This is an optimization exercise on Yosys and OpenROAD, whose aim is a short achievable clock period and few clock cycles, not a production implementation. In this exercise RTL edits were held to simulation tests only and were not proved equivalent to the original. The series may have gaps, and a smaller design here may also do less where the tests do not look. Power and IR drop assume default switching activity.

**Run 1: sequential cells coloured by instance or generate block**

Scale bar: 200 um. Other sequential cells in the stronger grey, the rest of the logic in the fainter grey.
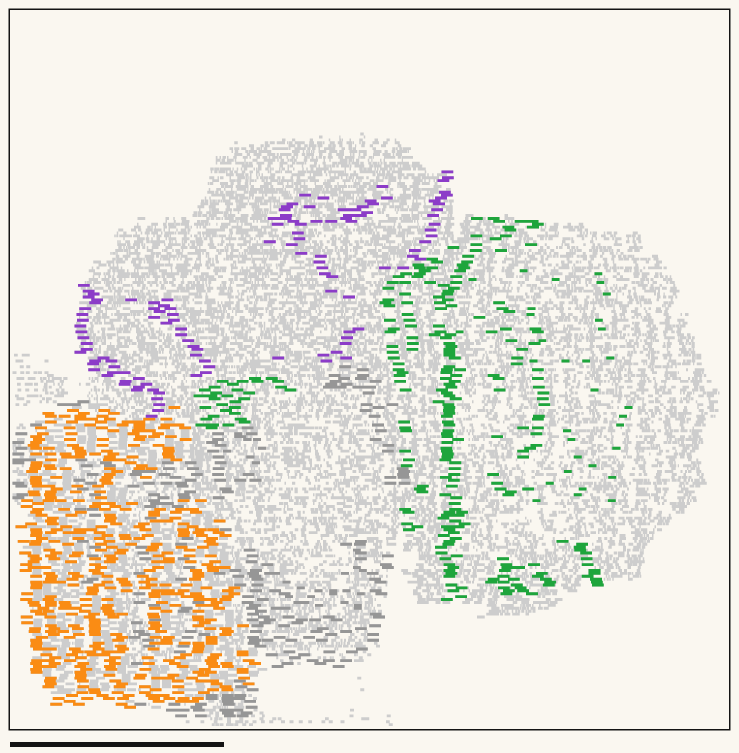
**Run 1: signal metal coverage by tile**

Scale bar: 200 um. 34 x 34 tiles, from black (low) to pale yellow (high), scaled to the fullest tile. Values are wire area over tile area, all layers added.
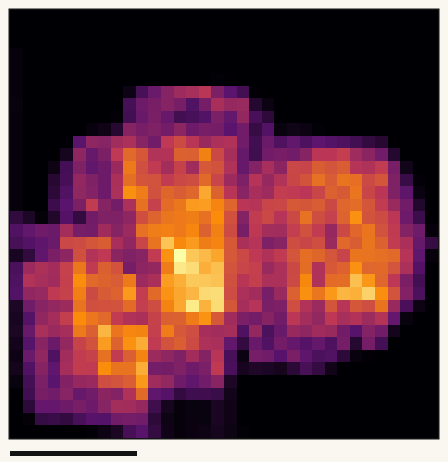
**Run 1: wires at chosen ports, followed through buffers**

Scale bar: 200 um.
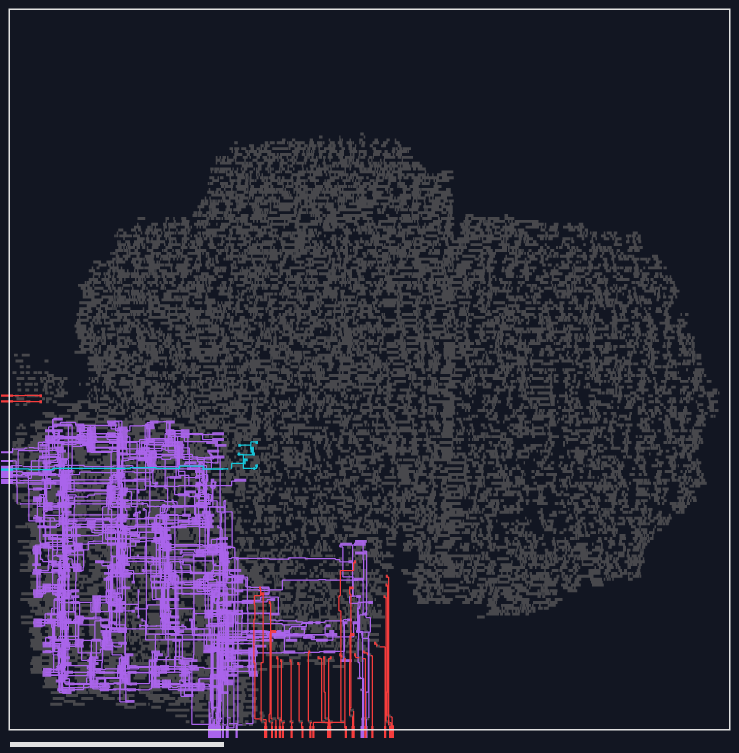
**Run 1: pin map**

Scale bar: 200 um. Pins as bars across the die edge, other pins in grey.
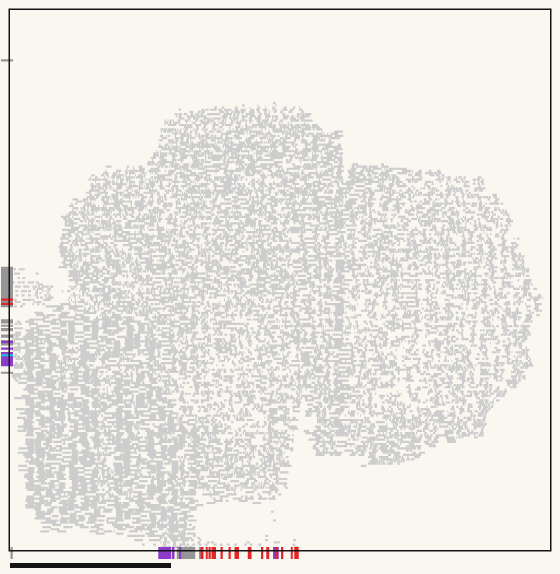
`flow/run.sh`:
```
#!/bin/bash
# synth_recipe.tcl (not shown) runs the flow's synth.tcl, then flattens the netlist and writes it again
# the make line also repeats each setting of config.mk as NAME=value (left out here)
make -C /OpenROAD-flow-scripts/flow DESIGN_CONFIG=/design/flow/config.mk WORK_HOME=/design/flow/orfs CLKGATE_MAP_FILE= SYNTH_SCRIPT=/design/flow/synth_recipe.tcl finish
```
`flow/config.mk`:
```
export PLATFORM = sky130hd
export DESIGN_NAME = RISC5
export DESIGN_NICKNAME = RISC5
export VERILOG_FILES = /design/flow/design.v
export SDC_FILE = /design/flow/constraint.sdc
export NUM_CORES = 4
export LEC_CHECK = 0
export ABC_CLOCK_PERIOD_IN_PS = 4000
export CAP_MARGIN = 20
export CORE_MARGIN = 2
export CORE_UTILIZATION = 30
export SETUP_SLACK_MARGIN = 5
export SLEW_MARGIN = 20
export TNS_END_PERCENT = 100
```
`flow/constraint.sdc`:
```
create_clock -name core_clock -period 13.0 [get_ports {clk}]
set_input_delay 2.6000 -clock core_clock [delete_from_list [all_inputs] [get_ports {clk}]]
set_output_delay 2.6000 -clock core_clock [all_outputs]
set_load 0.01 [all_outputs]
```
`flow/design.v`:
```
`timescale 1ns / 1ps
module RISC5(
input clk, rst, irq, stallX,
input [31:0] inbus, codebus,
output [23:0] adr,
output rd, wr, ben,
output [31:0] outbus);
localparam [21:0] StartAdr = 22'h3FF800;
reg [31:0] IR;
reg bub;                  
reg [21:0] pcn;           
reg [21:0] tgt;           
reg [31:0] opA, opB, opC;    
reg N, Z, C, OV;
reg [31:0] H;
reg memph, mulph, divph, fixph;
reg [2:0] dcnt;
reg [23:0] madr;
reg mld, mst, mben;
reg [31:0] mdata;
reg [3:0] lwa;            
wire p = IR[31], q = IR[30], u = IR[29], v = IR[28];
wire [3:0] op = IR[19:16], ira = IR[27:24];
wire [2:0] cc = IR[26:24];
wire ph0 = ~(memph | mulph | divph | fixph);
wire go = rst & ~stallX;
wire ex = ~bub & ph0;     
wire MUL = ~p & (op == 10);
wire DIV = ~p & (op == 11);
wire ADD = ~p & (op == 8);
wire SUB = ~p & (op == 9);
wire LDR = p & ~q & ~u;
wire STR = p & ~q & u;
wire MEM = p & ~q;
wire BR = p & q;
wire S = N ^ OV;
wire cond = IR[27] ^
  ((cc == 0) & N | (cc == 1) & Z | (cc == 2) & C | (cc == 3) & OV |
   (cc == 4) & (C|Z) | (cc == 5) & S | (cc == 6) & (S|Z) | (cc == 7));
wire taken = ex & BR & cond;
wire [21:0] fa = ~taken ? pcn : u ? tgt : opC[23:2];
assign adr = memph ? madr : {fa, 2'b00};
assign rd = memph & mld;
assign wr = memph & mst;
assign ben = mben;
assign outbus = mdata;
wire [31:0] lshout, rshout;
LeftShifter LSUnit (.x(opB), .y(lshout), .sc(opC[4:0]));
RightShifter RSUnit (.x(opB), .y(rshout), .sc(opC[4:0]), .md(IR[16]));
wire cin = u & C;
wire [31:0] addend = SUB ? ~opC : opC;
wire [31:0] sum = opB + addend + {31'b0, SUB ? ~cin : cin};
wire [31:0] movres = (~q & u) ? (~v ? H : {N, Z, C, OV, 20'b0, 8'h54}) : opC;
wire [31:0] aluRes =
  ~op[3] ?
    (~op[2] ?
      (~op[1] ? (~op[0] ? movres : lshout) : rshout) :
      (~op[1] ? (~op[0] ? opB & opC : opB & ~opC) :
                (~op[0] ? opB | opC : opB ^ opC))) :
    (~op[2] & ~op[1] ? sum : 32'b0);
wire [31:0] link = {8'b0, pcn, 2'b0};
wire [31:0] eres = BR ? link : aluRes;
wire ewr = ex & ((~p & ~MUL & ~DIV) | (BR & cond & v));
wire [3:0] ewa = BR ? 4'd15 : ira;
wire sa = sum[31], sb = opB[31], sc = opC[31];
wire [63:0] product;
wire [31:0] quotient, remainder;
Multiplier mulUnit (.clk(clk), .en(go & ex & MUL), .u(~u), .x(opB), .y(opC),
  .z(product));
Divider divUnit (.clk(clk), .init(go & ex & DIV), .step(go & divph), .u(~u),
  .x(opB), .y(opC), .quot(quotient), .rem(remainder));
wire [31:0] ldata = ~mben ? inbus :
  {24'b0, (madr[1] ? (madr[0] ? inbus[31:24] : inbus[23:16]) :
                     (madr[0] ? inbus[15:8] : inbus[7:0]))};
wire lwr = (memph & mld) | mulph | fixph;    
wire [31:0] ldat = memph ? ldata : mulph ? product[31:0] : quotient;
wire [31:0] rA, rB, rC;
wire [3:0] fa_ra = codebus[27:24], fa_rb = codebus[23:20], fa_rc = codebus[3:0];
wire rfwr = go & (ewr | lwr);
wire [31:0] rfdin = ph0 ? eres : ldat;
Registers regs (.clk(clk), .wr(rfwr), .wno(ph0 ? ewa : lwa),
  .rno0(fa_ra), .rno1(fa_rb), .rno2(fa_rc), .din(rfdin),
  .dout0(rA), .dout1(rB), .dout2(rC));
wire fp = codebus[31], fq = codebus[30], fu = codebus[29], fv = codebus[28];
wire [15:0] fimm = codebus[15:0];
wire fimmop = ~fp & fq;
wire [31:0] fC1 = (codebus[19:16] == 0 & fu) ? {fimm, 16'b0} : {{16{fv}}, fimm};
wire [31:0] nA = (ewr & ewa == fa_ra) ? eres : rA;
wire [31:0] nB = (ewr & ewa == fa_rb) ? eres : rB;
wire [31:0] nC = fimmop ? fC1 : (ewr & ewa == fa_rc) ? eres : rC;
wire [21:0] fpcn = fa + 1;
wire [21:0] ftgt = fa + codebus[21:0] + 22'd1;
wire lwA = lwr & (IR[27:24] == lwa);
wire lwB = lwr & (IR[23:20] == lwa);
wire lwC = lwr & (p | ~q) & (IR[3:0] == lwa);
always @ (posedge clk) begin
  if (~rst) begin
    bub <= 1'b1;
    pcn <= StartAdr;
    memph <= 1'b0;
    mulph <= 1'b0;
    divph <= 1'b0;
    fixph <= 1'b0;
    mld <= 1'b0;
    mst <= 1'b0;
  end else if (~stallX) begin
    if (ph0) begin
      IR <= codebus;
      bub <= 1'b0;
      pcn <= fpcn;
      tgt <= ftgt;
      opA <= nA;
      opB <= nB;
      opC <= nC;
      if (ex) begin
        if (ewr) begin
          N <= eres[31];
          Z <= eres == 0;
        end
        if (ADD) begin
          C <= (~sb&sc&~sa) | (sb&sc&sa) | (sb&~sa);
          OV <= (sa&~sb&~sc) | (~sa&sb&sc);
        end
        if (SUB) begin
          C <= (~sb&sc&~sa) | (sb&sc&sa) | (~sb&sa);
          OV <= (sa&~sb&sc) | (~sa&sb&~sc);
        end
        lwa <= ira;
        if (MEM) begin
          memph <= 1'b1;
          madr <= opB[23:0] + {{4{IR[19]}}, IR[19:0]};
          mld <= ~u;
          mst <= u;
          mben <= v;
          mdata <= ~v ? opA : {4{opA[7:0]}};
        end
        mulph <= MUL;
        if (DIV) begin
          divph <= 1'b1;
          dcnt <= 0;
        end
      end
    end else begin
      if (lwr) begin
        N <= ldat[31];
        Z <= ldat == 0;
        if (lwA) opA <= ldat;
        if (lwB) opB <= ldat;
        if (lwC) opC <= ldat;
      end
      if (mulph) H <= product[63:32];
      if (fixph) H <= remainder;
      memph <= 1'b0;
      mulph <= 1'b0;
      fixph <= 1'b0;
      if (divph) begin
        dcnt <= dcnt + 1;
        if (dcnt == 7) begin
          divph <= 1'b0;
          fixph <= 1'b1;
        end
      end
    end
  end
end
endmodule
module Registers(
input clk, wr,
input [3:0] wno, rno0, rno1, rno2,
input [31:0] din,
output [31:0] dout0, dout1, dout2);
reg [31:0] R [0:15];
assign dout0 = R[rno0];
assign dout1 = R[rno1];
assign dout2 = R[rno2];
always @ (posedge clk) begin
  if (wr) R[wno] <= din;
end
endmodule
module CSA64(input [63:0] a, b, c, output [63:0] s, co);
  wire [63:0] m = (a & b) | (a & c) | (b & c);
  assign s = a ^ b ^ c;
  assign co = {m[62:0], 1'b0};
endmodule
module Multiplier(
input clk, en, u,
input [31:0] x, y,
output [63:0] z);
wire [63:0] xe = {{32{u & x[31]}}, x};
wire [33:0] ye = {{2{u & y[31]}}, y};
wire [64*17-1:0] pp;
wire [63:0] negs;
genvar i;
generate for (i = 0; i < 17; i = i + 1) begin : booth
  wire b1 = ye[2*i+1];
  wire b0 = ye[2*i];
  wire bm = (i == 0) ? 1'b0 : ye[2*i-1];
  wire one = b0 ^ bm;
  wire two = (b1 & ~b0 & ~bm) | (~b1 & b0 & bm);
  wire neg = b1 & ~(b0 & bm);
  wire [63:0] m = one ? xe : two ? {xe[62:0], 1'b0} : 64'b0;
  wire [63:0] r = m ^ {64{neg}};
  assign pp[64*i +: 64] = r << (2*i);
  assign negs[2*i] = neg;
  if (i < 16) assign negs[2*i+1] = 1'b0;
end endgenerate
assign negs[63:33] = 0;
wire [63:0] s1 [0:5], c1 [0:5];
generate for (i = 0; i < 5; i = i + 1) begin : l1
  CSA64 k (pp[64*(3*i) +: 64], pp[64*(3*i+1) +: 64], pp[64*(3*i+2) +: 64], s1[i], c1[i]);
end endgenerate
CSA64 k15 (pp[64*15 +: 64], pp[64*16 +: 64], negs, s1[5], c1[5]);
wire [63:0] s2 [0:3], c2 [0:3];
CSA64 k20 (s1[0], c1[0], s1[1], s2[0], c2[0]);
CSA64 k21 (c1[1], s1[2], c1[2], s2[1], c2[1]);
CSA64 k22 (s1[3], c1[3], s1[4], s2[2], c2[2]);
CSA64 k23 (c1[4], s1[5], c1[5], s2[3], c2[3]);
wire [63:0] s3 [0:1], c3 [0:1];
CSA64 k30 (s2[0], c2[0], s2[1], s3[0], c3[0]);
CSA64 k31 (c2[1], s2[2], c2[2], s3[1], c3[1]);
wire [63:0] s4 [0:1], c4 [0:1];
CSA64 k40 (s3[0], c3[0], s3[1], s4[0], c4[0]);
CSA64 k41 (c3[1], s2[3], c2[3], s4[1], c4[1]);
wire [63:0] s5, c5;
CSA64 k50 (s4[0], c4[0], s4[1], s5, c5);
wire [63:0] s6, c6;
CSA64 k60 (s5, c5, c4[1], s6, c6);
reg [63:0] S, C;
always @ (posedge clk) if (en) begin
  S <= s6;
  C <= c6;
end
assign z = S + C;
endmodule
module Divider(
input clk, init, step, u,
input [31:0] x, y,
output [31:0] quot, rem);
reg [31:0] R, Q;
reg [31:0] y1, y3, y5, y7, y9, y11, y13, y15;
reg sign;
wire [31:0] P1 = {R[30:0], Q[31]};
wire [31:0] P2 = {R[29:0], Q[31:30]};
wire [31:0] P3 = {R[28:0], Q[31:29]};
wire [31:0] P4 = {R[27:0], Q[31:28]};
wire [31:0] a1 = P1 - y1;
wire [31:0] a20 = P2 - y1, a21 = P2 - y3;
wire [31:0] a30 = P3 - y1, a31 = P3 - y3, a32 = P3 - y5, a33 = P3 - y7;
wire [31:0] a40 = P4 - y1, a41 = P4 - y3, a42 = P4 - y5, a43 = P4 - y7,
            a44 = P4 - y9, a45 = P4 - y11, a46 = P4 - y13, a47 = P4 - y15;
wire q1 = ~a1[31];
wire q2 = ~((q1 & a21[31]) | (~q1 & a20[31]));
wire [3:0] a3s = {a33[31], a32[31], a31[31], a30[31]};
wire q3 = ~a3s[{q1, q2}];
wire [7:0] a4s = {a47[31], a46[31], a45[31], a44[31], a43[31], a42[31], a41[31], a40[31]};
wire q4 = ~a4s[{q1, q2, q3}];
wire [3:0] M = {q1, q2, q3, q4};
wire [32*16-1:0] cand = {
  a47, {a33[30:0], Q[28]}, a46, {a21[29:0], Q[29:28]},
  a45, {a32[30:0], Q[28]}, a44, {a1[28:0], Q[30:28]},
  a43, {a31[30:0], Q[28]}, a42, {a20[29:0], Q[29:28]},
  a41, {a30[30:0], Q[28]}, a40, P4};
reg [31:0] R4;
integer k;
always @* begin
  R4 = 32'b0;
  for (k = 0; k < 16; k = k + 1)
    R4 = R4 | (cand[32*k +: 32] & {32{M == k}});
end
wire s0 = x[31] & u;
always @ (posedge clk) begin
  if (init) begin
    sign <= s0;
    R <= 0;
    Q <= s0 ? -x : x;
    y1 <= y;
    y3 <= y + {y[30:0], 1'b0};
    y5 <= y + {y[29:0], 2'b0};
    y7 <= {y[28:0], 3'b0} - y;
    y9 <= {y[28:0], 3'b0} + y;
    y11 <= {y[28:0], 3'b0} + {y[30:0], 1'b0} + y;
    y13 <= {y[28:0], 3'b0} + {y[29:0], 2'b0} + y;
    y15 <= {y[27:0], 4'b0} - y;
  end else if (step) begin
    R <= R4;
    Q <= {Q[27:0], q1, q2, q3, q4};
  end
end
assign quot = ~sign ? Q : ~Q + {31'b0, R == 0};
assign rem = ~sign ? R : (R == 0) ? 32'b0 : y1 - R;
endmodule
module LeftShifter(
input [31:0] x,
input [4:0] sc,
output [31:0] y);
wire [31:0] t1, t2, t3, t4;
assign t1 = sc[0] ? {x[30:0], 1'b0} : x;
assign t2 = sc[1] ? {t1[29:0], 2'b0} : t1;
assign t3 = sc[2] ? {t2[27:0], 4'b0} : t2;
assign t4 = sc[3] ? {t3[23:0], 8'b0} : t3;
assign y  = sc[4] ? {t4[15:0], 16'b0} : t4;
endmodule
module RightShifter(
input [31:0] x,
input [4:0] sc,
input md,
output [31:0] y);
wire s;
wire [31:0] t1, t2, t3, t4;
assign s = x[31];
assign t1 = sc[0] ? {(md ? x[0] : s), x[31:1]} : x;
assign t2 = sc[1] ? {(md ? t1[1:0] : {2{s}}), t1[31:2]} : t1;
assign t3 = sc[2] ? {(md ? t2[3:0] : {4{s}}), t2[31:4]} : t2;
assign t4 = sc[3] ? {(md ? t3[7:0] : {8{s}}), t3[31:8]} : t3;
assign y  = sc[4] ? {(md ? t4[15:0] : {16{s}}), t4[31:16]} : t4;
endmodule
```
==> flow_summary.yaml, run 1 <==
route:
  route.met3.wl_mm: 69.3
  wl_met1_mm: 218
setup_path:
  r2r_setup_slack_ns: 5.21
  crit_path_end_kind: "flip-flop"
  startpoint: "divUnit.Q[31]$_DFFE_PP_"
  rr_endpoint: "divUnit.R[30]$_SDFFE_PP0P_"
timing:
  fmax_mhz: 128
  relSlewSlack: 0.114
  skew_ns: 0.120
finish:
  regMostFlops: "regs.R"
  final_util: 0.332
  largest_reg_flops: 512
power_and_ir_drop:
  power_frac_seq: 0.217
  power.total_mw: 27.5
  combPwrFrac: 0.622
  power_leader: "combinational cells"
  vdd_drop_max_uv: 404
  clk-power_mw: 4.42
floorplanning:
  ios: 127
  dieHeight_um: 672
placed_design:
  dp_hpwl_mm: 397
  dp_slack_ns: 4.75
  gp_congestion: 1.01
synthesis:
  muxShareOfSynthArea: 0.109
  synth_xor_area_frac: 0.0910
global_routing:
  grt_pass1_vias: 110000
  grt_pass1_wl_mm: 789
clocking:
  hold_buffers: 0
  clock-sinks: 1218
  numCtsBuffers: 158
status:
  outcome: "timing/DRC/antenna clean"
worst_hold_path:
  min_to: "mdata[5]$_DFFE_PP_"
Testbench counts for the RTL of run 1, summed over its fixed seeds: cycles 92,656.
Notes on 'sequential cells coloured by instance or generate block' above:
legend:
  mulUnit:
    colour: purple
    placed_flops: 123
  regs:
    colour: orange
    placed_flops: 512
    where: bottom left
  divUnit:
    colour: green
    placed_flops: 304
not coloured: 279

Notes on 'signal metal coverage by tile' above:
mean over tiles: 0.22
densest ninth of the die: middle
fullest tile: 0.82
nearly empty tiles: 39%
tiles over half the peak: 24%

Notes on 'wires at chosen ports, followed through buffers' above:
legend:
  adr:
    colour: red
    bits: 24
    direction: output
    end_cells: 24
    buffers: 24
    wire: 2210 um
  stallX:
    colour: cyan
    bits: 1
    direction: input
    end_cells: 11
    buffers: 1
    wire: 308 um
  codebus:
    colour: purple
    bits: 32
    direction: input
    end_cells: 600
    buffers: 53
    wire: 27.0 mm

Notes on 'pin map' above:
legend:
  adr:
    colour: red
    pins: 24
    direction: output
    edge: 22 bottom, 2 left
  codebus:
    colour: purple
    pins: 32
    direction: input
    edge: 20 bottom, 12 left
  stallX:
    colour: cyan
    pins: 1
    direction: input
    edge: left
all pins by edge: 64 bottom, 63 left

## run 1: critical path: stages (launching register included)
cell,delay [ns]
edfxtp_1,0.33
buf_4,0.35
inv_1,0.48
ha_1,0.39
nor2b_1,0.16
o2111ai_1,0.18
nand3_1,0.21
nand3_1,0.31
a21oi_1,0.45
a21oi_1,0.21
mux2i_1,0.39
nand2_1,0.39
buf_4,0.35
nor2_2,0.56
a221oi_4,0.14
buf_4,0.24
and2_1,0.33
buf_4,0.28
or2_2,0.51
buf_4,0.39
a221oi_1,0.55
o211a_1,0.24
a221oi_2,0.06
## run 1: cells by family after synthesis
group                      count (synthesis)
AOI/OAI and AO/OA                       3569
xor gates and xnor gates                1390
adders and majority gates               1628
buffers and inverters                   2062
DFF                                     1218
muxes                                    769
and+or+nand+nor                         3492
## run 1: cells in the final DEF (no fill, tap or decap), types with 192 or more instances in the layout
cell type and n:
o21ai_0 1133, xor2_1 302, buf_4 334, edfxtp_1 1157, nor3_1 192, ha_1 971, a21oi_1 867, a21o_1 265
mux4_2 549, nor2_1 752, nand2_1 1591, inv_1 1246, xnor2_1 1085, fa_1 642
## Run 2: what changed since run 1
--- a/flow/design.v
+++ b/flow/design.v
@@ -9,9 +9,14 @@
 reg [31:0] IR;
 reg bub;                  
 reg [21:0] pcn;           
-reg [21:0] tgt;           
+reg [10:0] tgtl;          
+reg [10:0] tgth0, tgth1;   
+reg tgtc;                  
 reg [31:0] opA, opB, opC;    
 reg N, Z, C, OV;
+reg dADD, dSUB, dwr, dBL;
+reg [3:0] dewa;
+reg [8:0] dsel;    
 reg [31:0] H;
 reg memph, mulph, divph, fixph;
 reg [2:0] dcnt;
@@ -38,6 +43,7 @@
   ((cc == 0) & N | (cc == 1) & Z | (cc == 2) & C | (cc == 3) & OV |
    (cc == 4) & (C|Z) | (cc == 5) & S | (cc == 6) & (S|Z) | (cc == 7));
 wire taken = ex & BR & cond;
+wire [21:0] tgt = {tgtc ? tgth1 : tgth0, tgtl};
 wire [21:0] fa = ~taken ? pcn : u ? tgt : opC[23:2];
 assign adr = memph ? madr : {fa, 2'b00};
 assign rd = memph & mld;
@@ -48,20 +54,23 @@
 LeftShifter LSUnit (.x(opB), .y(lshout), .sc(opC[4:0]));
 RightShifter RSUnit (.x(opB), .y(rshout), .sc(opC[4:0]), .md(IR[16]));
 wire cin = u & C;
-wire [31:0] addend = SUB ? ~opC : opC;
-wire [31:0] sum = opB + addend + {31'b0, SUB ? ~cin : cin};
+wire [31:0] addend = dSUB ? ~opC : opC;
+wire acin = dSUB ? ~cin : cin;
+wire [31:0] sum = opB + addend + {31'b0, acin};
 wire [31:0] movres = (~q & u) ? (~v ? H : {N, Z, C, OV, 20'b0, 8'h54}) : opC;
-wire [31:0] aluRes =
-  ~op[3] ?
-    (~op[2] ?
-      (~op[1] ? (~op[0] ? movres : lshout) : rshout) :
-      (~op[1] ? (~op[0] ? opB & opC : opB & ~opC) :
-                (~op[0] ? opB | opC : opB ^ opC))) :
-    (~op[2] & ~op[1] ? sum : 32'b0);
 wire [31:0] link = {8'b0, pcn, 2'b0};
-wire [31:0] eres = BR ? link : aluRes;
-wire ewr = ex & ((~p & ~MUL & ~DIV) | (BR & cond & v));
-wire [3:0] ewa = BR ? 4'd15 : ira;
+wire [31:0] other =
+  (movres & {32{dsel[0]}}) | (lshout & {32{dsel[1]}}) |
+  (rshout & {32{dsel[2]}}) | (opB & opC & {32{dsel[3]}}) |
+  (opB & ~opC & {32{dsel[4]}}) | ((opB | opC) & {32{dsel[5]}}) |
+  ((opB ^ opC) & {32{dsel[6]}}) | (link & {32{dsel[8]}});
+wire [31:0] eres = other | (sum & {32{dsel[7]}});
+wire ewr = ex & (dwr | (dBL & cond));
+wire [3:0] ewa = dewa;
+wire [31:0] zx = opB ^ addend;
+wire [31:0] zo = opB | addend;
+wire zadd = (zx == {zo[30:0], acin});
+wire ezero = (~dsel[7] | zadd) & (other == 0);
 wire sa = sum[31], sb = opB[31], sc = opC[31];
 wire [63:0] product;
 wire [31:0] quotient, remainder;
@@ -89,7 +98,9 @@
 wire [31:0] nB = (ewr & ewa == fa_rb) ? eres : rB;
 wire [31:0] nC = fimmop ? fC1 : (ewr & ewa == fa_rc) ? eres : rC;
 wire [21:0] fpcn = fa + 1;
-wire [21:0] ftgt = fa + codebus[21:0] + 22'd1;
+wire [11:0] ftgtl = {1'b0, fa[10:0]} + {1'b0, codebus[10:0]} + 12'd1;
+wire [10:0] ftgth0 = fa[21:11] + codebus[21:11];
+wire [10:0] ftgth1 = fa[21:11] + codebus[21:11] + 11'd1;
 wire lwA = lwr & (IR[27:24] == lwa);
 wire lwB = lwr & (IR[23:20] == lwa);
 wire lwC = lwr & (p | ~q) & (IR[3:0] == lwa);
@@ -108,20 +119,37 @@
       IR <= codebus;
       bub <= 1'b0;
       pcn <= fpcn;
-      tgt <= ftgt;
+      tgtl <= ftgtl[10:0];
+      tgtc <= ftgtl[11];
+      tgth0 <= ftgth0;
+      tgth1 <= ftgth1;
       opA <= nA;
       opB <= nB;
       opC <= nC;
+      dADD <= ~fp & (codebus[19:16] == 8);
+      dSUB <= ~fp & (codebus[19:16] == 9);
+      dwr <= ~fp & (codebus[19:16] != 10) & (codebus[19:16] != 11);
+      dBL <= fp & fq & fv;
+      dewa <= (fp & fq) ? 4'd15 : codebus[27:24];
+      dsel[0] <= ~fp & (codebus[19:16] == 0);
+      dsel[1] <= ~fp & (codebus[19:16] == 1);
+      dsel[2] <= ~fp & (codebus[19:17] == 1);
+      dsel[3] <= ~fp & (codebus[19:16] == 4);
+      dsel[4] <= ~fp & (codebus[19:16] == 5);
+      dsel[5] <= ~fp & (codebus[19:16] == 6);
+      dsel[6] <= ~fp & (codebus[19:16] == 7);
+      dsel[7] <= ~fp & (codebus[19:17] == 4);
+      dsel[8] <= fp & fq;
       if (ex) begin
         if (ewr) begin
           N <= eres[31];
-          Z <= eres == 0;
+          Z <= ezero;
         end
-        if (ADD) begin
+        if (dADD) begin
           C <= (~sb&sc&~sa) | (sb&sc&sa) | (sb&~sa);
           OV <= (sa&~sb&~sc) | (~sa&sb&sc);
         end
-        if (SUB) begin
+        if (dSUB) begin
           C <= (~sb&sc&~sa) | (sb&sc&sa) | (~sb&sa);
           OV <= (sa&~sb&sc) | (~sa&sb&~sc);
         end
@@ -221,16 +249,18 @@
 wire [63:0] s4 [0:1], c4 [0:1];
 CSA64 k40 (s3[0], c3[0], s3[1], s4[0], c4[0]);
 CSA64 k41 (c3[1], s2[3], c2[3], s4[1], c4[1]);
-wire [63:0] s5, c5;
-CSA64 k50 (s4[0], c4[0], s4[1], s5, c5);
-wire [63:0] s6, c6;
-CSA64 k60 (s5, c5, c4[1], s6, c6);
-reg [63:0] S, C;
+reg [63:0] T0, T1, T2, T3;
 always @ (posedge clk) if (en) begin
-  S <= s6;
-  C <= c6;
+  T0 <= s4[0];
+  T1 <= c4[0];
+  T2 <= s4[1];
+  T3 <= c4[1];
 end
-assign z = S + C;
+wire [63:0] s5, c5;
+CSA64 k50 (T0, T1, T2, s5, c5);
+wire [63:0] s6, c6;
+CSA64 k60 (s5, c5, T3, s6, c6);
+assign z = s6 + c6;
 endmodule
 module Divider(
 input clk, init, step, u,
==> flow/flow/run.sh (new file) <==
#!/bin/bash
set -euo pipefail
bash standard.sh synth > synth.log 2>&1
bash standard.sh SETUP_SLACK_MARGIN=7 finish > layout.log 2>&1
test -f out/final.def
==> flow/standard.sh (new file) <==
#!/bin/bash
# synth_recipe.tcl (not shown) runs the flow's synth.tcl, then flattens the netlist and writes it again
# the make line also repeats each setting of config.mk as NAME=value (left out here)
make -C /OpenROAD-flow-scripts/flow DESIGN_CONFIG=/design/flow/config.mk WORK_HOME=/design/flow/orfs CLKGATE_MAP_FILE= SYNTH_SCRIPT=/design/flow/synth_recipe.tcl "${@:-finish}"
--- a/flow/config.mk
+++ b/flow/config.mk
@@ -9,6 +9,5 @@
 export CAP_MARGIN = 20
 export CORE_MARGIN = 2
 export CORE_UTILIZATION = 30
-export SETUP_SLACK_MARGIN = 5
 export SLEW_MARGIN = 20
 export TNS_END_PERCENT = 100
removed: flow/run.sh
**Run 2: sequential cells coloured by instance or generate block**

Scale bar: 200 um. Other sequential cells in the stronger grey, the rest of the logic in the fainter grey.
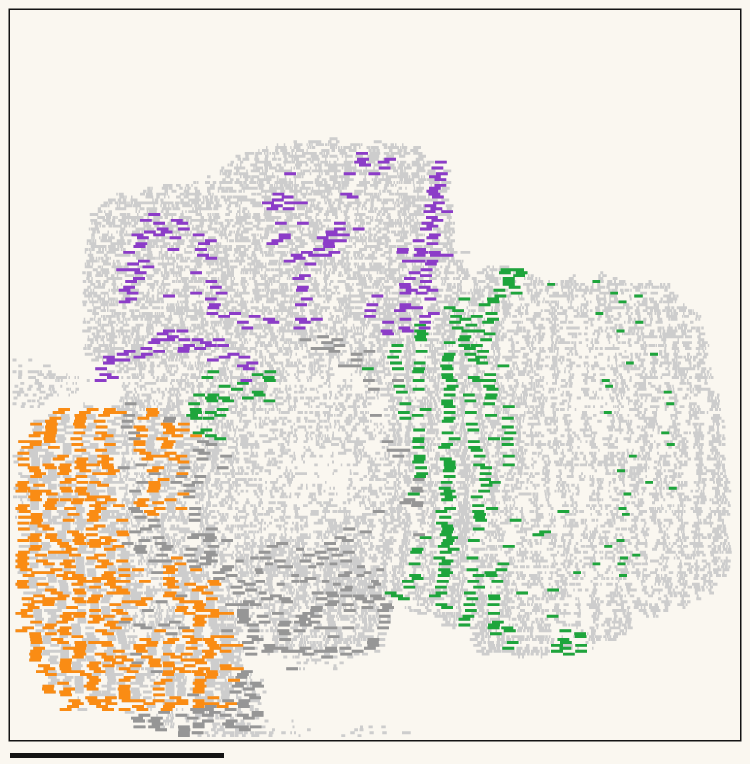
legend:
  regs:
    colour: orange
    placed_flops: 512
    where: bottom left
  mulUnit:
    colour: purple
    placed_flops: 216
  divUnit:
    colour: green
    placed_flops: 304
not coloured: 308
die area: 465000 um2
Non-Filler Instances: 20600
final core occ: 0.338

**Run 2: wires at chosen ports, followed through buffers**

Scale bar: 200 um.
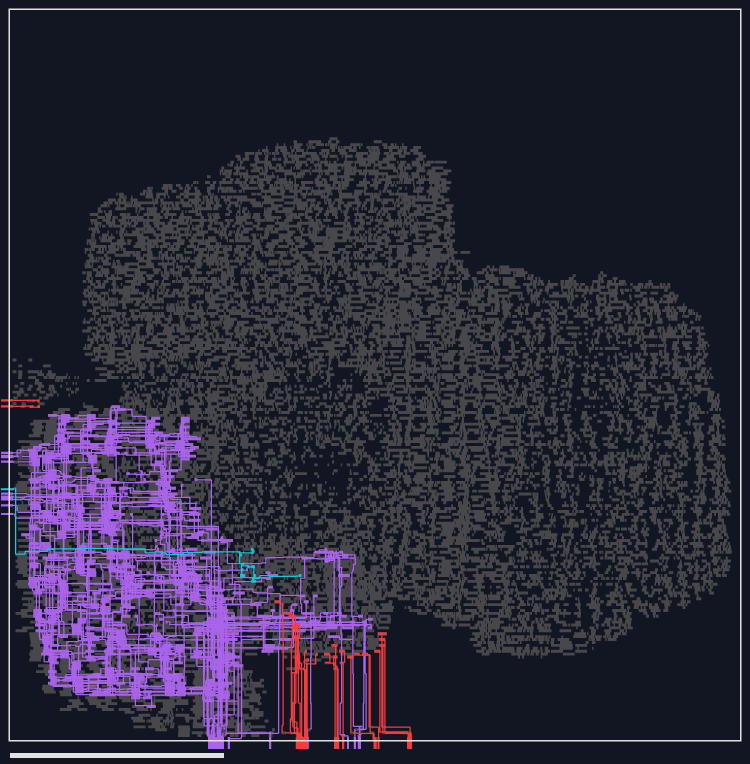
legend:
  codebus:
    colour: purple
    bits: 32
    direction: input
    end_cells: 607
    buffers: 54
    wire: 27.6 mm
  stallX:
    colour: cyan
    bits: 1
    direction: input
    end_cells: 13
    buffers: 1
    wire: 406 um
  adr:
    colour: red
    bits: 24
    direction: output
    end_cells: 24
    buffers: 24
    wire: 2280 um

**Run 2: clock wiring as the flow saved it**

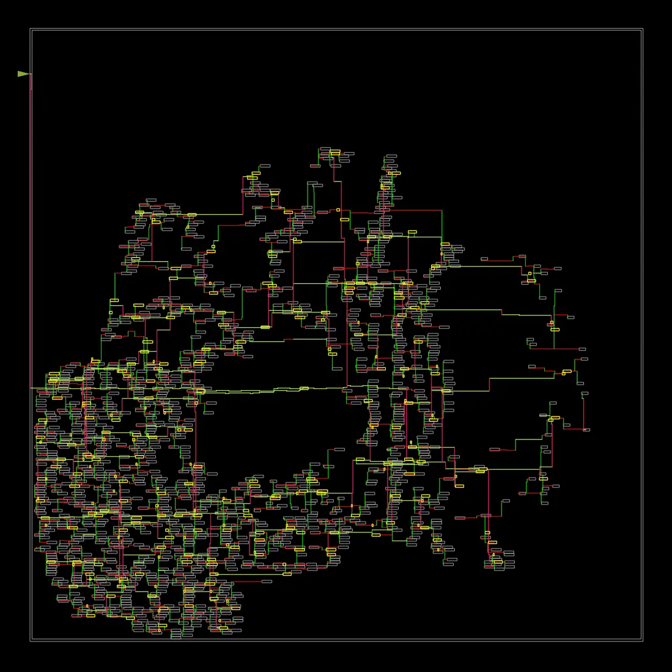
Clock Buffer Count: 182
cts bufs inserted: 163
FF+latch count: 1340
Clock Skew: 0.125 ns

**Run 2: signal metal coverage by tile**

Scale bar: 200 um. 34 x 34 tiles, from black (low) to pale yellow (high), scaled to the fullest tile. Values are wire area over tile area, all layers added.
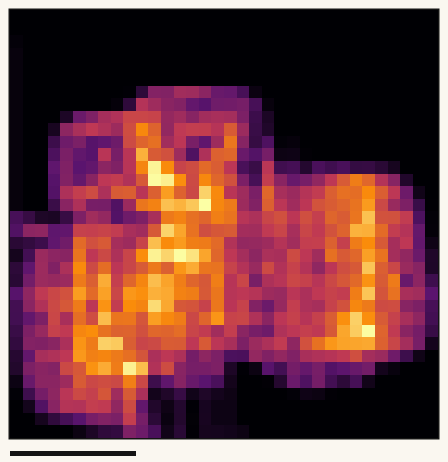
fullest tile: 0.75
mean over tiles: 0.22
densest ninth of the die: middle
tiles over half the peak: 28%
nearly empty tiles: 36%
wirelength, routed: 583 mm
mean routed wirelength per cell: 28.3 um
Vias: 119000
gr usage total: 0.242

==> flow_summary.yaml, run 2 <==
worst_hold_path:
  holdCritStartpoint: "opA[7]$_DFFE_PP_"
  whs_path_depth: 0
  hold_path.class: "flip-flop to flip-flop"
  min_to: "mdata[7]$_DFFE_PP_"
timing:
  fmax_mhz: 162
  rsz0062_at_grt: "yes"
  whs_ns: 0.457
  relSlewSlack: 0.140
setup_path:
  critical_path_arrival_ns: 3.56
  r2r_setup_slack_ns: 7.03
  startpoint: "C$_DFFE_PP_"
  worstPathMaxFanout: 6
  rr_endpoint: "divUnit.R[15]$_SDFFE_PP0P_"
  critPathKind: "flip-flop to output pin"
  crit_required_ns: 10.40
  crit_path_end_kind: "output pin"
route:
  route.met3.wl_mm: 67.2
  detailedRoute.firstPassIterationCount: 9
  wl_met1_mm: 228
  top_layer: "met5"
power_and_ir_drop:
  vdd_drop_max_uv: 193
  power_leader: "combinational cells"
  power.total_mw: 21.7
  combPwrFrac: 0.513
  leakagePower_nw: 60.1
  pg_comb_mw: 11.1
  clk-power_mw: 4.89
  p_switching_mw: 9.02
  pg_seq_mw: 5.66
  power_frac_seq: 0.261
floorplanning:
  ios: 127
  die_w_um: 682
  dieHeight_um: 682
clocking:
  clock-sinks: 1340
  hold_buffers: 0
  cts_resized: 323
  clockBufferDepth: 4
synthesis:
  synthFlopType: "edfxtp_1"
  ys_ff_latch: 1340
  yosysTopAreaCellShare: 0.278
  synth_nets: 16100
  synth_edf_count: 1279
global_routing:
  use_met1: 0.320
  grt_start_max_net_pins: 178
  grt_pass1_vias: 113000
  grt_pass1_wl_mm: 821
finish:
  regMostFlops: "regs.R"
  final_cell_mix: "nand2_1 (1748), edfxtp_1 (1279), o21ai_0 (1119)"
  largest_reg_flops: 512
  design_area_um2: 155000
  final_common_cell: "nand2_1"
placed_design:
  dp_slack_ns: 5.47
  gp_congestion: 1.02
  post_dp_cell_area_um2: 147000
  dp_hpwl_mm: 420
status:
  outcome: "timing/DRC/antenna clean"
Testbench counts for the RTL of run 2, summed over its fixed seeds: cycles 92,656.
run 2: changes by cell type after synthesis, moves of 24 or more:
cell / change
nand2_1: +171
nor2_1: -42
edfxtp_1: +122
inv_1: -213
ha_1: +93
a21o_1: +31
a22oi_1: +40
mux4_2: -54
xor2_1: +50
o21a_1: -24
nor4_1: +28
mux2i_1: +29
run 2: critical path, cell delays in order (launching register included):
cell and delay (ns):
edfxtp_1 0.50, mux4_2 0.53, mux2i_4 0.20, xnor2_2 0.16
nand4_1 0.14, buf_6 0.17, buf_12 0.13, buf_16 0.14
buf_12 0.13, nand2_4 0.07, o21ai_4 0.09, mux2_4 0.29
buf_6 0.13
run 2: kinds of logic after synthesis:
family	synth area share
fa+ha+maj	0.191
buf+inv	0.0500
compound gates	0.159
flops	0.287
xor+xnor	0.0914
mux	0.0996
simple gates	0.121
run 2: layout make-up:
| class | count | area [um2] |
|---|---|---|
| fill | 46400 | 304000 |
| sequential | 1340 | 39600 |
| timing repair inverter | 1 | 8.76 |
| multi-input combinational | 11200 | 93200 |
| clock inverter | 108 | 1310 |
| clock buffer | 182 | 4190 |
| timing repair buffer | 580 | 5050 |
| inverter | 1047 | 3960 |
| tap | 6149 | 7690 |
| antenna | 17 | 42.5 |
## Run 3: what changed since run 2
==> flow/flow/run.sh (replaced) <==
#!/bin/bash
set -euo pipefail
bash standard.sh synth > synth.log 2>&1
bash standard.sh SETUP_SLACK_MARGIN=8 finish > layout.log 2>&1
test -f out/final.def
**Run 3: signal metal coverage by tile**

Scale bar: 200 um. 34 x 34 tiles, from black (low) to pale yellow (high), scaled to the fullest tile. Values are wire area over tile area, all layers added.
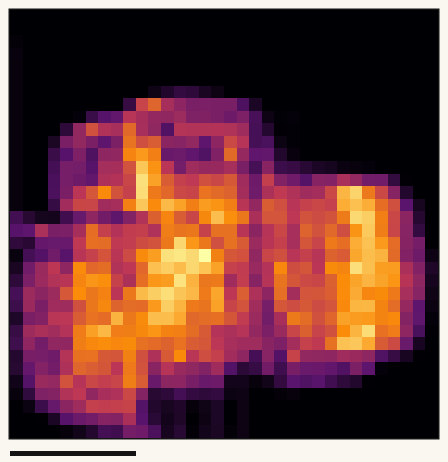
tiles over half the peak: 28%
emptiest ninth of the die: top right
densest ninth of the die: middle
mean routed wirelength per cell: 28.4 um
Vias: 122000

**Run 3: clock wiring as the flow saved it**

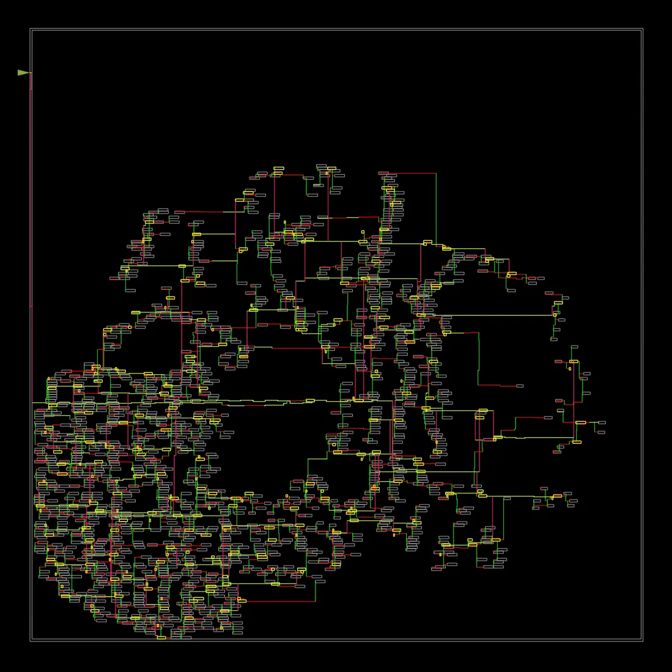
Clock Skew: 0.122 ns
later-pin clock latency in the skew report: 0.93 ns
clk pwr: 4.74 mW

**Run 3: sequential cells coloured by instance or generate block**

Scale bar: 200 um. Other sequential cells in the stronger grey, the rest of the logic in the fainter grey.
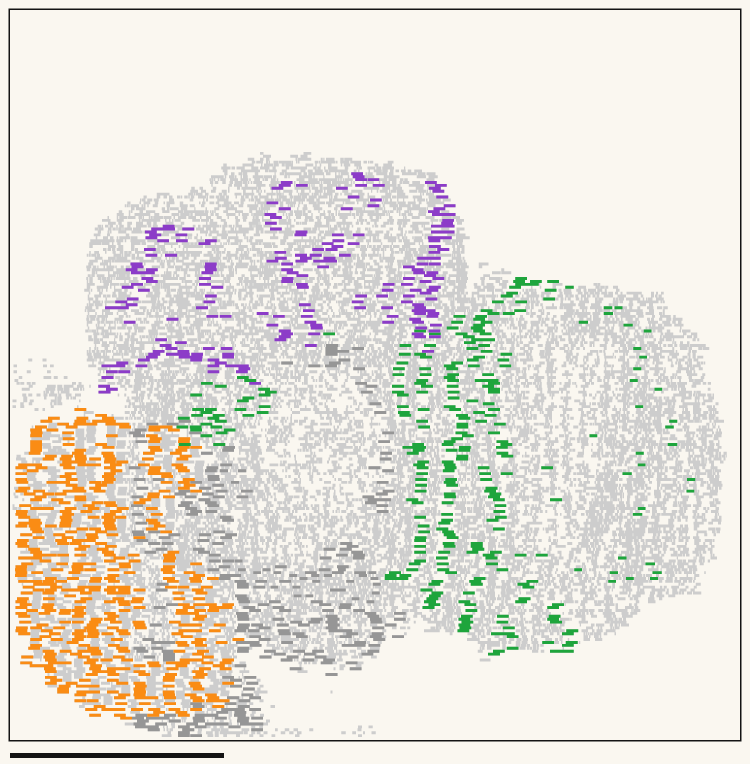
legend:
  divUnit:
    colour: green
    placed_flops: 304
  mulUnit:
    colour: purple
    placed_flops: 216
  regs:
    colour: orange
    placed_flops: 512
    where: bottom left
not coloured: 308

**Run 3: wires at chosen ports, followed through buffers**

Scale bar: 200 um.
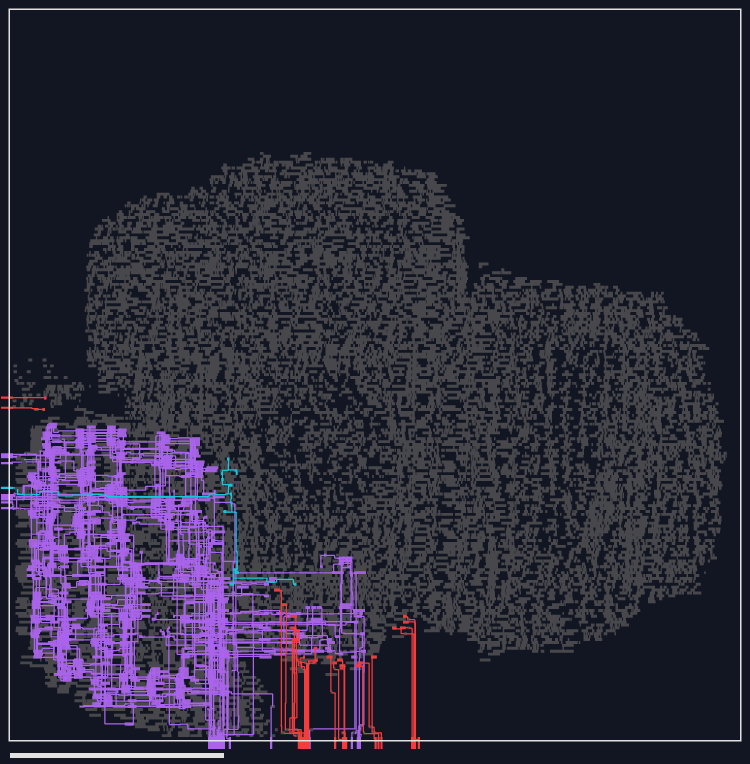
legend:
  codebus:
    colour: purple
    bits: 32
    direction: input
    end_cells: 607
    buffers: 53
    wire: 26.7 mm
  adr:
    colour: red
    bits: 24
    direction: output
    end_cells: 24
    buffers: 24
    wire: 2260 um
  stallX:
    colour: cyan
    bits: 1
    direction: input
    end_cells: 13
    buffers: 1
    wire: 457 um
# IOs: 127
PortBufs: 125

==> flow_summary.yaml, run 3 <==
route:
  detailedRoute.firstPassIterationCount: 7
  routed_wl_mm: 596
  route.met3.wl_mm: 77.7
  wl_met1_mm: 224
  top_layer: "met5"
power_and_ir_drop:
  power_leader: "combinational cells"
  vdd_drop_max_uv: 160
  pg_comb_mw: 12.2
  power_frac_seq: 0.251
  p_switching_mw: 9.44
  combPwrFrac: 0.539
  leakagePower_nw: 63.5
placed_design:
  post_dp_cell_area_um2: 147000
  dp_hpwl_mm: 412
  gp_congestion: 1.05
worst_hold_path:
  hold_path.class: "flip-flop to flip-flop"
finish:
  nFillCells: 45300
  seq_area_frac: 0.241
  design_area_um2: 165000
  seq_cells: 1340
  regMostFlops: "regs.R"
  comb.multi_input.count: 11100
  largest_class: "multi-input gates"
  diodes: 10
  nonClkBufAreaFrac: 0.0649
  clockNetworkAreaShare: 0.0321
  clock_buffers: 194
  finalNonFillerCells: 21000
synthesis:
  synth-simple-area-share: 0.121
  synth-compound-area-share: 0.159
  muxShareOfSynthArea: 0.0996
  synth_top_family_by_area: "adder cells"
  synth_edf_count: 1279
setup_path:
  slowest_stage: "mux4_2"
  worst-path-buf-inv: 4
  critPathMaxStageDelay_ns: 0.53
  cpLargestDelayFamily: "multiplexers"
  crit_path_end_kind: "output pin"
  critical_path_arrival_ns: 3.42
  critPathKind: "flip-flop to output pin"
  crit_required_ns: 10.40
  cpMostUsedCell: "buf_6"
  worstPathMaxFanout: 5
global_routing:
  grt_start_max_net_pins: 169
  grt_pass1_wl_mm: 828
  grt_pass1_vias: 115000
clocking:
  clock-sinks: 1340
  numCtsBuffers: 163
  hold_buffers: 0
  clockBufferDepth: 4
floorplanning:
  die_w_um: 682
  dieHeight_um: 682
status:
  outcome: "timing/DRC/antenna clean"
timing:
  rsz0062_at_grt: "yes"
  relSlewSlack: 0.143
## run 3: cell counts after synthesis
No cell type changed its count.
## run 3: stage by stage
step	power (mW)	hold slack (ns)	utilization	worst slack, ns
4_1_cts	22.0	0.437	0.349	6.97
5_1_grt	23.9	0.462	0.359	6.93
2_1_floorplan	12.9	0.424	-	4.64
3_3_place_gp	16.2	0.435	0.320	5.51
6_report	22.6	0.449	0.359	6.98
3_5_place_dp	16.4	0.434	0.320	5.51
## run 3: path summary, 6_finish.rpt
| kind | start | endpoint | slack, ns | depth (start not counted) |
|---|---|---|---|---|
| max | IR[24]$_DFFE_PP_ | adr[19] | 6.98 | 11 |
| min | opA[4]$_DFFE_PP_ | mdata[4]$_DFFE_PP_ | 0.45 | 0 |
| max reg2reg | divUnit.y3[16]$_DFFE_PP_ | divUnit.R[2]$_SDFFE_PP0P_ | 7.64 | 24 |
| min reg2reg | opA[4]$_DFFE_PP_ | mdata[4]$_DFFE_PP_ | 0.45 | 0 |
## run 3: what timing repair did
item                                     CTS  global route
pin swaps                                228           275
endpoints found under the setup margin  2006          1269
cloned                                    20            17
setup buffers                            314           205
endpoints found under the hold margin      0             0
resized for setup                       1106           544
==> run 4: a larger rewrite; changed files in full <==
==> flow/design.v <==
`timescale 1ns / 1ps
module RISC5(
input clk, rst, irq, stallX,
input [31:0] inbus, codebus,
output [23:0] adr,
output rd, wr, ben,
output [31:0] outbus);
localparam [21:0] StartAdr = 22'h3FF800;
reg [31:0] IR;
reg bub;                  
reg [21:0] pcn;           
reg [10:0] tgtl;          
reg [10:0] tgth0, tgth1;   
reg tgtc;                  
reg [31:0] opA, opB, opC;    
reg N, Z, C, OV;
reg N1, Z1, C1, OV1;      
reg [31:0] H;
reg dADD, dSUB, dwr, dBL;
reg [3:0] dewa;
reg [8:0] dsel;    
reg [7:0] conds;
reg [7:0] dcc;    
reg dinv;         
reg memph;
reg [23:0] madr;
reg mld, mst, mben;
reg [31:0] mdata;
reg [3:0] mla;            
reg lp;                   
reg lmul;                 
reg lrdy;                 
reg divph;                
reg [2:0] dcnt;
reg [3:0] ld;             
reg ldv;                  
reg lnz;                  
wire p = IR[31], q = IR[30], u = IR[29], v = IR[28];
wire [3:0] op = IR[19:16], ira = IR[27:24];
wire [2:0] cc = IR[26:24];
wire MUL = ~p & (op == 10);
wire DIV = ~p & (op == 11);
wire MEM = p & ~q;
wire BR = p & q;
wire rdB = (~p & (op != 0)) | MEM;
wire rdC = (~p & ~q) | (BR & ~u);
wire rdA = MEM & u;
wire rdNZ = (BR & (cc != 7)) | (~p & (op == 0) & ~q & u & v);
wire rdH = ~p & (op == 0) & ~q & u & ~v;
wire haz = lp & ((ldv & ((rdB & (IR[23:20] == ld)) | (rdC & (IR[3:0] == ld)) |
                         (rdA & (ira == ld)))) |
                 (lnz & rdNZ) | rdH | MUL | DIV);
wire run = ~bub & ~memph & ~haz;             
wire adv = ~memph & (bub | ~haz) & ~stallX;  
wire cond = dinv ^ |(conds & dcc);
wire taken = cond;
wire [21:0] tgt = {tgtc ? tgth1 : tgth0, tgtl};
wire [21:0] fa = ~taken ? pcn : u ? tgt : opC[23:2];
assign adr = memph ? madr : {fa, 2'b00};
assign rd = memph & mld;
assign wr = memph & mst;
assign ben = mben;
assign outbus = mdata;
wire [31:0] lshout, rshout;
LeftShifter LSUnit (.x(opB), .y(lshout), .sc(opC[4:0]));
RightShifter RSUnit (.x(opB), .y(rshout), .sc(opC[4:0]), .md(IR[16]));
wire cin = u & C;
wire [31:0] addend = dSUB ? ~opC : opC;
wire acin = dSUB ? ~cin : cin;
wire [31:0] sum;
KSAdd #(32) addUnit (.a(opB), .b(addend), .cin(acin), .s(sum));
wire [31:0] movres = (~q & u) ? (~v ? H : {N, Z, C, OV, 20'b0, 8'h54}) : opC;
wire [31:0] link = {8'b0, pcn, 2'b0};
wire [31:0] other =
  (movres & {32{dsel[0]}}) | (lshout & {32{dsel[1]}}) |
  (rshout & {32{dsel[2]}}) | (opB & opC & {32{dsel[3]}}) |
  (opB & ~opC & {32{dsel[4]}}) | ((opB | opC) & {32{dsel[5]}}) |
  ((opB ^ opC) & {32{dsel[6]}}) | (link & {32{dsel[8]}});
wire [31:0] eres = other | (sum & {32{dsel[7]}});
wire ewr = run & (dwr | (dBL & cond));
wire [3:0] ewa = dewa;
wire [31:0] zx = opB ^ addend;
wire [31:0] zo = opB | addend;
wire zadd = (zx == {zo[30:0], acin});
wire ezero = (~dsel[7] | zadd) & (other == 0);
wire sa = sum[31], sb = opB[31], sc = opC[31];
wire [63:0] product;
wire [31:0] quotient, remainder;
wire lfree = ~bub & ~memph & ~lp;
Multiplier mulUnit (.clk(clk), .en(lfree & MUL), .u(~u), .x(opB), .y(opC),
  .z(product));
Divider divUnit (.clk(clk), .init(lfree & DIV), .step(divph), .u(~u),
  .x(opB), .y(opC), .quot(quotient), .rem(remainder));
wire lwb = lp & lrdy & ~memph & ~stallX;    
wire [31:0] lres = lmul ? product[31:0] : quotient;
wire [31:0] ldata = ~mben ? inbus :
  {24'b0, (madr[1] ? (madr[0] ? inbus[31:24] : inbus[23:16]) :
                     (madr[0] ? inbus[15:8] : inbus[7:0]))};
wire [3:0] bz = {inbus[31:24] == 0, inbus[23:16] == 0, inbus[15:8] == 0, inbus[7:0] == 0};
wire ldz = mben ? bz[madr[1:0]] : &bz;
wire ldn = ~mben & inbus[31];
wire lwr = (memph & mld) | (lwb & ldv);
wire [3:0] lwa = memph ? mla : ld;
wire [31:0] ldat = memph ? ldata : lres;
wire [31:0] rA, rB, rC;
wire [3:0] fa_ra = codebus[27:24], fa_rb = codebus[23:20], fa_rc = codebus[3:0];
Registers regs (.clk(clk), .wr0(ewr), .wr1(lwr), .wno0(ewa), .wno1(lwa),
  .rno0(fa_ra), .rno1(fa_rb), .rno2(fa_rc), .din0(eres), .din1(ldat),
  .dout0(rA), .dout1(rB), .dout2(rC));
wire fp = codebus[31], fq = codebus[30], fu = codebus[29], fv = codebus[28];
wire [15:0] fimm = codebus[15:0];
wire fimmop = ~fp & fq;
wire [31:0] fC1 = (codebus[19:16] == 0 & fu) ? {fimm, 16'b0} : {{16{fv}}, fimm};
wire [31:0] nA = (ewr & ewa == fa_ra) ? eres : (lwr & lwa == fa_ra) ? ldat : rA;
wire [31:0] nB = (ewr & ewa == fa_rb) ? eres : (lwr & lwa == fa_rb) ? ldat : rB;
wire [31:0] nC = fimmop ? fC1 :
  (ewr & ewa == fa_rc) ? eres : (lwr & lwa == fa_rc) ? ldat : rC;
wire [21:0] fpcn = fa + 1;
wire [11:0] ftgtl;
wire [10:0] ftgth0, ftgth1;
KSAdd #(12) tgtL (.a({1'b0, fa[10:0]}), .b({1'b0, codebus[10:0]}), .cin(1'b1), .s(ftgtl));
KSAdd #(11) tgtH0 (.a(fa[21:11]), .b(codebus[21:11]), .cin(1'b0), .s(ftgth0));
KSAdd #(11) tgtH1 (.a(fa[21:11]), .b(codebus[21:11]), .cin(1'b1), .s(ftgth1));
wire lwA = lwr & (IR[27:24] == lwa);
wire lwB = lwr & (IR[23:20] == lwa);
wire lwC = lwr & (p | ~q) & (IR[3:0] == lwa);
always @* begin
  N1 = N; Z1 = Z; C1 = C; OV1 = OV;
  if (~stallX & memph & mld) begin
    N1 = ldn;
    Z1 = ldz;
  end
  if (lwb & lnz) begin
    N1 = lres[31];
    Z1 = lres == 0;
  end
  if (~stallX & run) begin
    if (ewr) begin
      N1 = eres[31];
      Z1 = ezero;
    end
    if (dADD) begin
      C1 = (~sb&sc&~sa) | (sb&sc&sa) | (sb&~sa);
      OV1 = (sa&~sb&~sc) | (~sa&sb&sc);
    end
    if (dSUB) begin
      C1 = (~sb&sc&~sa) | (sb&sc&sa) | (~sb&sa);
      OV1 = (sa&~sb&sc) | (~sa&sb&~sc);
    end
  end
end
always @ (posedge clk) begin
  N <= N1;
  Z <= Z1;
  C <= C1;
  OV <= OV1;
  conds <= {1'b1, (N1 ^ OV1) | Z1, N1 ^ OV1, C1 | Z1, OV1, C1, Z1, N1};
end
always @ (posedge clk) begin
  if (~rst) begin
    bub <= 1'b1;
    pcn <= StartAdr;
    memph <= 1'b0;
    mld <= 1'b0;
    mst <= 1'b0;
    lp <= 1'b0;
    lrdy <= 1'b0;
    divph <= 1'b0;
  end else begin
    if (divph) begin
      dcnt <= dcnt + 1;
      if (dcnt == 7) begin
        divph <= 1'b0;
        lrdy <= 1'b1;
      end
    end
    if (lwb) begin
      lp <= 1'b0;
      lrdy <= 1'b0;
    end
    if (~stallX) begin
      if (memph) begin
        memph <= 1'b0;
        if (mld & (mla == ld)) ldv <= 1'b0;
        if (mld) lnz <= 1'b0;
      end
      if (adv) begin
        bub <= 1'b0;
        pcn <= fpcn;
      end
      if (run) begin
        if (MEM) begin
          memph <= 1'b1;
          mld <= ~u;
          mst <= u;
        end
        if (MUL | DIV) begin
          lp <= 1'b1;
          lmul <= MUL;
          ld <= ira;
          ldv <= 1'b1;
          lnz <= 1'b1;
          lrdy <= MUL;
          if (DIV) begin
            divph <= 1'b1;
            dcnt <= 0;
          end
        end
        if (ewr & (ewa == ld)) ldv <= 1'b0;
        if (ewr) lnz <= 1'b0;
      end
    end
  end
end
always @ (posedge clk) begin
  if (~rst) begin
    dcc <= 8'b0;
    dinv <= 1'b0;
  end else if (adv) begin
    dcc <= (fp & fq) ? 8'b1 << codebus[26:24] : 8'b0;
    dinv <= fp & fq & codebus[27];
  end
end
always @ (posedge clk) begin
  if (adv) begin
    IR <= codebus;
    tgtl <= ftgtl[10:0];
    tgtc <= ftgtl[11];
    tgth0 <= ftgth0;
    tgth1 <= ftgth1;
    opA <= nA;
    opB <= nB;
    opC <= nC;
    dADD <= ~fp & (codebus[19:16] == 8);
    dSUB <= ~fp & (codebus[19:16] == 9);
    dwr <= ~fp & (codebus[19:16] != 10) & (codebus[19:16] != 11);
    dBL <= fp & fq & fv;
    dewa <= (fp & fq) ? 4'd15 : codebus[27:24];
    dsel[0] <= ~fp & (codebus[19:16] == 0);
    dsel[1] <= ~fp & (codebus[19:16] == 1);
    dsel[2] <= ~fp & (codebus[19:17] == 1);
    dsel[3] <= ~fp & (codebus[19:16] == 4);
    dsel[4] <= ~fp & (codebus[19:16] == 5);
    dsel[5] <= ~fp & (codebus[19:16] == 6);
    dsel[6] <= ~fp & (codebus[19:16] == 7);
    dsel[7] <= ~fp & (codebus[19:17] == 4);
    dsel[8] <= fp & fq;
  end else if (lwr) begin
    if (lwA) opA <= ldat;
    if (lwB) opB <= ldat;
    if (lwC) opC <= ldat;
  end
  if (~bub & ~memph) begin
    mla <= ira;
    madr <= opB[23:0] + {{4{IR[19]}}, IR[19:0]};
    mben <= v;
    mdata <= ~v ? opA : {4{opA[7:0]}};
  end
  if (lwb) H <= lmul ? product[63:32] : remainder;
end
endmodule
module Registers(
input clk, wr0, wr1,
input [3:0] wno0, wno1, rno0, rno1, rno2,
input [31:0] din0, din1,
output [31:0] dout0, dout1, dout2);
reg [31:0] R [0:15];
assign dout0 = R[rno0];
assign dout1 = R[rno1];
assign dout2 = R[rno2];
integer i;
always @ (posedge clk) begin
  for (i = 0; i < 16; i = i + 1)
    if (wr0 && wno0 == i) R[i] <= din0;
    else if (wr1 && wno1 == i) R[i] <= din1;
end
endmodule
module CSA64(input [63:0] a, b, c, output [63:0] s, co);
  wire [63:0] m = (a & b) | (a & c) | (b & c);
  assign s = a ^ b ^ c;
  assign co = {m[62:0], 1'b0};
endmodule
module Multiplier(
input clk, en, u,
input [31:0] x, y,
output [63:0] z);
wire [63:0] xe = {{32{u & x[31]}}, x};
wire [33:0] ye = {{2{u & y[31]}}, y};
wire [64*17-1:0] pp;
wire [63:0] negs;
genvar i;
generate for (i = 0; i < 17; i = i + 1) begin : booth
  wire b1 = ye[2*i+1];
  wire b0 = ye[2*i];
  wire bm = (i == 0) ? 1'b0 : ye[2*i-1];
  wire one = b0 ^ bm;
  wire two = (b1 & ~b0 & ~bm) | (~b1 & b0 & bm);
  wire neg = b1 & ~(b0 & bm);
  wire [63:0] m = one ? xe : two ? {xe[62:0], 1'b0} : 64'b0;
  wire [63:0] r = m ^ {64{neg}};
  assign pp[64*i +: 64] = r << (2*i);
  assign negs[2*i] = neg;
  if (i < 16) assign negs[2*i+1] = 1'b0;
end endgenerate
assign negs[63:33] = 0;
wire [63:0] s1 [0:5], c1 [0:5];
generate for (i = 0; i < 5; i = i + 1) begin : l1
  CSA64 k (pp[64*(3*i) +: 64], pp[64*(3*i+1) +: 64], pp[64*(3*i+2) +: 64], s1[i], c1[i]);
end endgenerate
CSA64 k15 (pp[64*15 +: 64], pp[64*16 +: 64], negs, s1[5], c1[5]);
wire [63:0] s2 [0:3], c2 [0:3];
CSA64 k20 (s1[0], c1[0], s1[1], s2[0], c2[0]);
CSA64 k21 (c1[1], s1[2], c1[2], s2[1], c2[1]);
CSA64 k22 (s1[3], c1[3], s1[4], s2[2], c2[2]);
CSA64 k23 (c1[4], s1[5], c1[5], s2[3], c2[3]);
wire [63:0] s3 [0:1], c3 [0:1];
CSA64 k30 (s2[0], c2[0], s2[1], s3[0], c3[0]);
CSA64 k31 (c2[1], s2[2], c2[2], s3[1], c3[1]);
wire [63:0] s4 [0:1], c4 [0:1];
CSA64 k40 (s3[0], c3[0], s3[1], s4[0], c4[0]);
CSA64 k41 (c3[1], s2[3], c2[3], s4[1], c4[1]);
reg [63:0] T0, T1, T2, T3;
always @ (posedge clk) if (en) begin
  T0 <= s4[0];
  T1 <= c4[0];
  T2 <= s4[1];
  T3 <= c4[1];
end
wire [63:0] s5, c5;
CSA64 k50 (T0, T1, T2, s5, c5);
wire [63:0] s6, c6;
CSA64 k60 (s5, c5, T3, s6, c6);
KSAdd #(64) cpa (.a(s6), .b(c6), .cin(1'b0), .s(z));
endmodule
module Divider(
input clk, init, step, u,
input [31:0] x, y,
output [31:0] quot, rem);
reg [31:0] R, Q;
reg [31:0] y1, y3, y5, y7, y9, y11, y13, y15;
reg sign;
wire [31:0] P1 = {R[30:0], Q[31]};
wire [31:0] P2 = {R[29:0], Q[31:30]};
wire [31:0] P3 = {R[28:0], Q[31:29]};
wire [31:0] P4 = {R[27:0], Q[31:28]};
wire [31:0] a1, a20, a21, a30, a31, a32, a33, a40, a41, a42, a43, a44, a45, a46, a47;
KSAdd #(32) s1 (.a(P1), .b(~y1), .cin(1'b1), .s(a1));
KSAdd #(32) s20 (.a(P2), .b(~y1), .cin(1'b1), .s(a20));
KSAdd #(32) s21 (.a(P2), .b(~y3), .cin(1'b1), .s(a21));
KSAdd #(32) s30 (.a(P3), .b(~y1), .cin(1'b1), .s(a30));
KSAdd #(32) s31 (.a(P3), .b(~y3), .cin(1'b1), .s(a31));
KSAdd #(32) s32 (.a(P3), .b(~y5), .cin(1'b1), .s(a32));
KSAdd #(32) s33 (.a(P3), .b(~y7), .cin(1'b1), .s(a33));
KSAdd #(32) s40 (.a(P4), .b(~y1), .cin(1'b1), .s(a40));
KSAdd #(32) s41 (.a(P4), .b(~y3), .cin(1'b1), .s(a41));
KSAdd #(32) s42 (.a(P4), .b(~y5), .cin(1'b1), .s(a42));
KSAdd #(32) s43 (.a(P4), .b(~y7), .cin(1'b1), .s(a43));
KSAdd #(32) s44 (.a(P4), .b(~y9), .cin(1'b1), .s(a44));
KSAdd #(32) s45 (.a(P4), .b(~y11), .cin(1'b1), .s(a45));
KSAdd #(32) s46 (.a(P4), .b(~y13), .cin(1'b1), .s(a46));
KSAdd #(32) s47 (.a(P4), .b(~y15), .cin(1'b1), .s(a47));
wire q1 = ~a1[31];
wire q2 = ~((q1 & a21[31]) | (~q1 & a20[31]));
wire [3:0] a3s = {a33[31], a32[31], a31[31], a30[31]};
wire q3 = ~a3s[{q1, q2}];
wire [7:0] a4s = {a47[31], a46[31], a45[31], a44[31], a43[31], a42[31], a41[31], a40[31]};
wire q4 = ~a4s[{q1, q2, q3}];
wire [3:0] M = {q1, q2, q3, q4};
wire [32*16-1:0] cand = {
  a47, {a33[30:0], Q[28]}, a46, {a21[29:0], Q[29:28]},
  a45, {a32[30:0], Q[28]}, a44, {a1[28:0], Q[30:28]},
  a43, {a31[30:0], Q[28]}, a42, {a20[29:0], Q[29:28]},
  a41, {a30[30:0], Q[28]}, a40, P4};
reg [31:0] R4;
integer k;
always @* begin
  R4 = 32'b0;
  for (k = 0; k < 16; k = k + 1)
    R4 = R4 | (cand[32*k +: 32] & {32{M == k}});
end
wire s0 = x[31] & u;
always @ (posedge clk) begin
  if (init) begin
    sign <= s0;
    R <= 0;
    Q <= s0 ? -x : x;
    y1 <= y;
    y3 <= y + {y[30:0], 1'b0};
    y5 <= y + {y[29:0], 2'b0};
    y7 <= {y[28:0], 3'b0} - y;
    y9 <= {y[28:0], 3'b0} + y;
    y11 <= {y[28:0], 3'b0} + {y[30:0], 1'b0} + y;
    y13 <= {y[28:0], 3'b0} + {y[29:0], 2'b0} + y;
    y15 <= {y[27:0], 4'b0} - y;
  end else if (step) begin
    R <= R4;
    Q <= {Q[27:0], q1, q2, q3, q4};
  end
end
assign quot = ~sign ? Q : ~Q + {31'b0, R == 0};
assign rem = ~sign ? R : (R == 0) ? 32'b0 : y1 - R;
endmodule
module LeftShifter(
input [31:0] x,
input [4:0] sc,
output [31:0] y);
wire [31:0] t1, t2, t3, t4;
assign t1 = sc[0] ? {x[30:0], 1'b0} : x;
assign t2 = sc[1] ? {t1[29:0], 2'b0} : t1;
assign t3 = sc[2] ? {t2[27:0], 4'b0} : t2;
assign t4 = sc[3] ? {t3[23:0], 8'b0} : t3;
assign y  = sc[4] ? {t4[15:0], 16'b0} : t4;
endmodule
module KSAdd #(parameter W = 32) (
input [W-1:0] a, b,
input cin,
output [W-1:0] s);
localparam L = (W < 8) ? 3 : (W < 16) ? 4 : (W < 32) ? 5 : (W < 64) ? 6 : 7;
wire [W:0] g [0:L];
wire [W:0] p [0:L];
assign g[0] = {a & b, cin};
assign p[0] = {a ^ b, 1'b0};
genvar k, i;
generate for (k = 0; k < L; k = k + 1) begin : lv
  for (i = 0; i <= W; i = i + 1) begin : bt
    if (i >= (1 << k)) begin : m
      assign g[k+1][i] = g[k][i] | (p[k][i] & g[k][i - (1 << k)]);
      assign p[k+1][i] = p[k][i] & p[k][i - (1 << k)];
    end else begin : c
      assign g[k+1][i] = g[k][i];
      assign p[k+1][i] = p[k][i];
    end
  end
end endgenerate
assign s = p[0][W:1] ^ g[L][W-1:0];
endmodule
module RightShifter(
input [31:0] x,
input [4:0] sc,
input md,
output [31:0] y);
wire s;
wire [31:0] t1, t2, t3, t4;
assign s = x[31];
assign t1 = sc[0] ? {(md ? x[0] : s), x[31:1]} : x;
assign t2 = sc[1] ? {(md ? t1[1:0] : {2{s}}), t1[31:2]} : t1;
assign t3 = sc[2] ? {(md ? t2[3:0] : {4{s}}), t2[31:4]} : t2;
assign t4 = sc[3] ? {(md ? t3[7:0] : {8{s}}), t3[31:8]} : t3;
assign y  = sc[4] ? {(md ? t4[15:0] : {16{s}}), t4[31:16]} : t4;
endmodule
**Run 4: sequential cells coloured by instance or generate block**

Scale bar: 200 um. Other sequential cells in the stronger grey, the rest of the logic in the fainter grey.
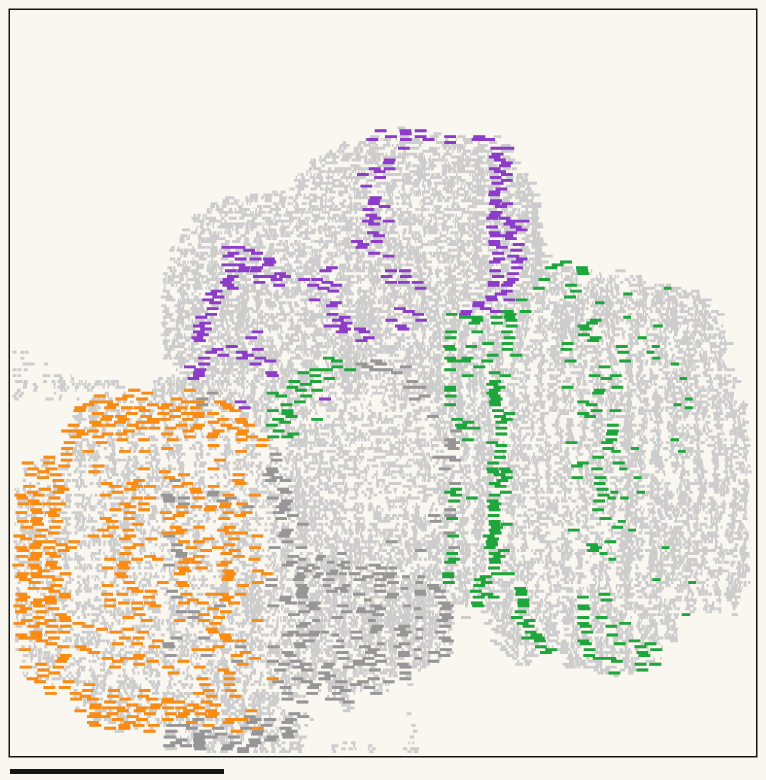
legend:
  divUnit:
    colour: green
    placed_flops: 304
  mulUnit:
    colour: purple
    placed_flops: 216
  regs:
    colour: orange
    placed_flops: 512
not coloured: 327
die area: 485000 um2
Non-Filler Instances: 23100
final core occ: 0.360

**Run 4: wires at chosen ports, followed through buffers**

Scale bar: 200 um.
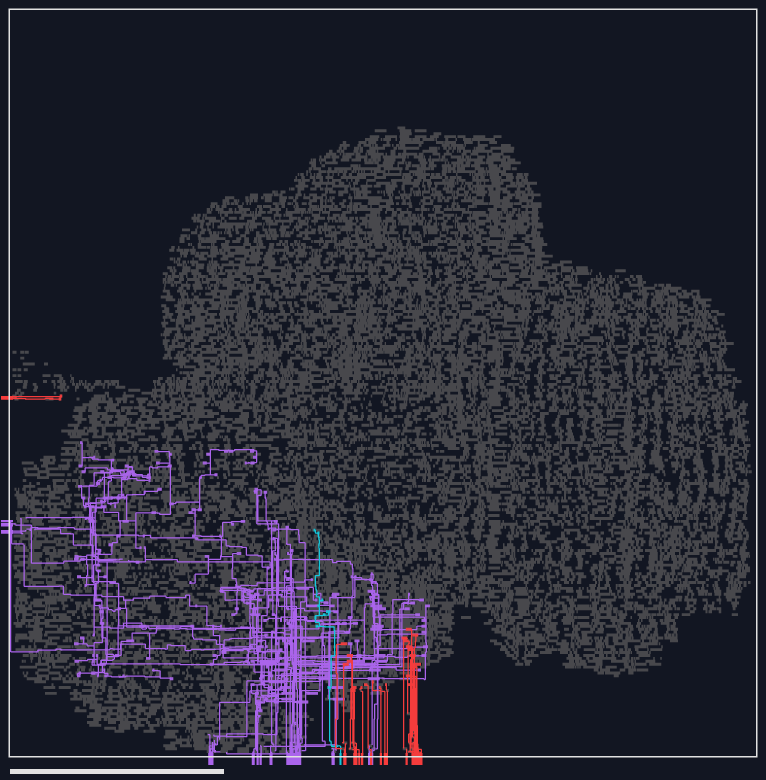
legend:
  stallX:
    colour: cyan
    bits: 1
    direction: input
    end_cells: 9
    buffers: 2
    wire: 285 um
  codebus:
    colour: purple
    bits: 32
    direction: input
    end_cells: 305
    buffers: 63
    wire: 14300 um
  adr:
    colour: red
    bits: 24
    direction: output
    end_cells: 24
    buffers: 24
    wire: 2090 um

**Run 4: clock wiring as the flow saved it**

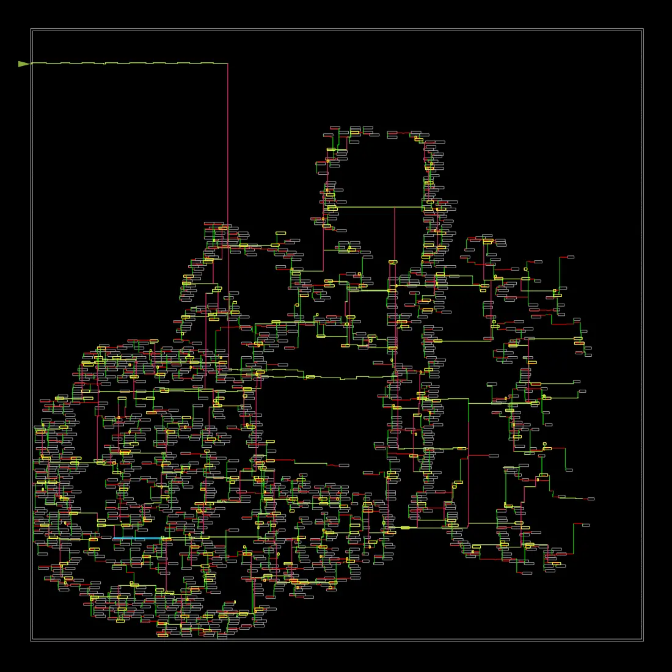
later-pin clock latency in the skew report: 1.00 ns
cts bufs inserted: 170
FF+latch count: 1359

**Run 4: pin map**

Scale bar: 200 um. Pins as bars across the die edge, other pins in grey.
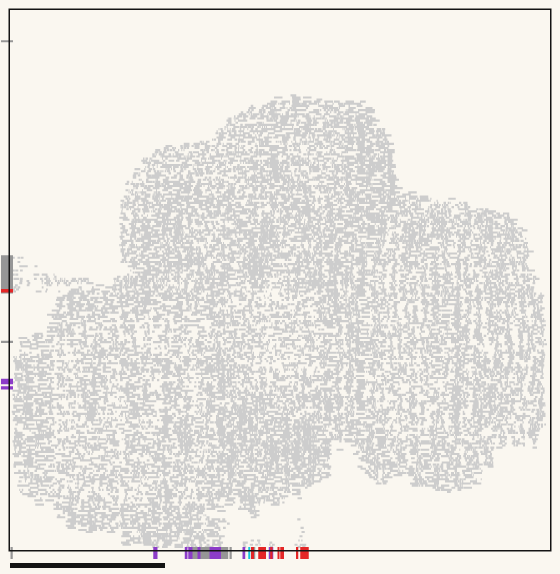
legend:
  adr:
    colour: red
    pins: 24
    direction: output
    edge: 22 bottom, 2 left
  codebus:
    colour: purple
    pins: 32
    direction: input
    edge: 27 bottom, 5 left
  stallX:
    colour: cyan
    pins: 1
    direction: input
    edge: bottom
die height: 696 um
die width: 696 um

==> flow_summary.yaml, run 4 <==
finish:
  clock_buffers: 206
  comb.multi_input.count: 12800
  diodes: 32
  regMostFlops: "regs.R"
  seq_area_frac: 0.233
  largest_class: "multi-input gates"
setup_path:
  r2r_setup_slack_ns: 7.68
  crit_path_end_kind: "output pin"
  crit_end: "adr[13]"
  cpMostUsedCell: "buf_6"
  worst-path-buf-inv: 4
  worst-path-stages: 10
  startpoint: "dcc[3]$_SDFFE_PN0P_"
  critical_path_arrival_ns: 2.98
  rr_endpoint: "divUnit.R[28]$_SDFFE_PP0P_"
  cpLargestDelayFamily: "buffers and inverters"
  critPathMaxStageDelay_ns: 0.32
  crit_required_ns: 10.40
  critPathKind: "flip-flop to output pin"
route:
  route.met3.wl_mm: 107
  vias: 142000
  top_layer: "met5"
placed_design:
  gp_congestion: 1.06
  portBuffers: 125
  post_dp_cell_area_um2: 154000
global_routing:
  grt_pass1_vias: 132000
  grt_start_max_net_pins: 155
  grt_pass1_wl_mm: 989
power_and_ir_drop:
  vdd_drop_max_uv: 275
  power.total_mw: 40.4
  leakagePower_nw: 68.6
synthesis:
  synth_edf_count: 1282
clocking:
  cts_resized: 1051
  clockBufferDepth: 4
  cts_setup_buffers: 280
  clock-sinks: 1359
timing:
  worst_slack_ns: 7.42
  relSlewSlack: 0.110
  rsz0062_at_grt: "yes"
worst_hold_path:
  whs_path_depth: 0
  min_to: "mdata[6]$_DFFE_PP_"
  hold_path.class: "flip-flop to flip-flop"
status:
  outcome: "timing/DRC/antenna clean"
floorplanning:
  ios: 127
Testbench counts for the RTL of run 4, summed over its fixed seeds: cycles 85,833.
==> run 4: cell count changes after synthesis, sizes merged, moves of 87 or more <==
| cell | delta |
|---|---|
| mux2i | +287 |
| nor2 | +281 |
| a221oi | +143 |
| mux4 | -450 |
| clkbuf | +257 |
| nand4 | +87 |
| a22o | +117 |
| a21oi | +368 |
| a22oi | +332 |
==> run 4: cell families (layout without fill, tap and decap cells) <==
group           Yosys count  count (layout)  synth area share
compound gates         4828            4828             0.217
flops                  1359            1359             0.279
mux                     592             593            0.0459
simple gates           4144            4149             0.130
fa+ha+maj              1719            1719             0.183
xor+xnor               1489            1489            0.0907
buf+inv                2082            2486            0.0548
other cells               0              32                 0
==> run 4: power breakdown <==
part / total, mW / switching [mW] / internal (mW)
Combinational: 28.1 / 17.1 / 10.9
Sequential: 7.09 / 0.234 / 6.85
Clock: 5.24 / 2.19 / 3.05
Total: 40.4 / 19.6 / 20.8
==> run 4: worst register-to-register path, delay by kind of cell (launching register included) <==
family,cells,cell delay [ns]
buffers and inverters,6,1.00
multiplexers,1,0.31
adder cells (fa/ha/maj),1,0.29
AO/OA/AOI/OAI,11,2.71
AND/OR/NAND/NOR,2,0.21
flip-flops,1,0.61
## Run 5: what changed since run 4
--- a/flow/design.v
+++ b/flow/design.v
@@ -19,9 +19,11 @@
 reg dADD, dSUB, dwr, dBL;
 reg [3:0] dewa;
 reg [8:0] dsel;    
-reg [7:0] conds;
-reg [7:0] dcc;    
-reg dinv;         
+reg condr;
+reg selT, selN;   
+reg dbu;          
+reg [7:0] dccT;   
+reg [7:0] dccF;   
 reg memph;
 reg [23:0] madr;
 reg mld, mst, mben;
@@ -52,11 +54,12 @@
                  (lnz & rdNZ) | rdH | MUL | DIV);
 wire run = ~bub & ~memph & ~haz;             
 wire adv = ~memph & (bub | ~haz) & ~stallX;  
-wire cond = dinv ^ |(conds & dcc);
+wire cond = condr;
 wire taken = cond;
 wire [21:0] tgt = {tgtc ? tgth1 : tgth0, tgtl};
 wire [21:0] fa = ~taken ? pcn : u ? tgt : opC[23:2];
-assign adr = memph ? madr : {fa, 2'b00};
+assign adr = ({24{memph}} & madr) | ({24{selT}} & {dbu ? tgt : opC[23:2], 2'b00}) |
+  ({24{selN}} & {pcn, 2'b00});
 assign rd = memph & mld;
 assign wr = memph & mst;
 assign ben = mben;
@@ -124,6 +127,13 @@
 wire lwA = lwr & (IR[27:24] == lwa);
 wire lwB = lwr & (IR[23:20] == lwa);
 wire lwC = lwr & (p | ~q) & (IR[3:0] == lwa);
+wire [7:0] conds1 = {1'b1, (N1 ^ OV1) | Z1, N1 ^ OV1, C1 | Z1, OV1, C1, Z1, N1};
+wire [7:0] fccT = (fp & fq & ~codebus[27]) ? 8'b1 << codebus[26:24] : 8'b0;
+wire [7:0] fccF = (fp & fq & codebus[27]) ? 8'b1 << codebus[26:24] : 8'b0;
+wire [7:0] ccT1 = ~rst ? 8'b0 : adv ? fccT : dccT;
+wire [7:0] ccF1 = ~rst ? 8'b0 : adv ? fccF : dccF;
+wire cond1 = |(conds1 & ccT1) | |(~conds1 & ccF1);
+wire memph1 = rst & (stallX ? memph : run & MEM);
 always @* begin
   N1 = N; Z1 = Z; C1 = C; OV1 = OV;
   if (~stallX & memph & mld) begin
@@ -154,7 +164,9 @@
   Z <= Z1;
   C <= C1;
   OV <= OV1;
-  conds <= {1'b1, (N1 ^ OV1) | Z1, N1 ^ OV1, C1 | Z1, OV1, C1, Z1, N1};
+  condr <= cond1;
+  selT <= ~memph1 & cond1;
+  selN <= ~memph1 & ~cond1;
 end
 always @ (posedge clk) begin
   if (~rst) begin
@@ -214,11 +226,11 @@
 end
 always @ (posedge clk) begin
   if (~rst) begin
-    dcc <= 8'b0;
-    dinv <= 1'b0;
+    dccT <= 8'b0;
+    dccF <= 8'b0;
   end else if (adv) begin
-    dcc <= (fp & fq) ? 8'b1 << codebus[26:24] : 8'b0;
-    dinv <= fp & fq & codebus[27];
+    dccT <= fccT;
+    dccF <= fccF;
   end
 end
 always @ (posedge clk) begin
@@ -235,6 +247,7 @@
     dSUB <= ~fp & (codebus[19:16] == 9);
     dwr <= ~fp & (codebus[19:16] != 10) & (codebus[19:16] != 11);
     dBL <= fp & fq & fv;
+    dbu <= fp & fq & fu;
     dewa <= (fp & fq) ? 4'd15 : codebus[27:24];
     dsel[0] <= ~fp & (codebus[19:16] == 0);
     dsel[1] <= ~fp & (codebus[19:16] == 1);
**Run 5: sequential cells coloured by instance or generate block**

Scale bar: 200 um. Other sequential cells in the stronger grey, the rest of the logic in the fainter grey.
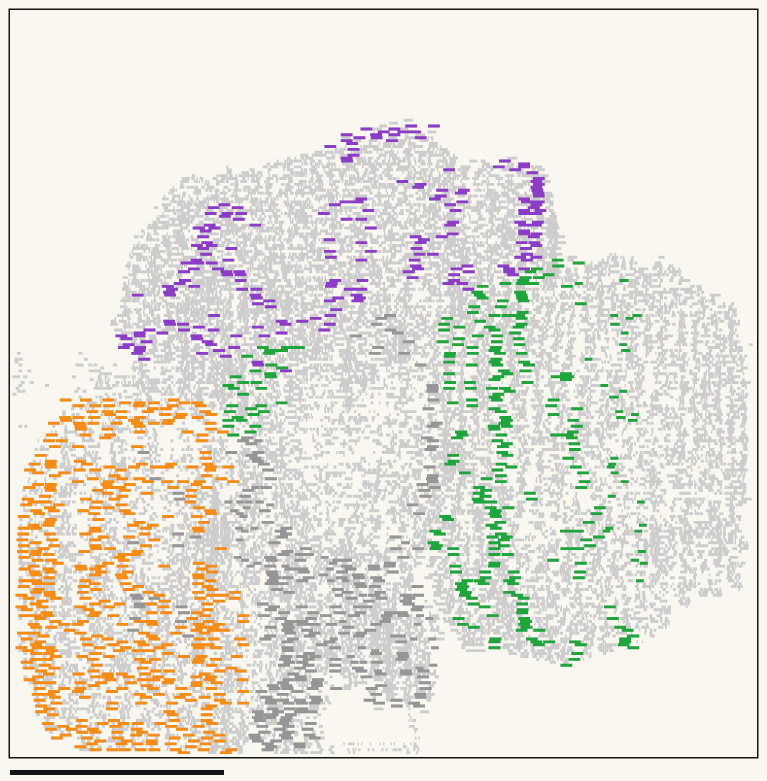
legend:
  regs:
    colour: orange
    placed_flops: 512
  mulUnit:
    colour: purple
    placed_flops: 216
  divUnit:
    colour: green
    placed_flops: 304
not coloured: 334
Non-Filler Instances: 23100
die area: 486000 um2
final core occ: 0.360

**Run 5: wires at chosen ports, followed through buffers**

Scale bar: 200 um.
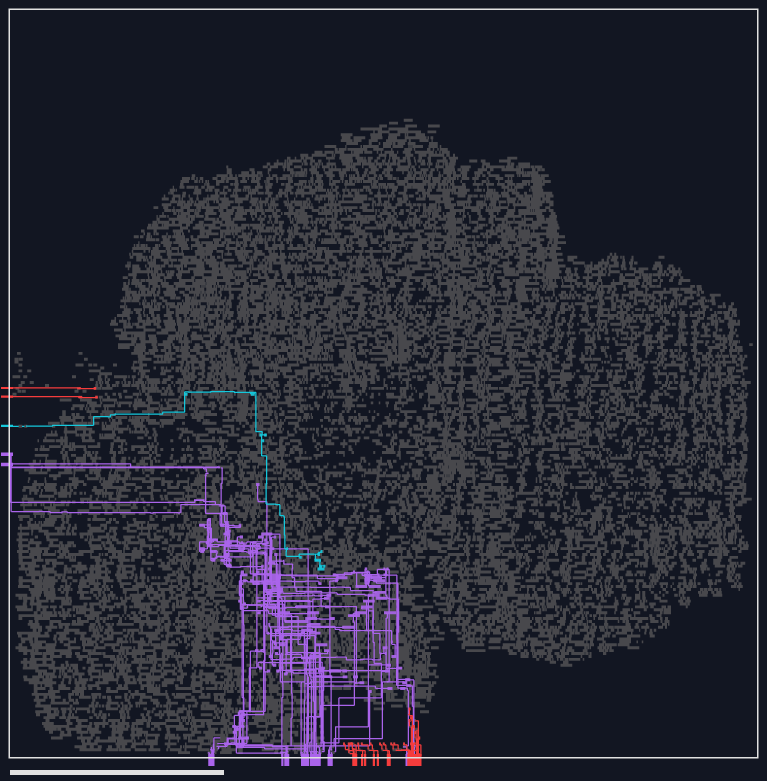
legend:
  adr:
    colour: red
    bits: 24
    direction: output
    end_cells: 24
    buffers: 24
    wire: 621 um
  codebus:
    colour: purple
    bits: 32
    direction: input
    end_cells: 187
    buffers: 42
    wire: 11000 um
  stallX:
    colour: cyan
    bits: 1
    direction: input
    end_cells: 14
    buffers: 2
    wire: 512 um

**Run 5: signal metal coverage by tile**

Scale bar: 200 um. 35 x 35 tiles, from black (low) to pale yellow (high), scaled to the fullest tile. Values are wire area over tile area, all layers added.
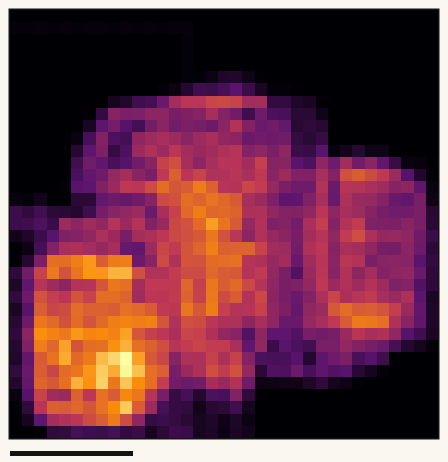
tiles over half the peak: 20%
fullest tile: 1.1
mean over tiles: 0.28

**Run 5: clock wiring as the flow saved it**

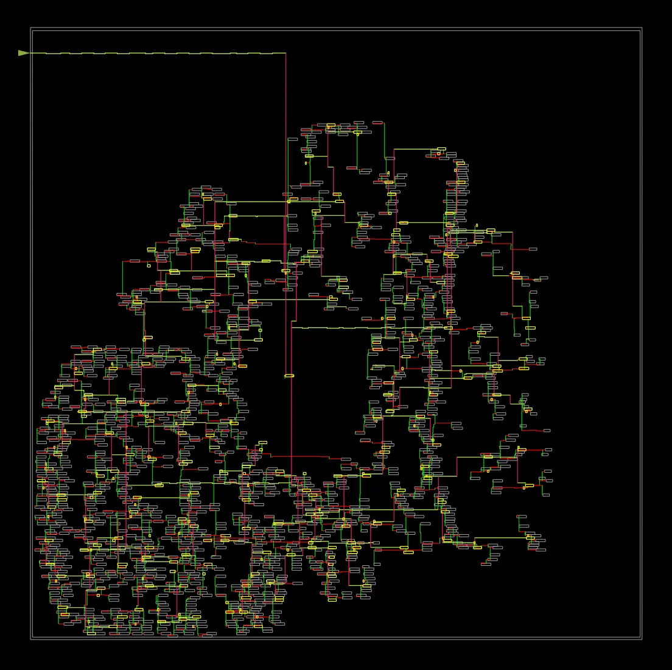
later-pin clock latency in the skew report: 1.01 ns
Clock Skew: 0.153 ns
Clock Buffer Count: 211

==> flow_summary.yaml, run 5 <==
clocking:
  numCtsBuffers: 175
  clockBufferDepth: 4
  cts_resized: 979
  clock-sinks: 1366
worst_hold_path:
  min_to: "mdata[3]$_DFFE_PP_"
  hold_path.class: "flip-flop to flip-flop"
  whs_path_depth: 0
power_and_ir_drop:
  clk-power_mw: 5.26
  internal_power_mw: 20.1
  power.total_mw: 39.2
  power.share.clock: 0.134
  pg_seq_mw: 6.77
  power_frac_seq: 0.173
  p_switching_mw: 19.2
  pg_comb_mw: 27.2
  leakagePower_nw: 68.3
placed_design:
  post_dp_cell_area_um2: 154000
  portBuffers: 125
  gp_congestion: 1.04
setup_path:
  worst-path-buf-inv: 4
  critPathKind: "flip-flop to flip-flop"
  cpLargestDelayFamily: "multiplexers"
  worst-path-stages: 18
  crit_end: "selT$_DFF_P_"
  worstSetupStartpointType: "flip-flop"
  crit_required_ns: 13.75
  r2r_setup_slack_ns: 7.42
  rr_endpoint: "selT$_DFF_P_"
  critPathMaxStageDelay_ns: 0.60
  startpoint: "opB[23]$_DFFE_PP_"
  critical_path_arrival_ns: 6.33
floorplanning:
  ios: 127
  die_w_um: 697
  dieHeight_um: 697
global_routing:
  grt_pass1_vias: 133000
  grt_start_max_net_pins: 169
  grt_pass1_wl_mm: 1020
timing:
  relSlewSlack: 0.156
  rsz0062_at_grt: "yes"
route:
  vias: 143000
  top_layer: "met5"
  route.met3.wl_mm: 103
synthesis:
  synth.distinct_cells: 113
  synth_edf_count: 1283
status:
  outcome: "timing/DRC/antenna clean"
finish:
  regMostFlops: "regs.R"
Testbench counts for the RTL of run 5, summed over its fixed seeds: cycles 85,833.
## run 5: cell types whose count changed after synthesis, moves of 23 or more
cell,change
a22o_1,+42
mux2i_1,-113
a22oi_1,+72
nand4_1,+23
nand3_1,+25
o21ai_0,-97
mux2_2,-23
a221oi_1,+28
## run 5: final cells by class
| type | count | area [um2] | share of cell area |
|---|---|---|---|
| inverters | 1092 | 4310 | 0.0250 |
| diodes | 38 | 95.1 | 0.000552 |
| well taps | 6400 | 8010 | 0.0465 |
| multi-input cells | 12700 | 102000 | 0.592 |
| clock buffers | 211 | 4600 | 0.0267 |
| flip-flops and latches | 1366 | 40200 | 0.233 |
| repair buffers | 1095 | 11800 | 0.0686 |
| clock inverters | 111 | 1320 | 0.00764 |
## run 5: cells by family (layout without fill, tap and decap cells)
kind of cell	Yosys count	count (layout)	synth area share
adder cells (fa/ha/maj)	1719	1719	0.182
AND/OR/NAND/NOR	4184	4184	0.132
other	0	38	0
multiplexers	467	467	0.0379
buffers and inverters	2150	2509	0.0563
flip-flops	1366	1366	0.279
XOR/XNOR	1487	1487	0.0906
AO/OA/AOI/OAI	4889	4889	0.222
## Run 6: what changed since run 5
--- a/flow/design.v
+++ b/flow/design.v
@@ -9,9 +9,8 @@
 reg [31:0] IR;
 reg bub;                  
 reg [21:0] pcn;           
-reg [10:0] tgtl;          
-reg [10:0] tgth0, tgth1;   
-reg tgtc;                  
+reg [21:0] TA, TB;        
+reg tsel;                  
 reg [31:0] opA, opB, opC;    
 reg N, Z, C, OV;
 reg N1, Z1, C1, OV1;      
@@ -20,8 +19,7 @@
 reg [3:0] dewa;
 reg [8:0] dsel;    
 reg condr;
-reg selT, selN;   
-reg dbu;          
+reg selTA, selTB, selN;   
 reg [7:0] dccT;   
 reg [7:0] dccF;   
 reg memph;
@@ -56,10 +54,9 @@
 wire adv = ~memph & (bub | ~haz) & ~stallX;  
 wire cond = condr;
 wire taken = cond;
-wire [21:0] tgt = {tgtc ? tgth1 : tgth0, tgtl};
-wire [21:0] fa = ~taken ? pcn : u ? tgt : opC[23:2];
-assign adr = ({24{memph}} & madr) | ({24{selT}} & {dbu ? tgt : opC[23:2], 2'b00}) |
-  ({24{selN}} & {pcn, 2'b00});
+wire [21:0] fa = ~taken ? pcn : tsel ? TA : TB;
+assign adr = ({24{memph}} & madr) | ({24{selTA}} & {TA, 2'b00}) |
+  ({24{selTB}} & {TB, 2'b00}) | ({24{selN}} & {pcn, 2'b00});
 assign rd = memph & mld;
 assign wr = memph & mst;
 assign ben = mben;
@@ -133,6 +130,8 @@
 wire [7:0] ccT1 = ~rst ? 8'b0 : adv ? fccT : dccT;
 wire [7:0] ccF1 = ~rst ? 8'b0 : adv ? fccF : dccF;
 wire cond1 = |(conds1 & ccT1) | |(~conds1 & ccF1);
+wire ftsel = fu & ftgtl[11];
+wire tsel1 = adv ? ftsel : tsel;
 wire memph1 = rst & (stallX ? memph : run & MEM);
 always @* begin
   N1 = N; Z1 = Z; C1 = C; OV1 = OV;
@@ -165,7 +164,8 @@
   C <= C1;
   OV <= OV1;
   condr <= cond1;
-  selT <= ~memph1 & cond1;
+  selTA <= ~memph1 & cond1 & tsel1;
+  selTB <= ~memph1 & cond1 & ~tsel1;
   selN <= ~memph1 & ~cond1;
 end
 always @ (posedge clk) begin
@@ -236,10 +236,9 @@
 always @ (posedge clk) begin
   if (adv) begin
     IR <= codebus;
-    tgtl <= ftgtl[10:0];
-    tgtc <= ftgtl[11];
-    tgth0 <= ftgth0;
-    tgth1 <= ftgth1;
+    TA <= fu ? {ftgth1, ftgtl[10:0]} : nC[23:2];
+    TB <= fu ? {ftgth0, ftgtl[10:0]} : nC[23:2];
+    tsel <= ftsel;
     opA <= nA;
     opB <= nB;
     opC <= nC;
@@ -247,7 +246,6 @@
     dSUB <= ~fp & (codebus[19:16] == 9);
     dwr <= ~fp & (codebus[19:16] != 10) & (codebus[19:16] != 11);
     dBL <= fp & fq & fv;
-    dbu <= fp & fq & fu;
     dewa <= (fp & fq) ? 4'd15 : codebus[27:24];
     dsel[0] <= ~fp & (codebus[19:16] == 0);
     dsel[1] <= ~fp & (codebus[19:16] == 1);
@@ -262,6 +260,10 @@
     if (lwA) opA <= ldat;
     if (lwB) opB <= ldat;
     if (lwC) opC <= ldat;
+    if (lwC & BR & ~u) begin
+      TA <= ldat[23:2];
+      TB <= ldat[23:2];
+    end
   end
   if (~bub & ~memph) begin
     mla <= ira;
@@ -392,19 +394,30 @@
     R4 = R4 | (cand[32*k +: 32] & {32{M == k}});
 end
 wire s0 = x[31] & u;
+wire [31:0] y2 = {y[30:0], 1'b0}, y4 = {y[29:0], 2'b0}, y8 = {y[28:0], 3'b0};
+wire [31:0] m3, m5, m7, m9, m11, m13, m15;
+KSAdd #(32) ma3 (.a(y), .b(y2), .cin(1'b0), .s(m3));
+KSAdd #(32) ma5 (.a(y), .b(y4), .cin(1'b0), .s(m5));
+KSAdd #(32) ma7 (.a(y8), .b(~y), .cin(1'b1), .s(m7));
+KSAdd #(32) ma9 (.a(y8), .b(y), .cin(1'b0), .s(m9));
+wire [31:0] x11s = y8 ^ y2 ^ y, x11c = {((y8 & y2) | (y8 & y) | (y2 & y)), 1'b0};
+wire [31:0] x13s = y8 ^ y4 ^ y, x13c = {((y8 & y4) | (y8 & y) | (y4 & y)), 1'b0};
+KSAdd #(32) ma11 (.a(x11s), .b(x11c), .cin(1'b0), .s(m11));
+KSAdd #(32) ma13 (.a(x13s), .b(x13c), .cin(1'b0), .s(m13));
+KSAdd #(32) ma15 (.a({y[27:0], 4'b0}), .b(~y), .cin(1'b1), .s(m15));
 always @ (posedge clk) begin
   if (init) begin
     sign <= s0;
     R <= 0;
     Q <= s0 ? -x : x;
     y1 <= y;
-    y3 <= y + {y[30:0], 1'b0};
-    y5 <= y + {y[29:0], 2'b0};
-    y7 <= {y[28:0], 3'b0} - y;
-    y9 <= {y[28:0], 3'b0} + y;
-    y11 <= {y[28:0], 3'b0} + {y[30:0], 1'b0} + y;
-    y13 <= {y[28:0], 3'b0} + {y[29:0], 2'b0} + y;
-    y15 <= {y[27:0], 4'b0} - y;
+    y3 <= m3;
+    y5 <= m5;
+    y7 <= m7;
+    y9 <= m9;
+    y11 <= m11;
+    y13 <= m13;
+    y15 <= m15;
   end else if (step) begin
     R <= R4;
     Q <= {Q[27:0], q1, q2, q3, q4};
**Run 6: clock wiring as the flow saved it**

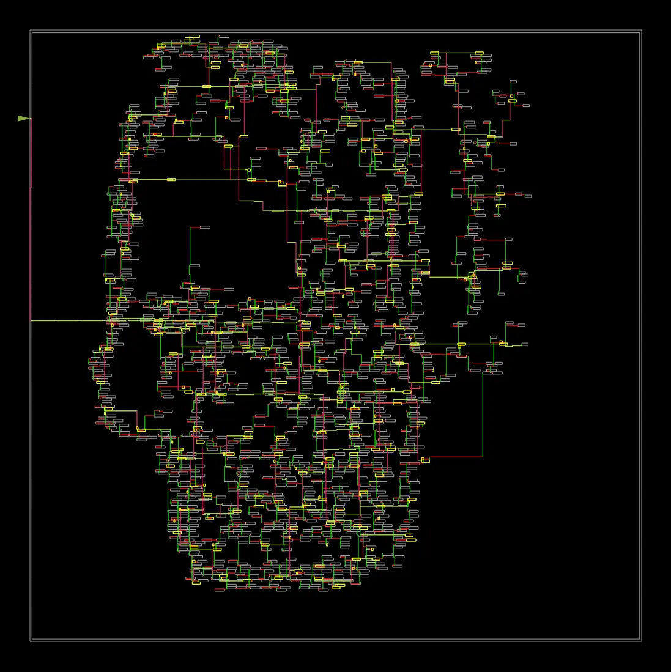
later-pin clock latency in the skew report: 0.93 ns
Clock Buffer Count: 193

**Run 6: wires at chosen ports, followed through buffers**

Scale bar: 200 um.
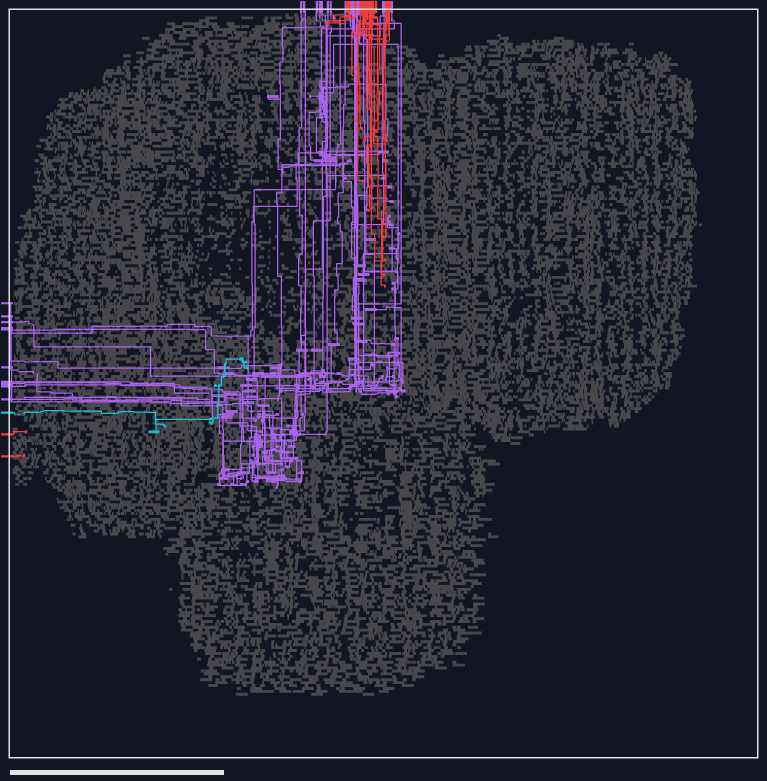
legend:
  adr:
    colour: red
    bits: 24
    direction: output
    end_cells: 24
    buffers: 24
    wire: 2590 um
  stallX:
    colour: cyan
    bits: 1
    direction: input
    end_cells: 13
    buffers: 2
    wire: 333 um
  codebus:
    colour: purple
    bits: 32
    direction: input
    end_cells: 211
    buffers: 60
    wire: 15800 um

**Run 6: signal metal coverage by tile**

Scale bar: 200 um. 35 x 35 tiles, from black (low) to pale yellow (high), scaled to the fullest tile. Values are wire area over tile area, all layers added.
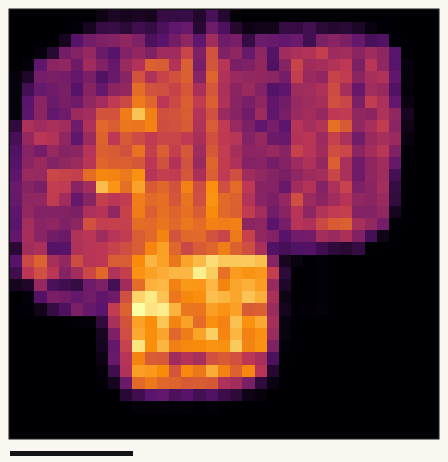
densest ninth of the die: middle
fullest tile: 0.94
emptiest ninth of the die: bottom right
nearly empty tiles: 34%

**Run 6: pin map**

Scale bar: 200 um. Pins as bars across the die edge, other pins in grey.
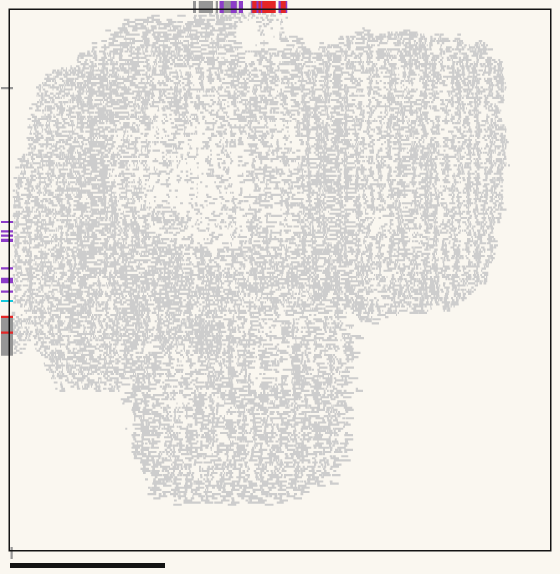
legend:
  adr:
    colour: red
    pins: 24
    direction: output
    edge: 22 top, 2 left
  stallX:
    colour: cyan
    pins: 1
    direction: input
    edge: left
  codebus:
    colour: purple
    pins: 32
    direction: input
    edge: 21 top, 11 left
die height: 697 um
die width: 697 um

==> flow_summary.yaml, run 6 <==
placed_design:
  portBuffers: 125
  gp_congestion: 1.05
power_and_ir_drop:
  leakagePower_nw: 68.8
floorplanning:
  tap_cells: 6400
  die_area_um2: 486000
  ios: 127
route:
  route.met3.wl_mm: 100
  top_layer: "met5"
  vias: 142000
setup_path:
  critPathKind: "flip-flop to flip-flop"
  r2r_setup_slack_ns: 7.47
  worstSetupStartpointType: "flip-flop"
  startpoint: "opC[0]$_DFFE_PP_"
  rr_endpoint: "selTB$_DFF_P_"
  crit_end: "selTB$_DFF_P_"
  cpLargestDelayFamily: "simple AND/OR/NAND/NOR gates"
  critical_path_arrival_ns: 6.25
  critPathMaxStageDelay_ns: 0.58
finish:
  seq_cells: 1366
  inv_count: 1101
  comb.multi_input.count: 12800
  multiInputGateArea_um2: 101000
  final-seq-area_um2: 40200
  multi_input_area_share: 0.589
  largest_class: "multi-input gates"
  nonClkBufAreaFrac: 0.0714
  seq_area_frac: 0.234
  n_all_buffers: 1163
worst_hold_path:
  min_to: "dccT[2]$_DFF_P_"
  whs_path_depth: 2
  hold_path.class: "flip-flop to flip-flop"
clocking:
  numCtsBuffers: 168
  clockBufferDepth: 4
global_routing:
  grt_start_max_net_pins: 93
  grt_pass1_wl_mm: 1020
timing:
  rsz0062_at_grt: "yes"
  skew_ns: 0.0936
  relSlewSlack: 0.0896
status:
  outcome: "timing/DRC/antenna clean"
synthesis:
  synth_edf_count: 1281
Testbench counts for the RTL of run 6, summed over its fixed seeds: cycles 85,833.
[run 6: cell types whose count changed after synthesis, sizes merged, moves of 45 or more]
cell and delta:
o21ai +93, mux2i +76, a221oi -64, nor3 +49
a21oi +47, xnor2 -45
[run 6: logic make-up (layout without fill, tap and decap cells)]
family,count (synthesis),in the layout,synth area share
and+or+nand+nor,4203,4209,0.132
other,0,91,0
DFF,1366,1366,0.279
AOI/OAI and AO/OA,4858,4858,0.216
muxes,550,551,0.0440
adders and majority gates,1719,1719,0.182
buffers and inverters,2159,2561,0.0573
xor gates and xnor gates,1459,1459,0.0889
[run 6: power by group]
part           total (mW)  switching, mW  internal [mW]
Clock                5.06           2.16           2.90
Sequential           6.73          0.184           6.55
Combinational        24.6           15.1           9.58
[run 6: per-stage QoR]
stage | util | area [um2] | total power [mW]
6_report | 0.360 | 172000 | 36.4
5_1_grt | 0.360 | 172000 | 38.9
4_1_cts | 0.351 | 168000 | 35.2
3_5_place_dp | 0.323 | 154000 | 28.6
3_3_place_gp | 0.323 | 154000 | 28.2
2_1_floorplan | - | 144000 | 21.2

static timing again, ports no longer ideal:
No port has a modelled driver above. Below, the same layouts with a new extraction and two added sets of constraints.
Step 1, drivers: a clkbuf_16 drives clk and a buf_2 each remaining input, both assumed.
Step 2, shift: input delay + t, output delay - t, t = (earliest + latest rising clock arrival at the registers) / 2. This alone moves slack from input paths to output paths.
Three values: ideal ports, drivers, drivers and shift; two values: the first two.
run | t (ns) | setup WS [ns] | pins driven straight from the clock port
run 1 | 0.964 | 5.209 / 5.209 / 4.773 | 1
run 2 | 0.978 | 6.840 / 6.727 / 6.211 | 1
run 3 | 0.988 | 6.979 / 6.859 / 6.913 | 1
run 4 | 1.050 | 7.420 / 7.295 / 6.837 | 1
run 5 | 1.060 | 7.423 / 7.382 / 6.609 | 1
run 6 | 0.991 | 7.474 / 7.474 / 6.608 | 1
After both steps setup and hold are still met in every run listed. The setup slack of run 6, which loses most, moves by 0.000 ns with the drivers and by -0.866 ns with both steps.
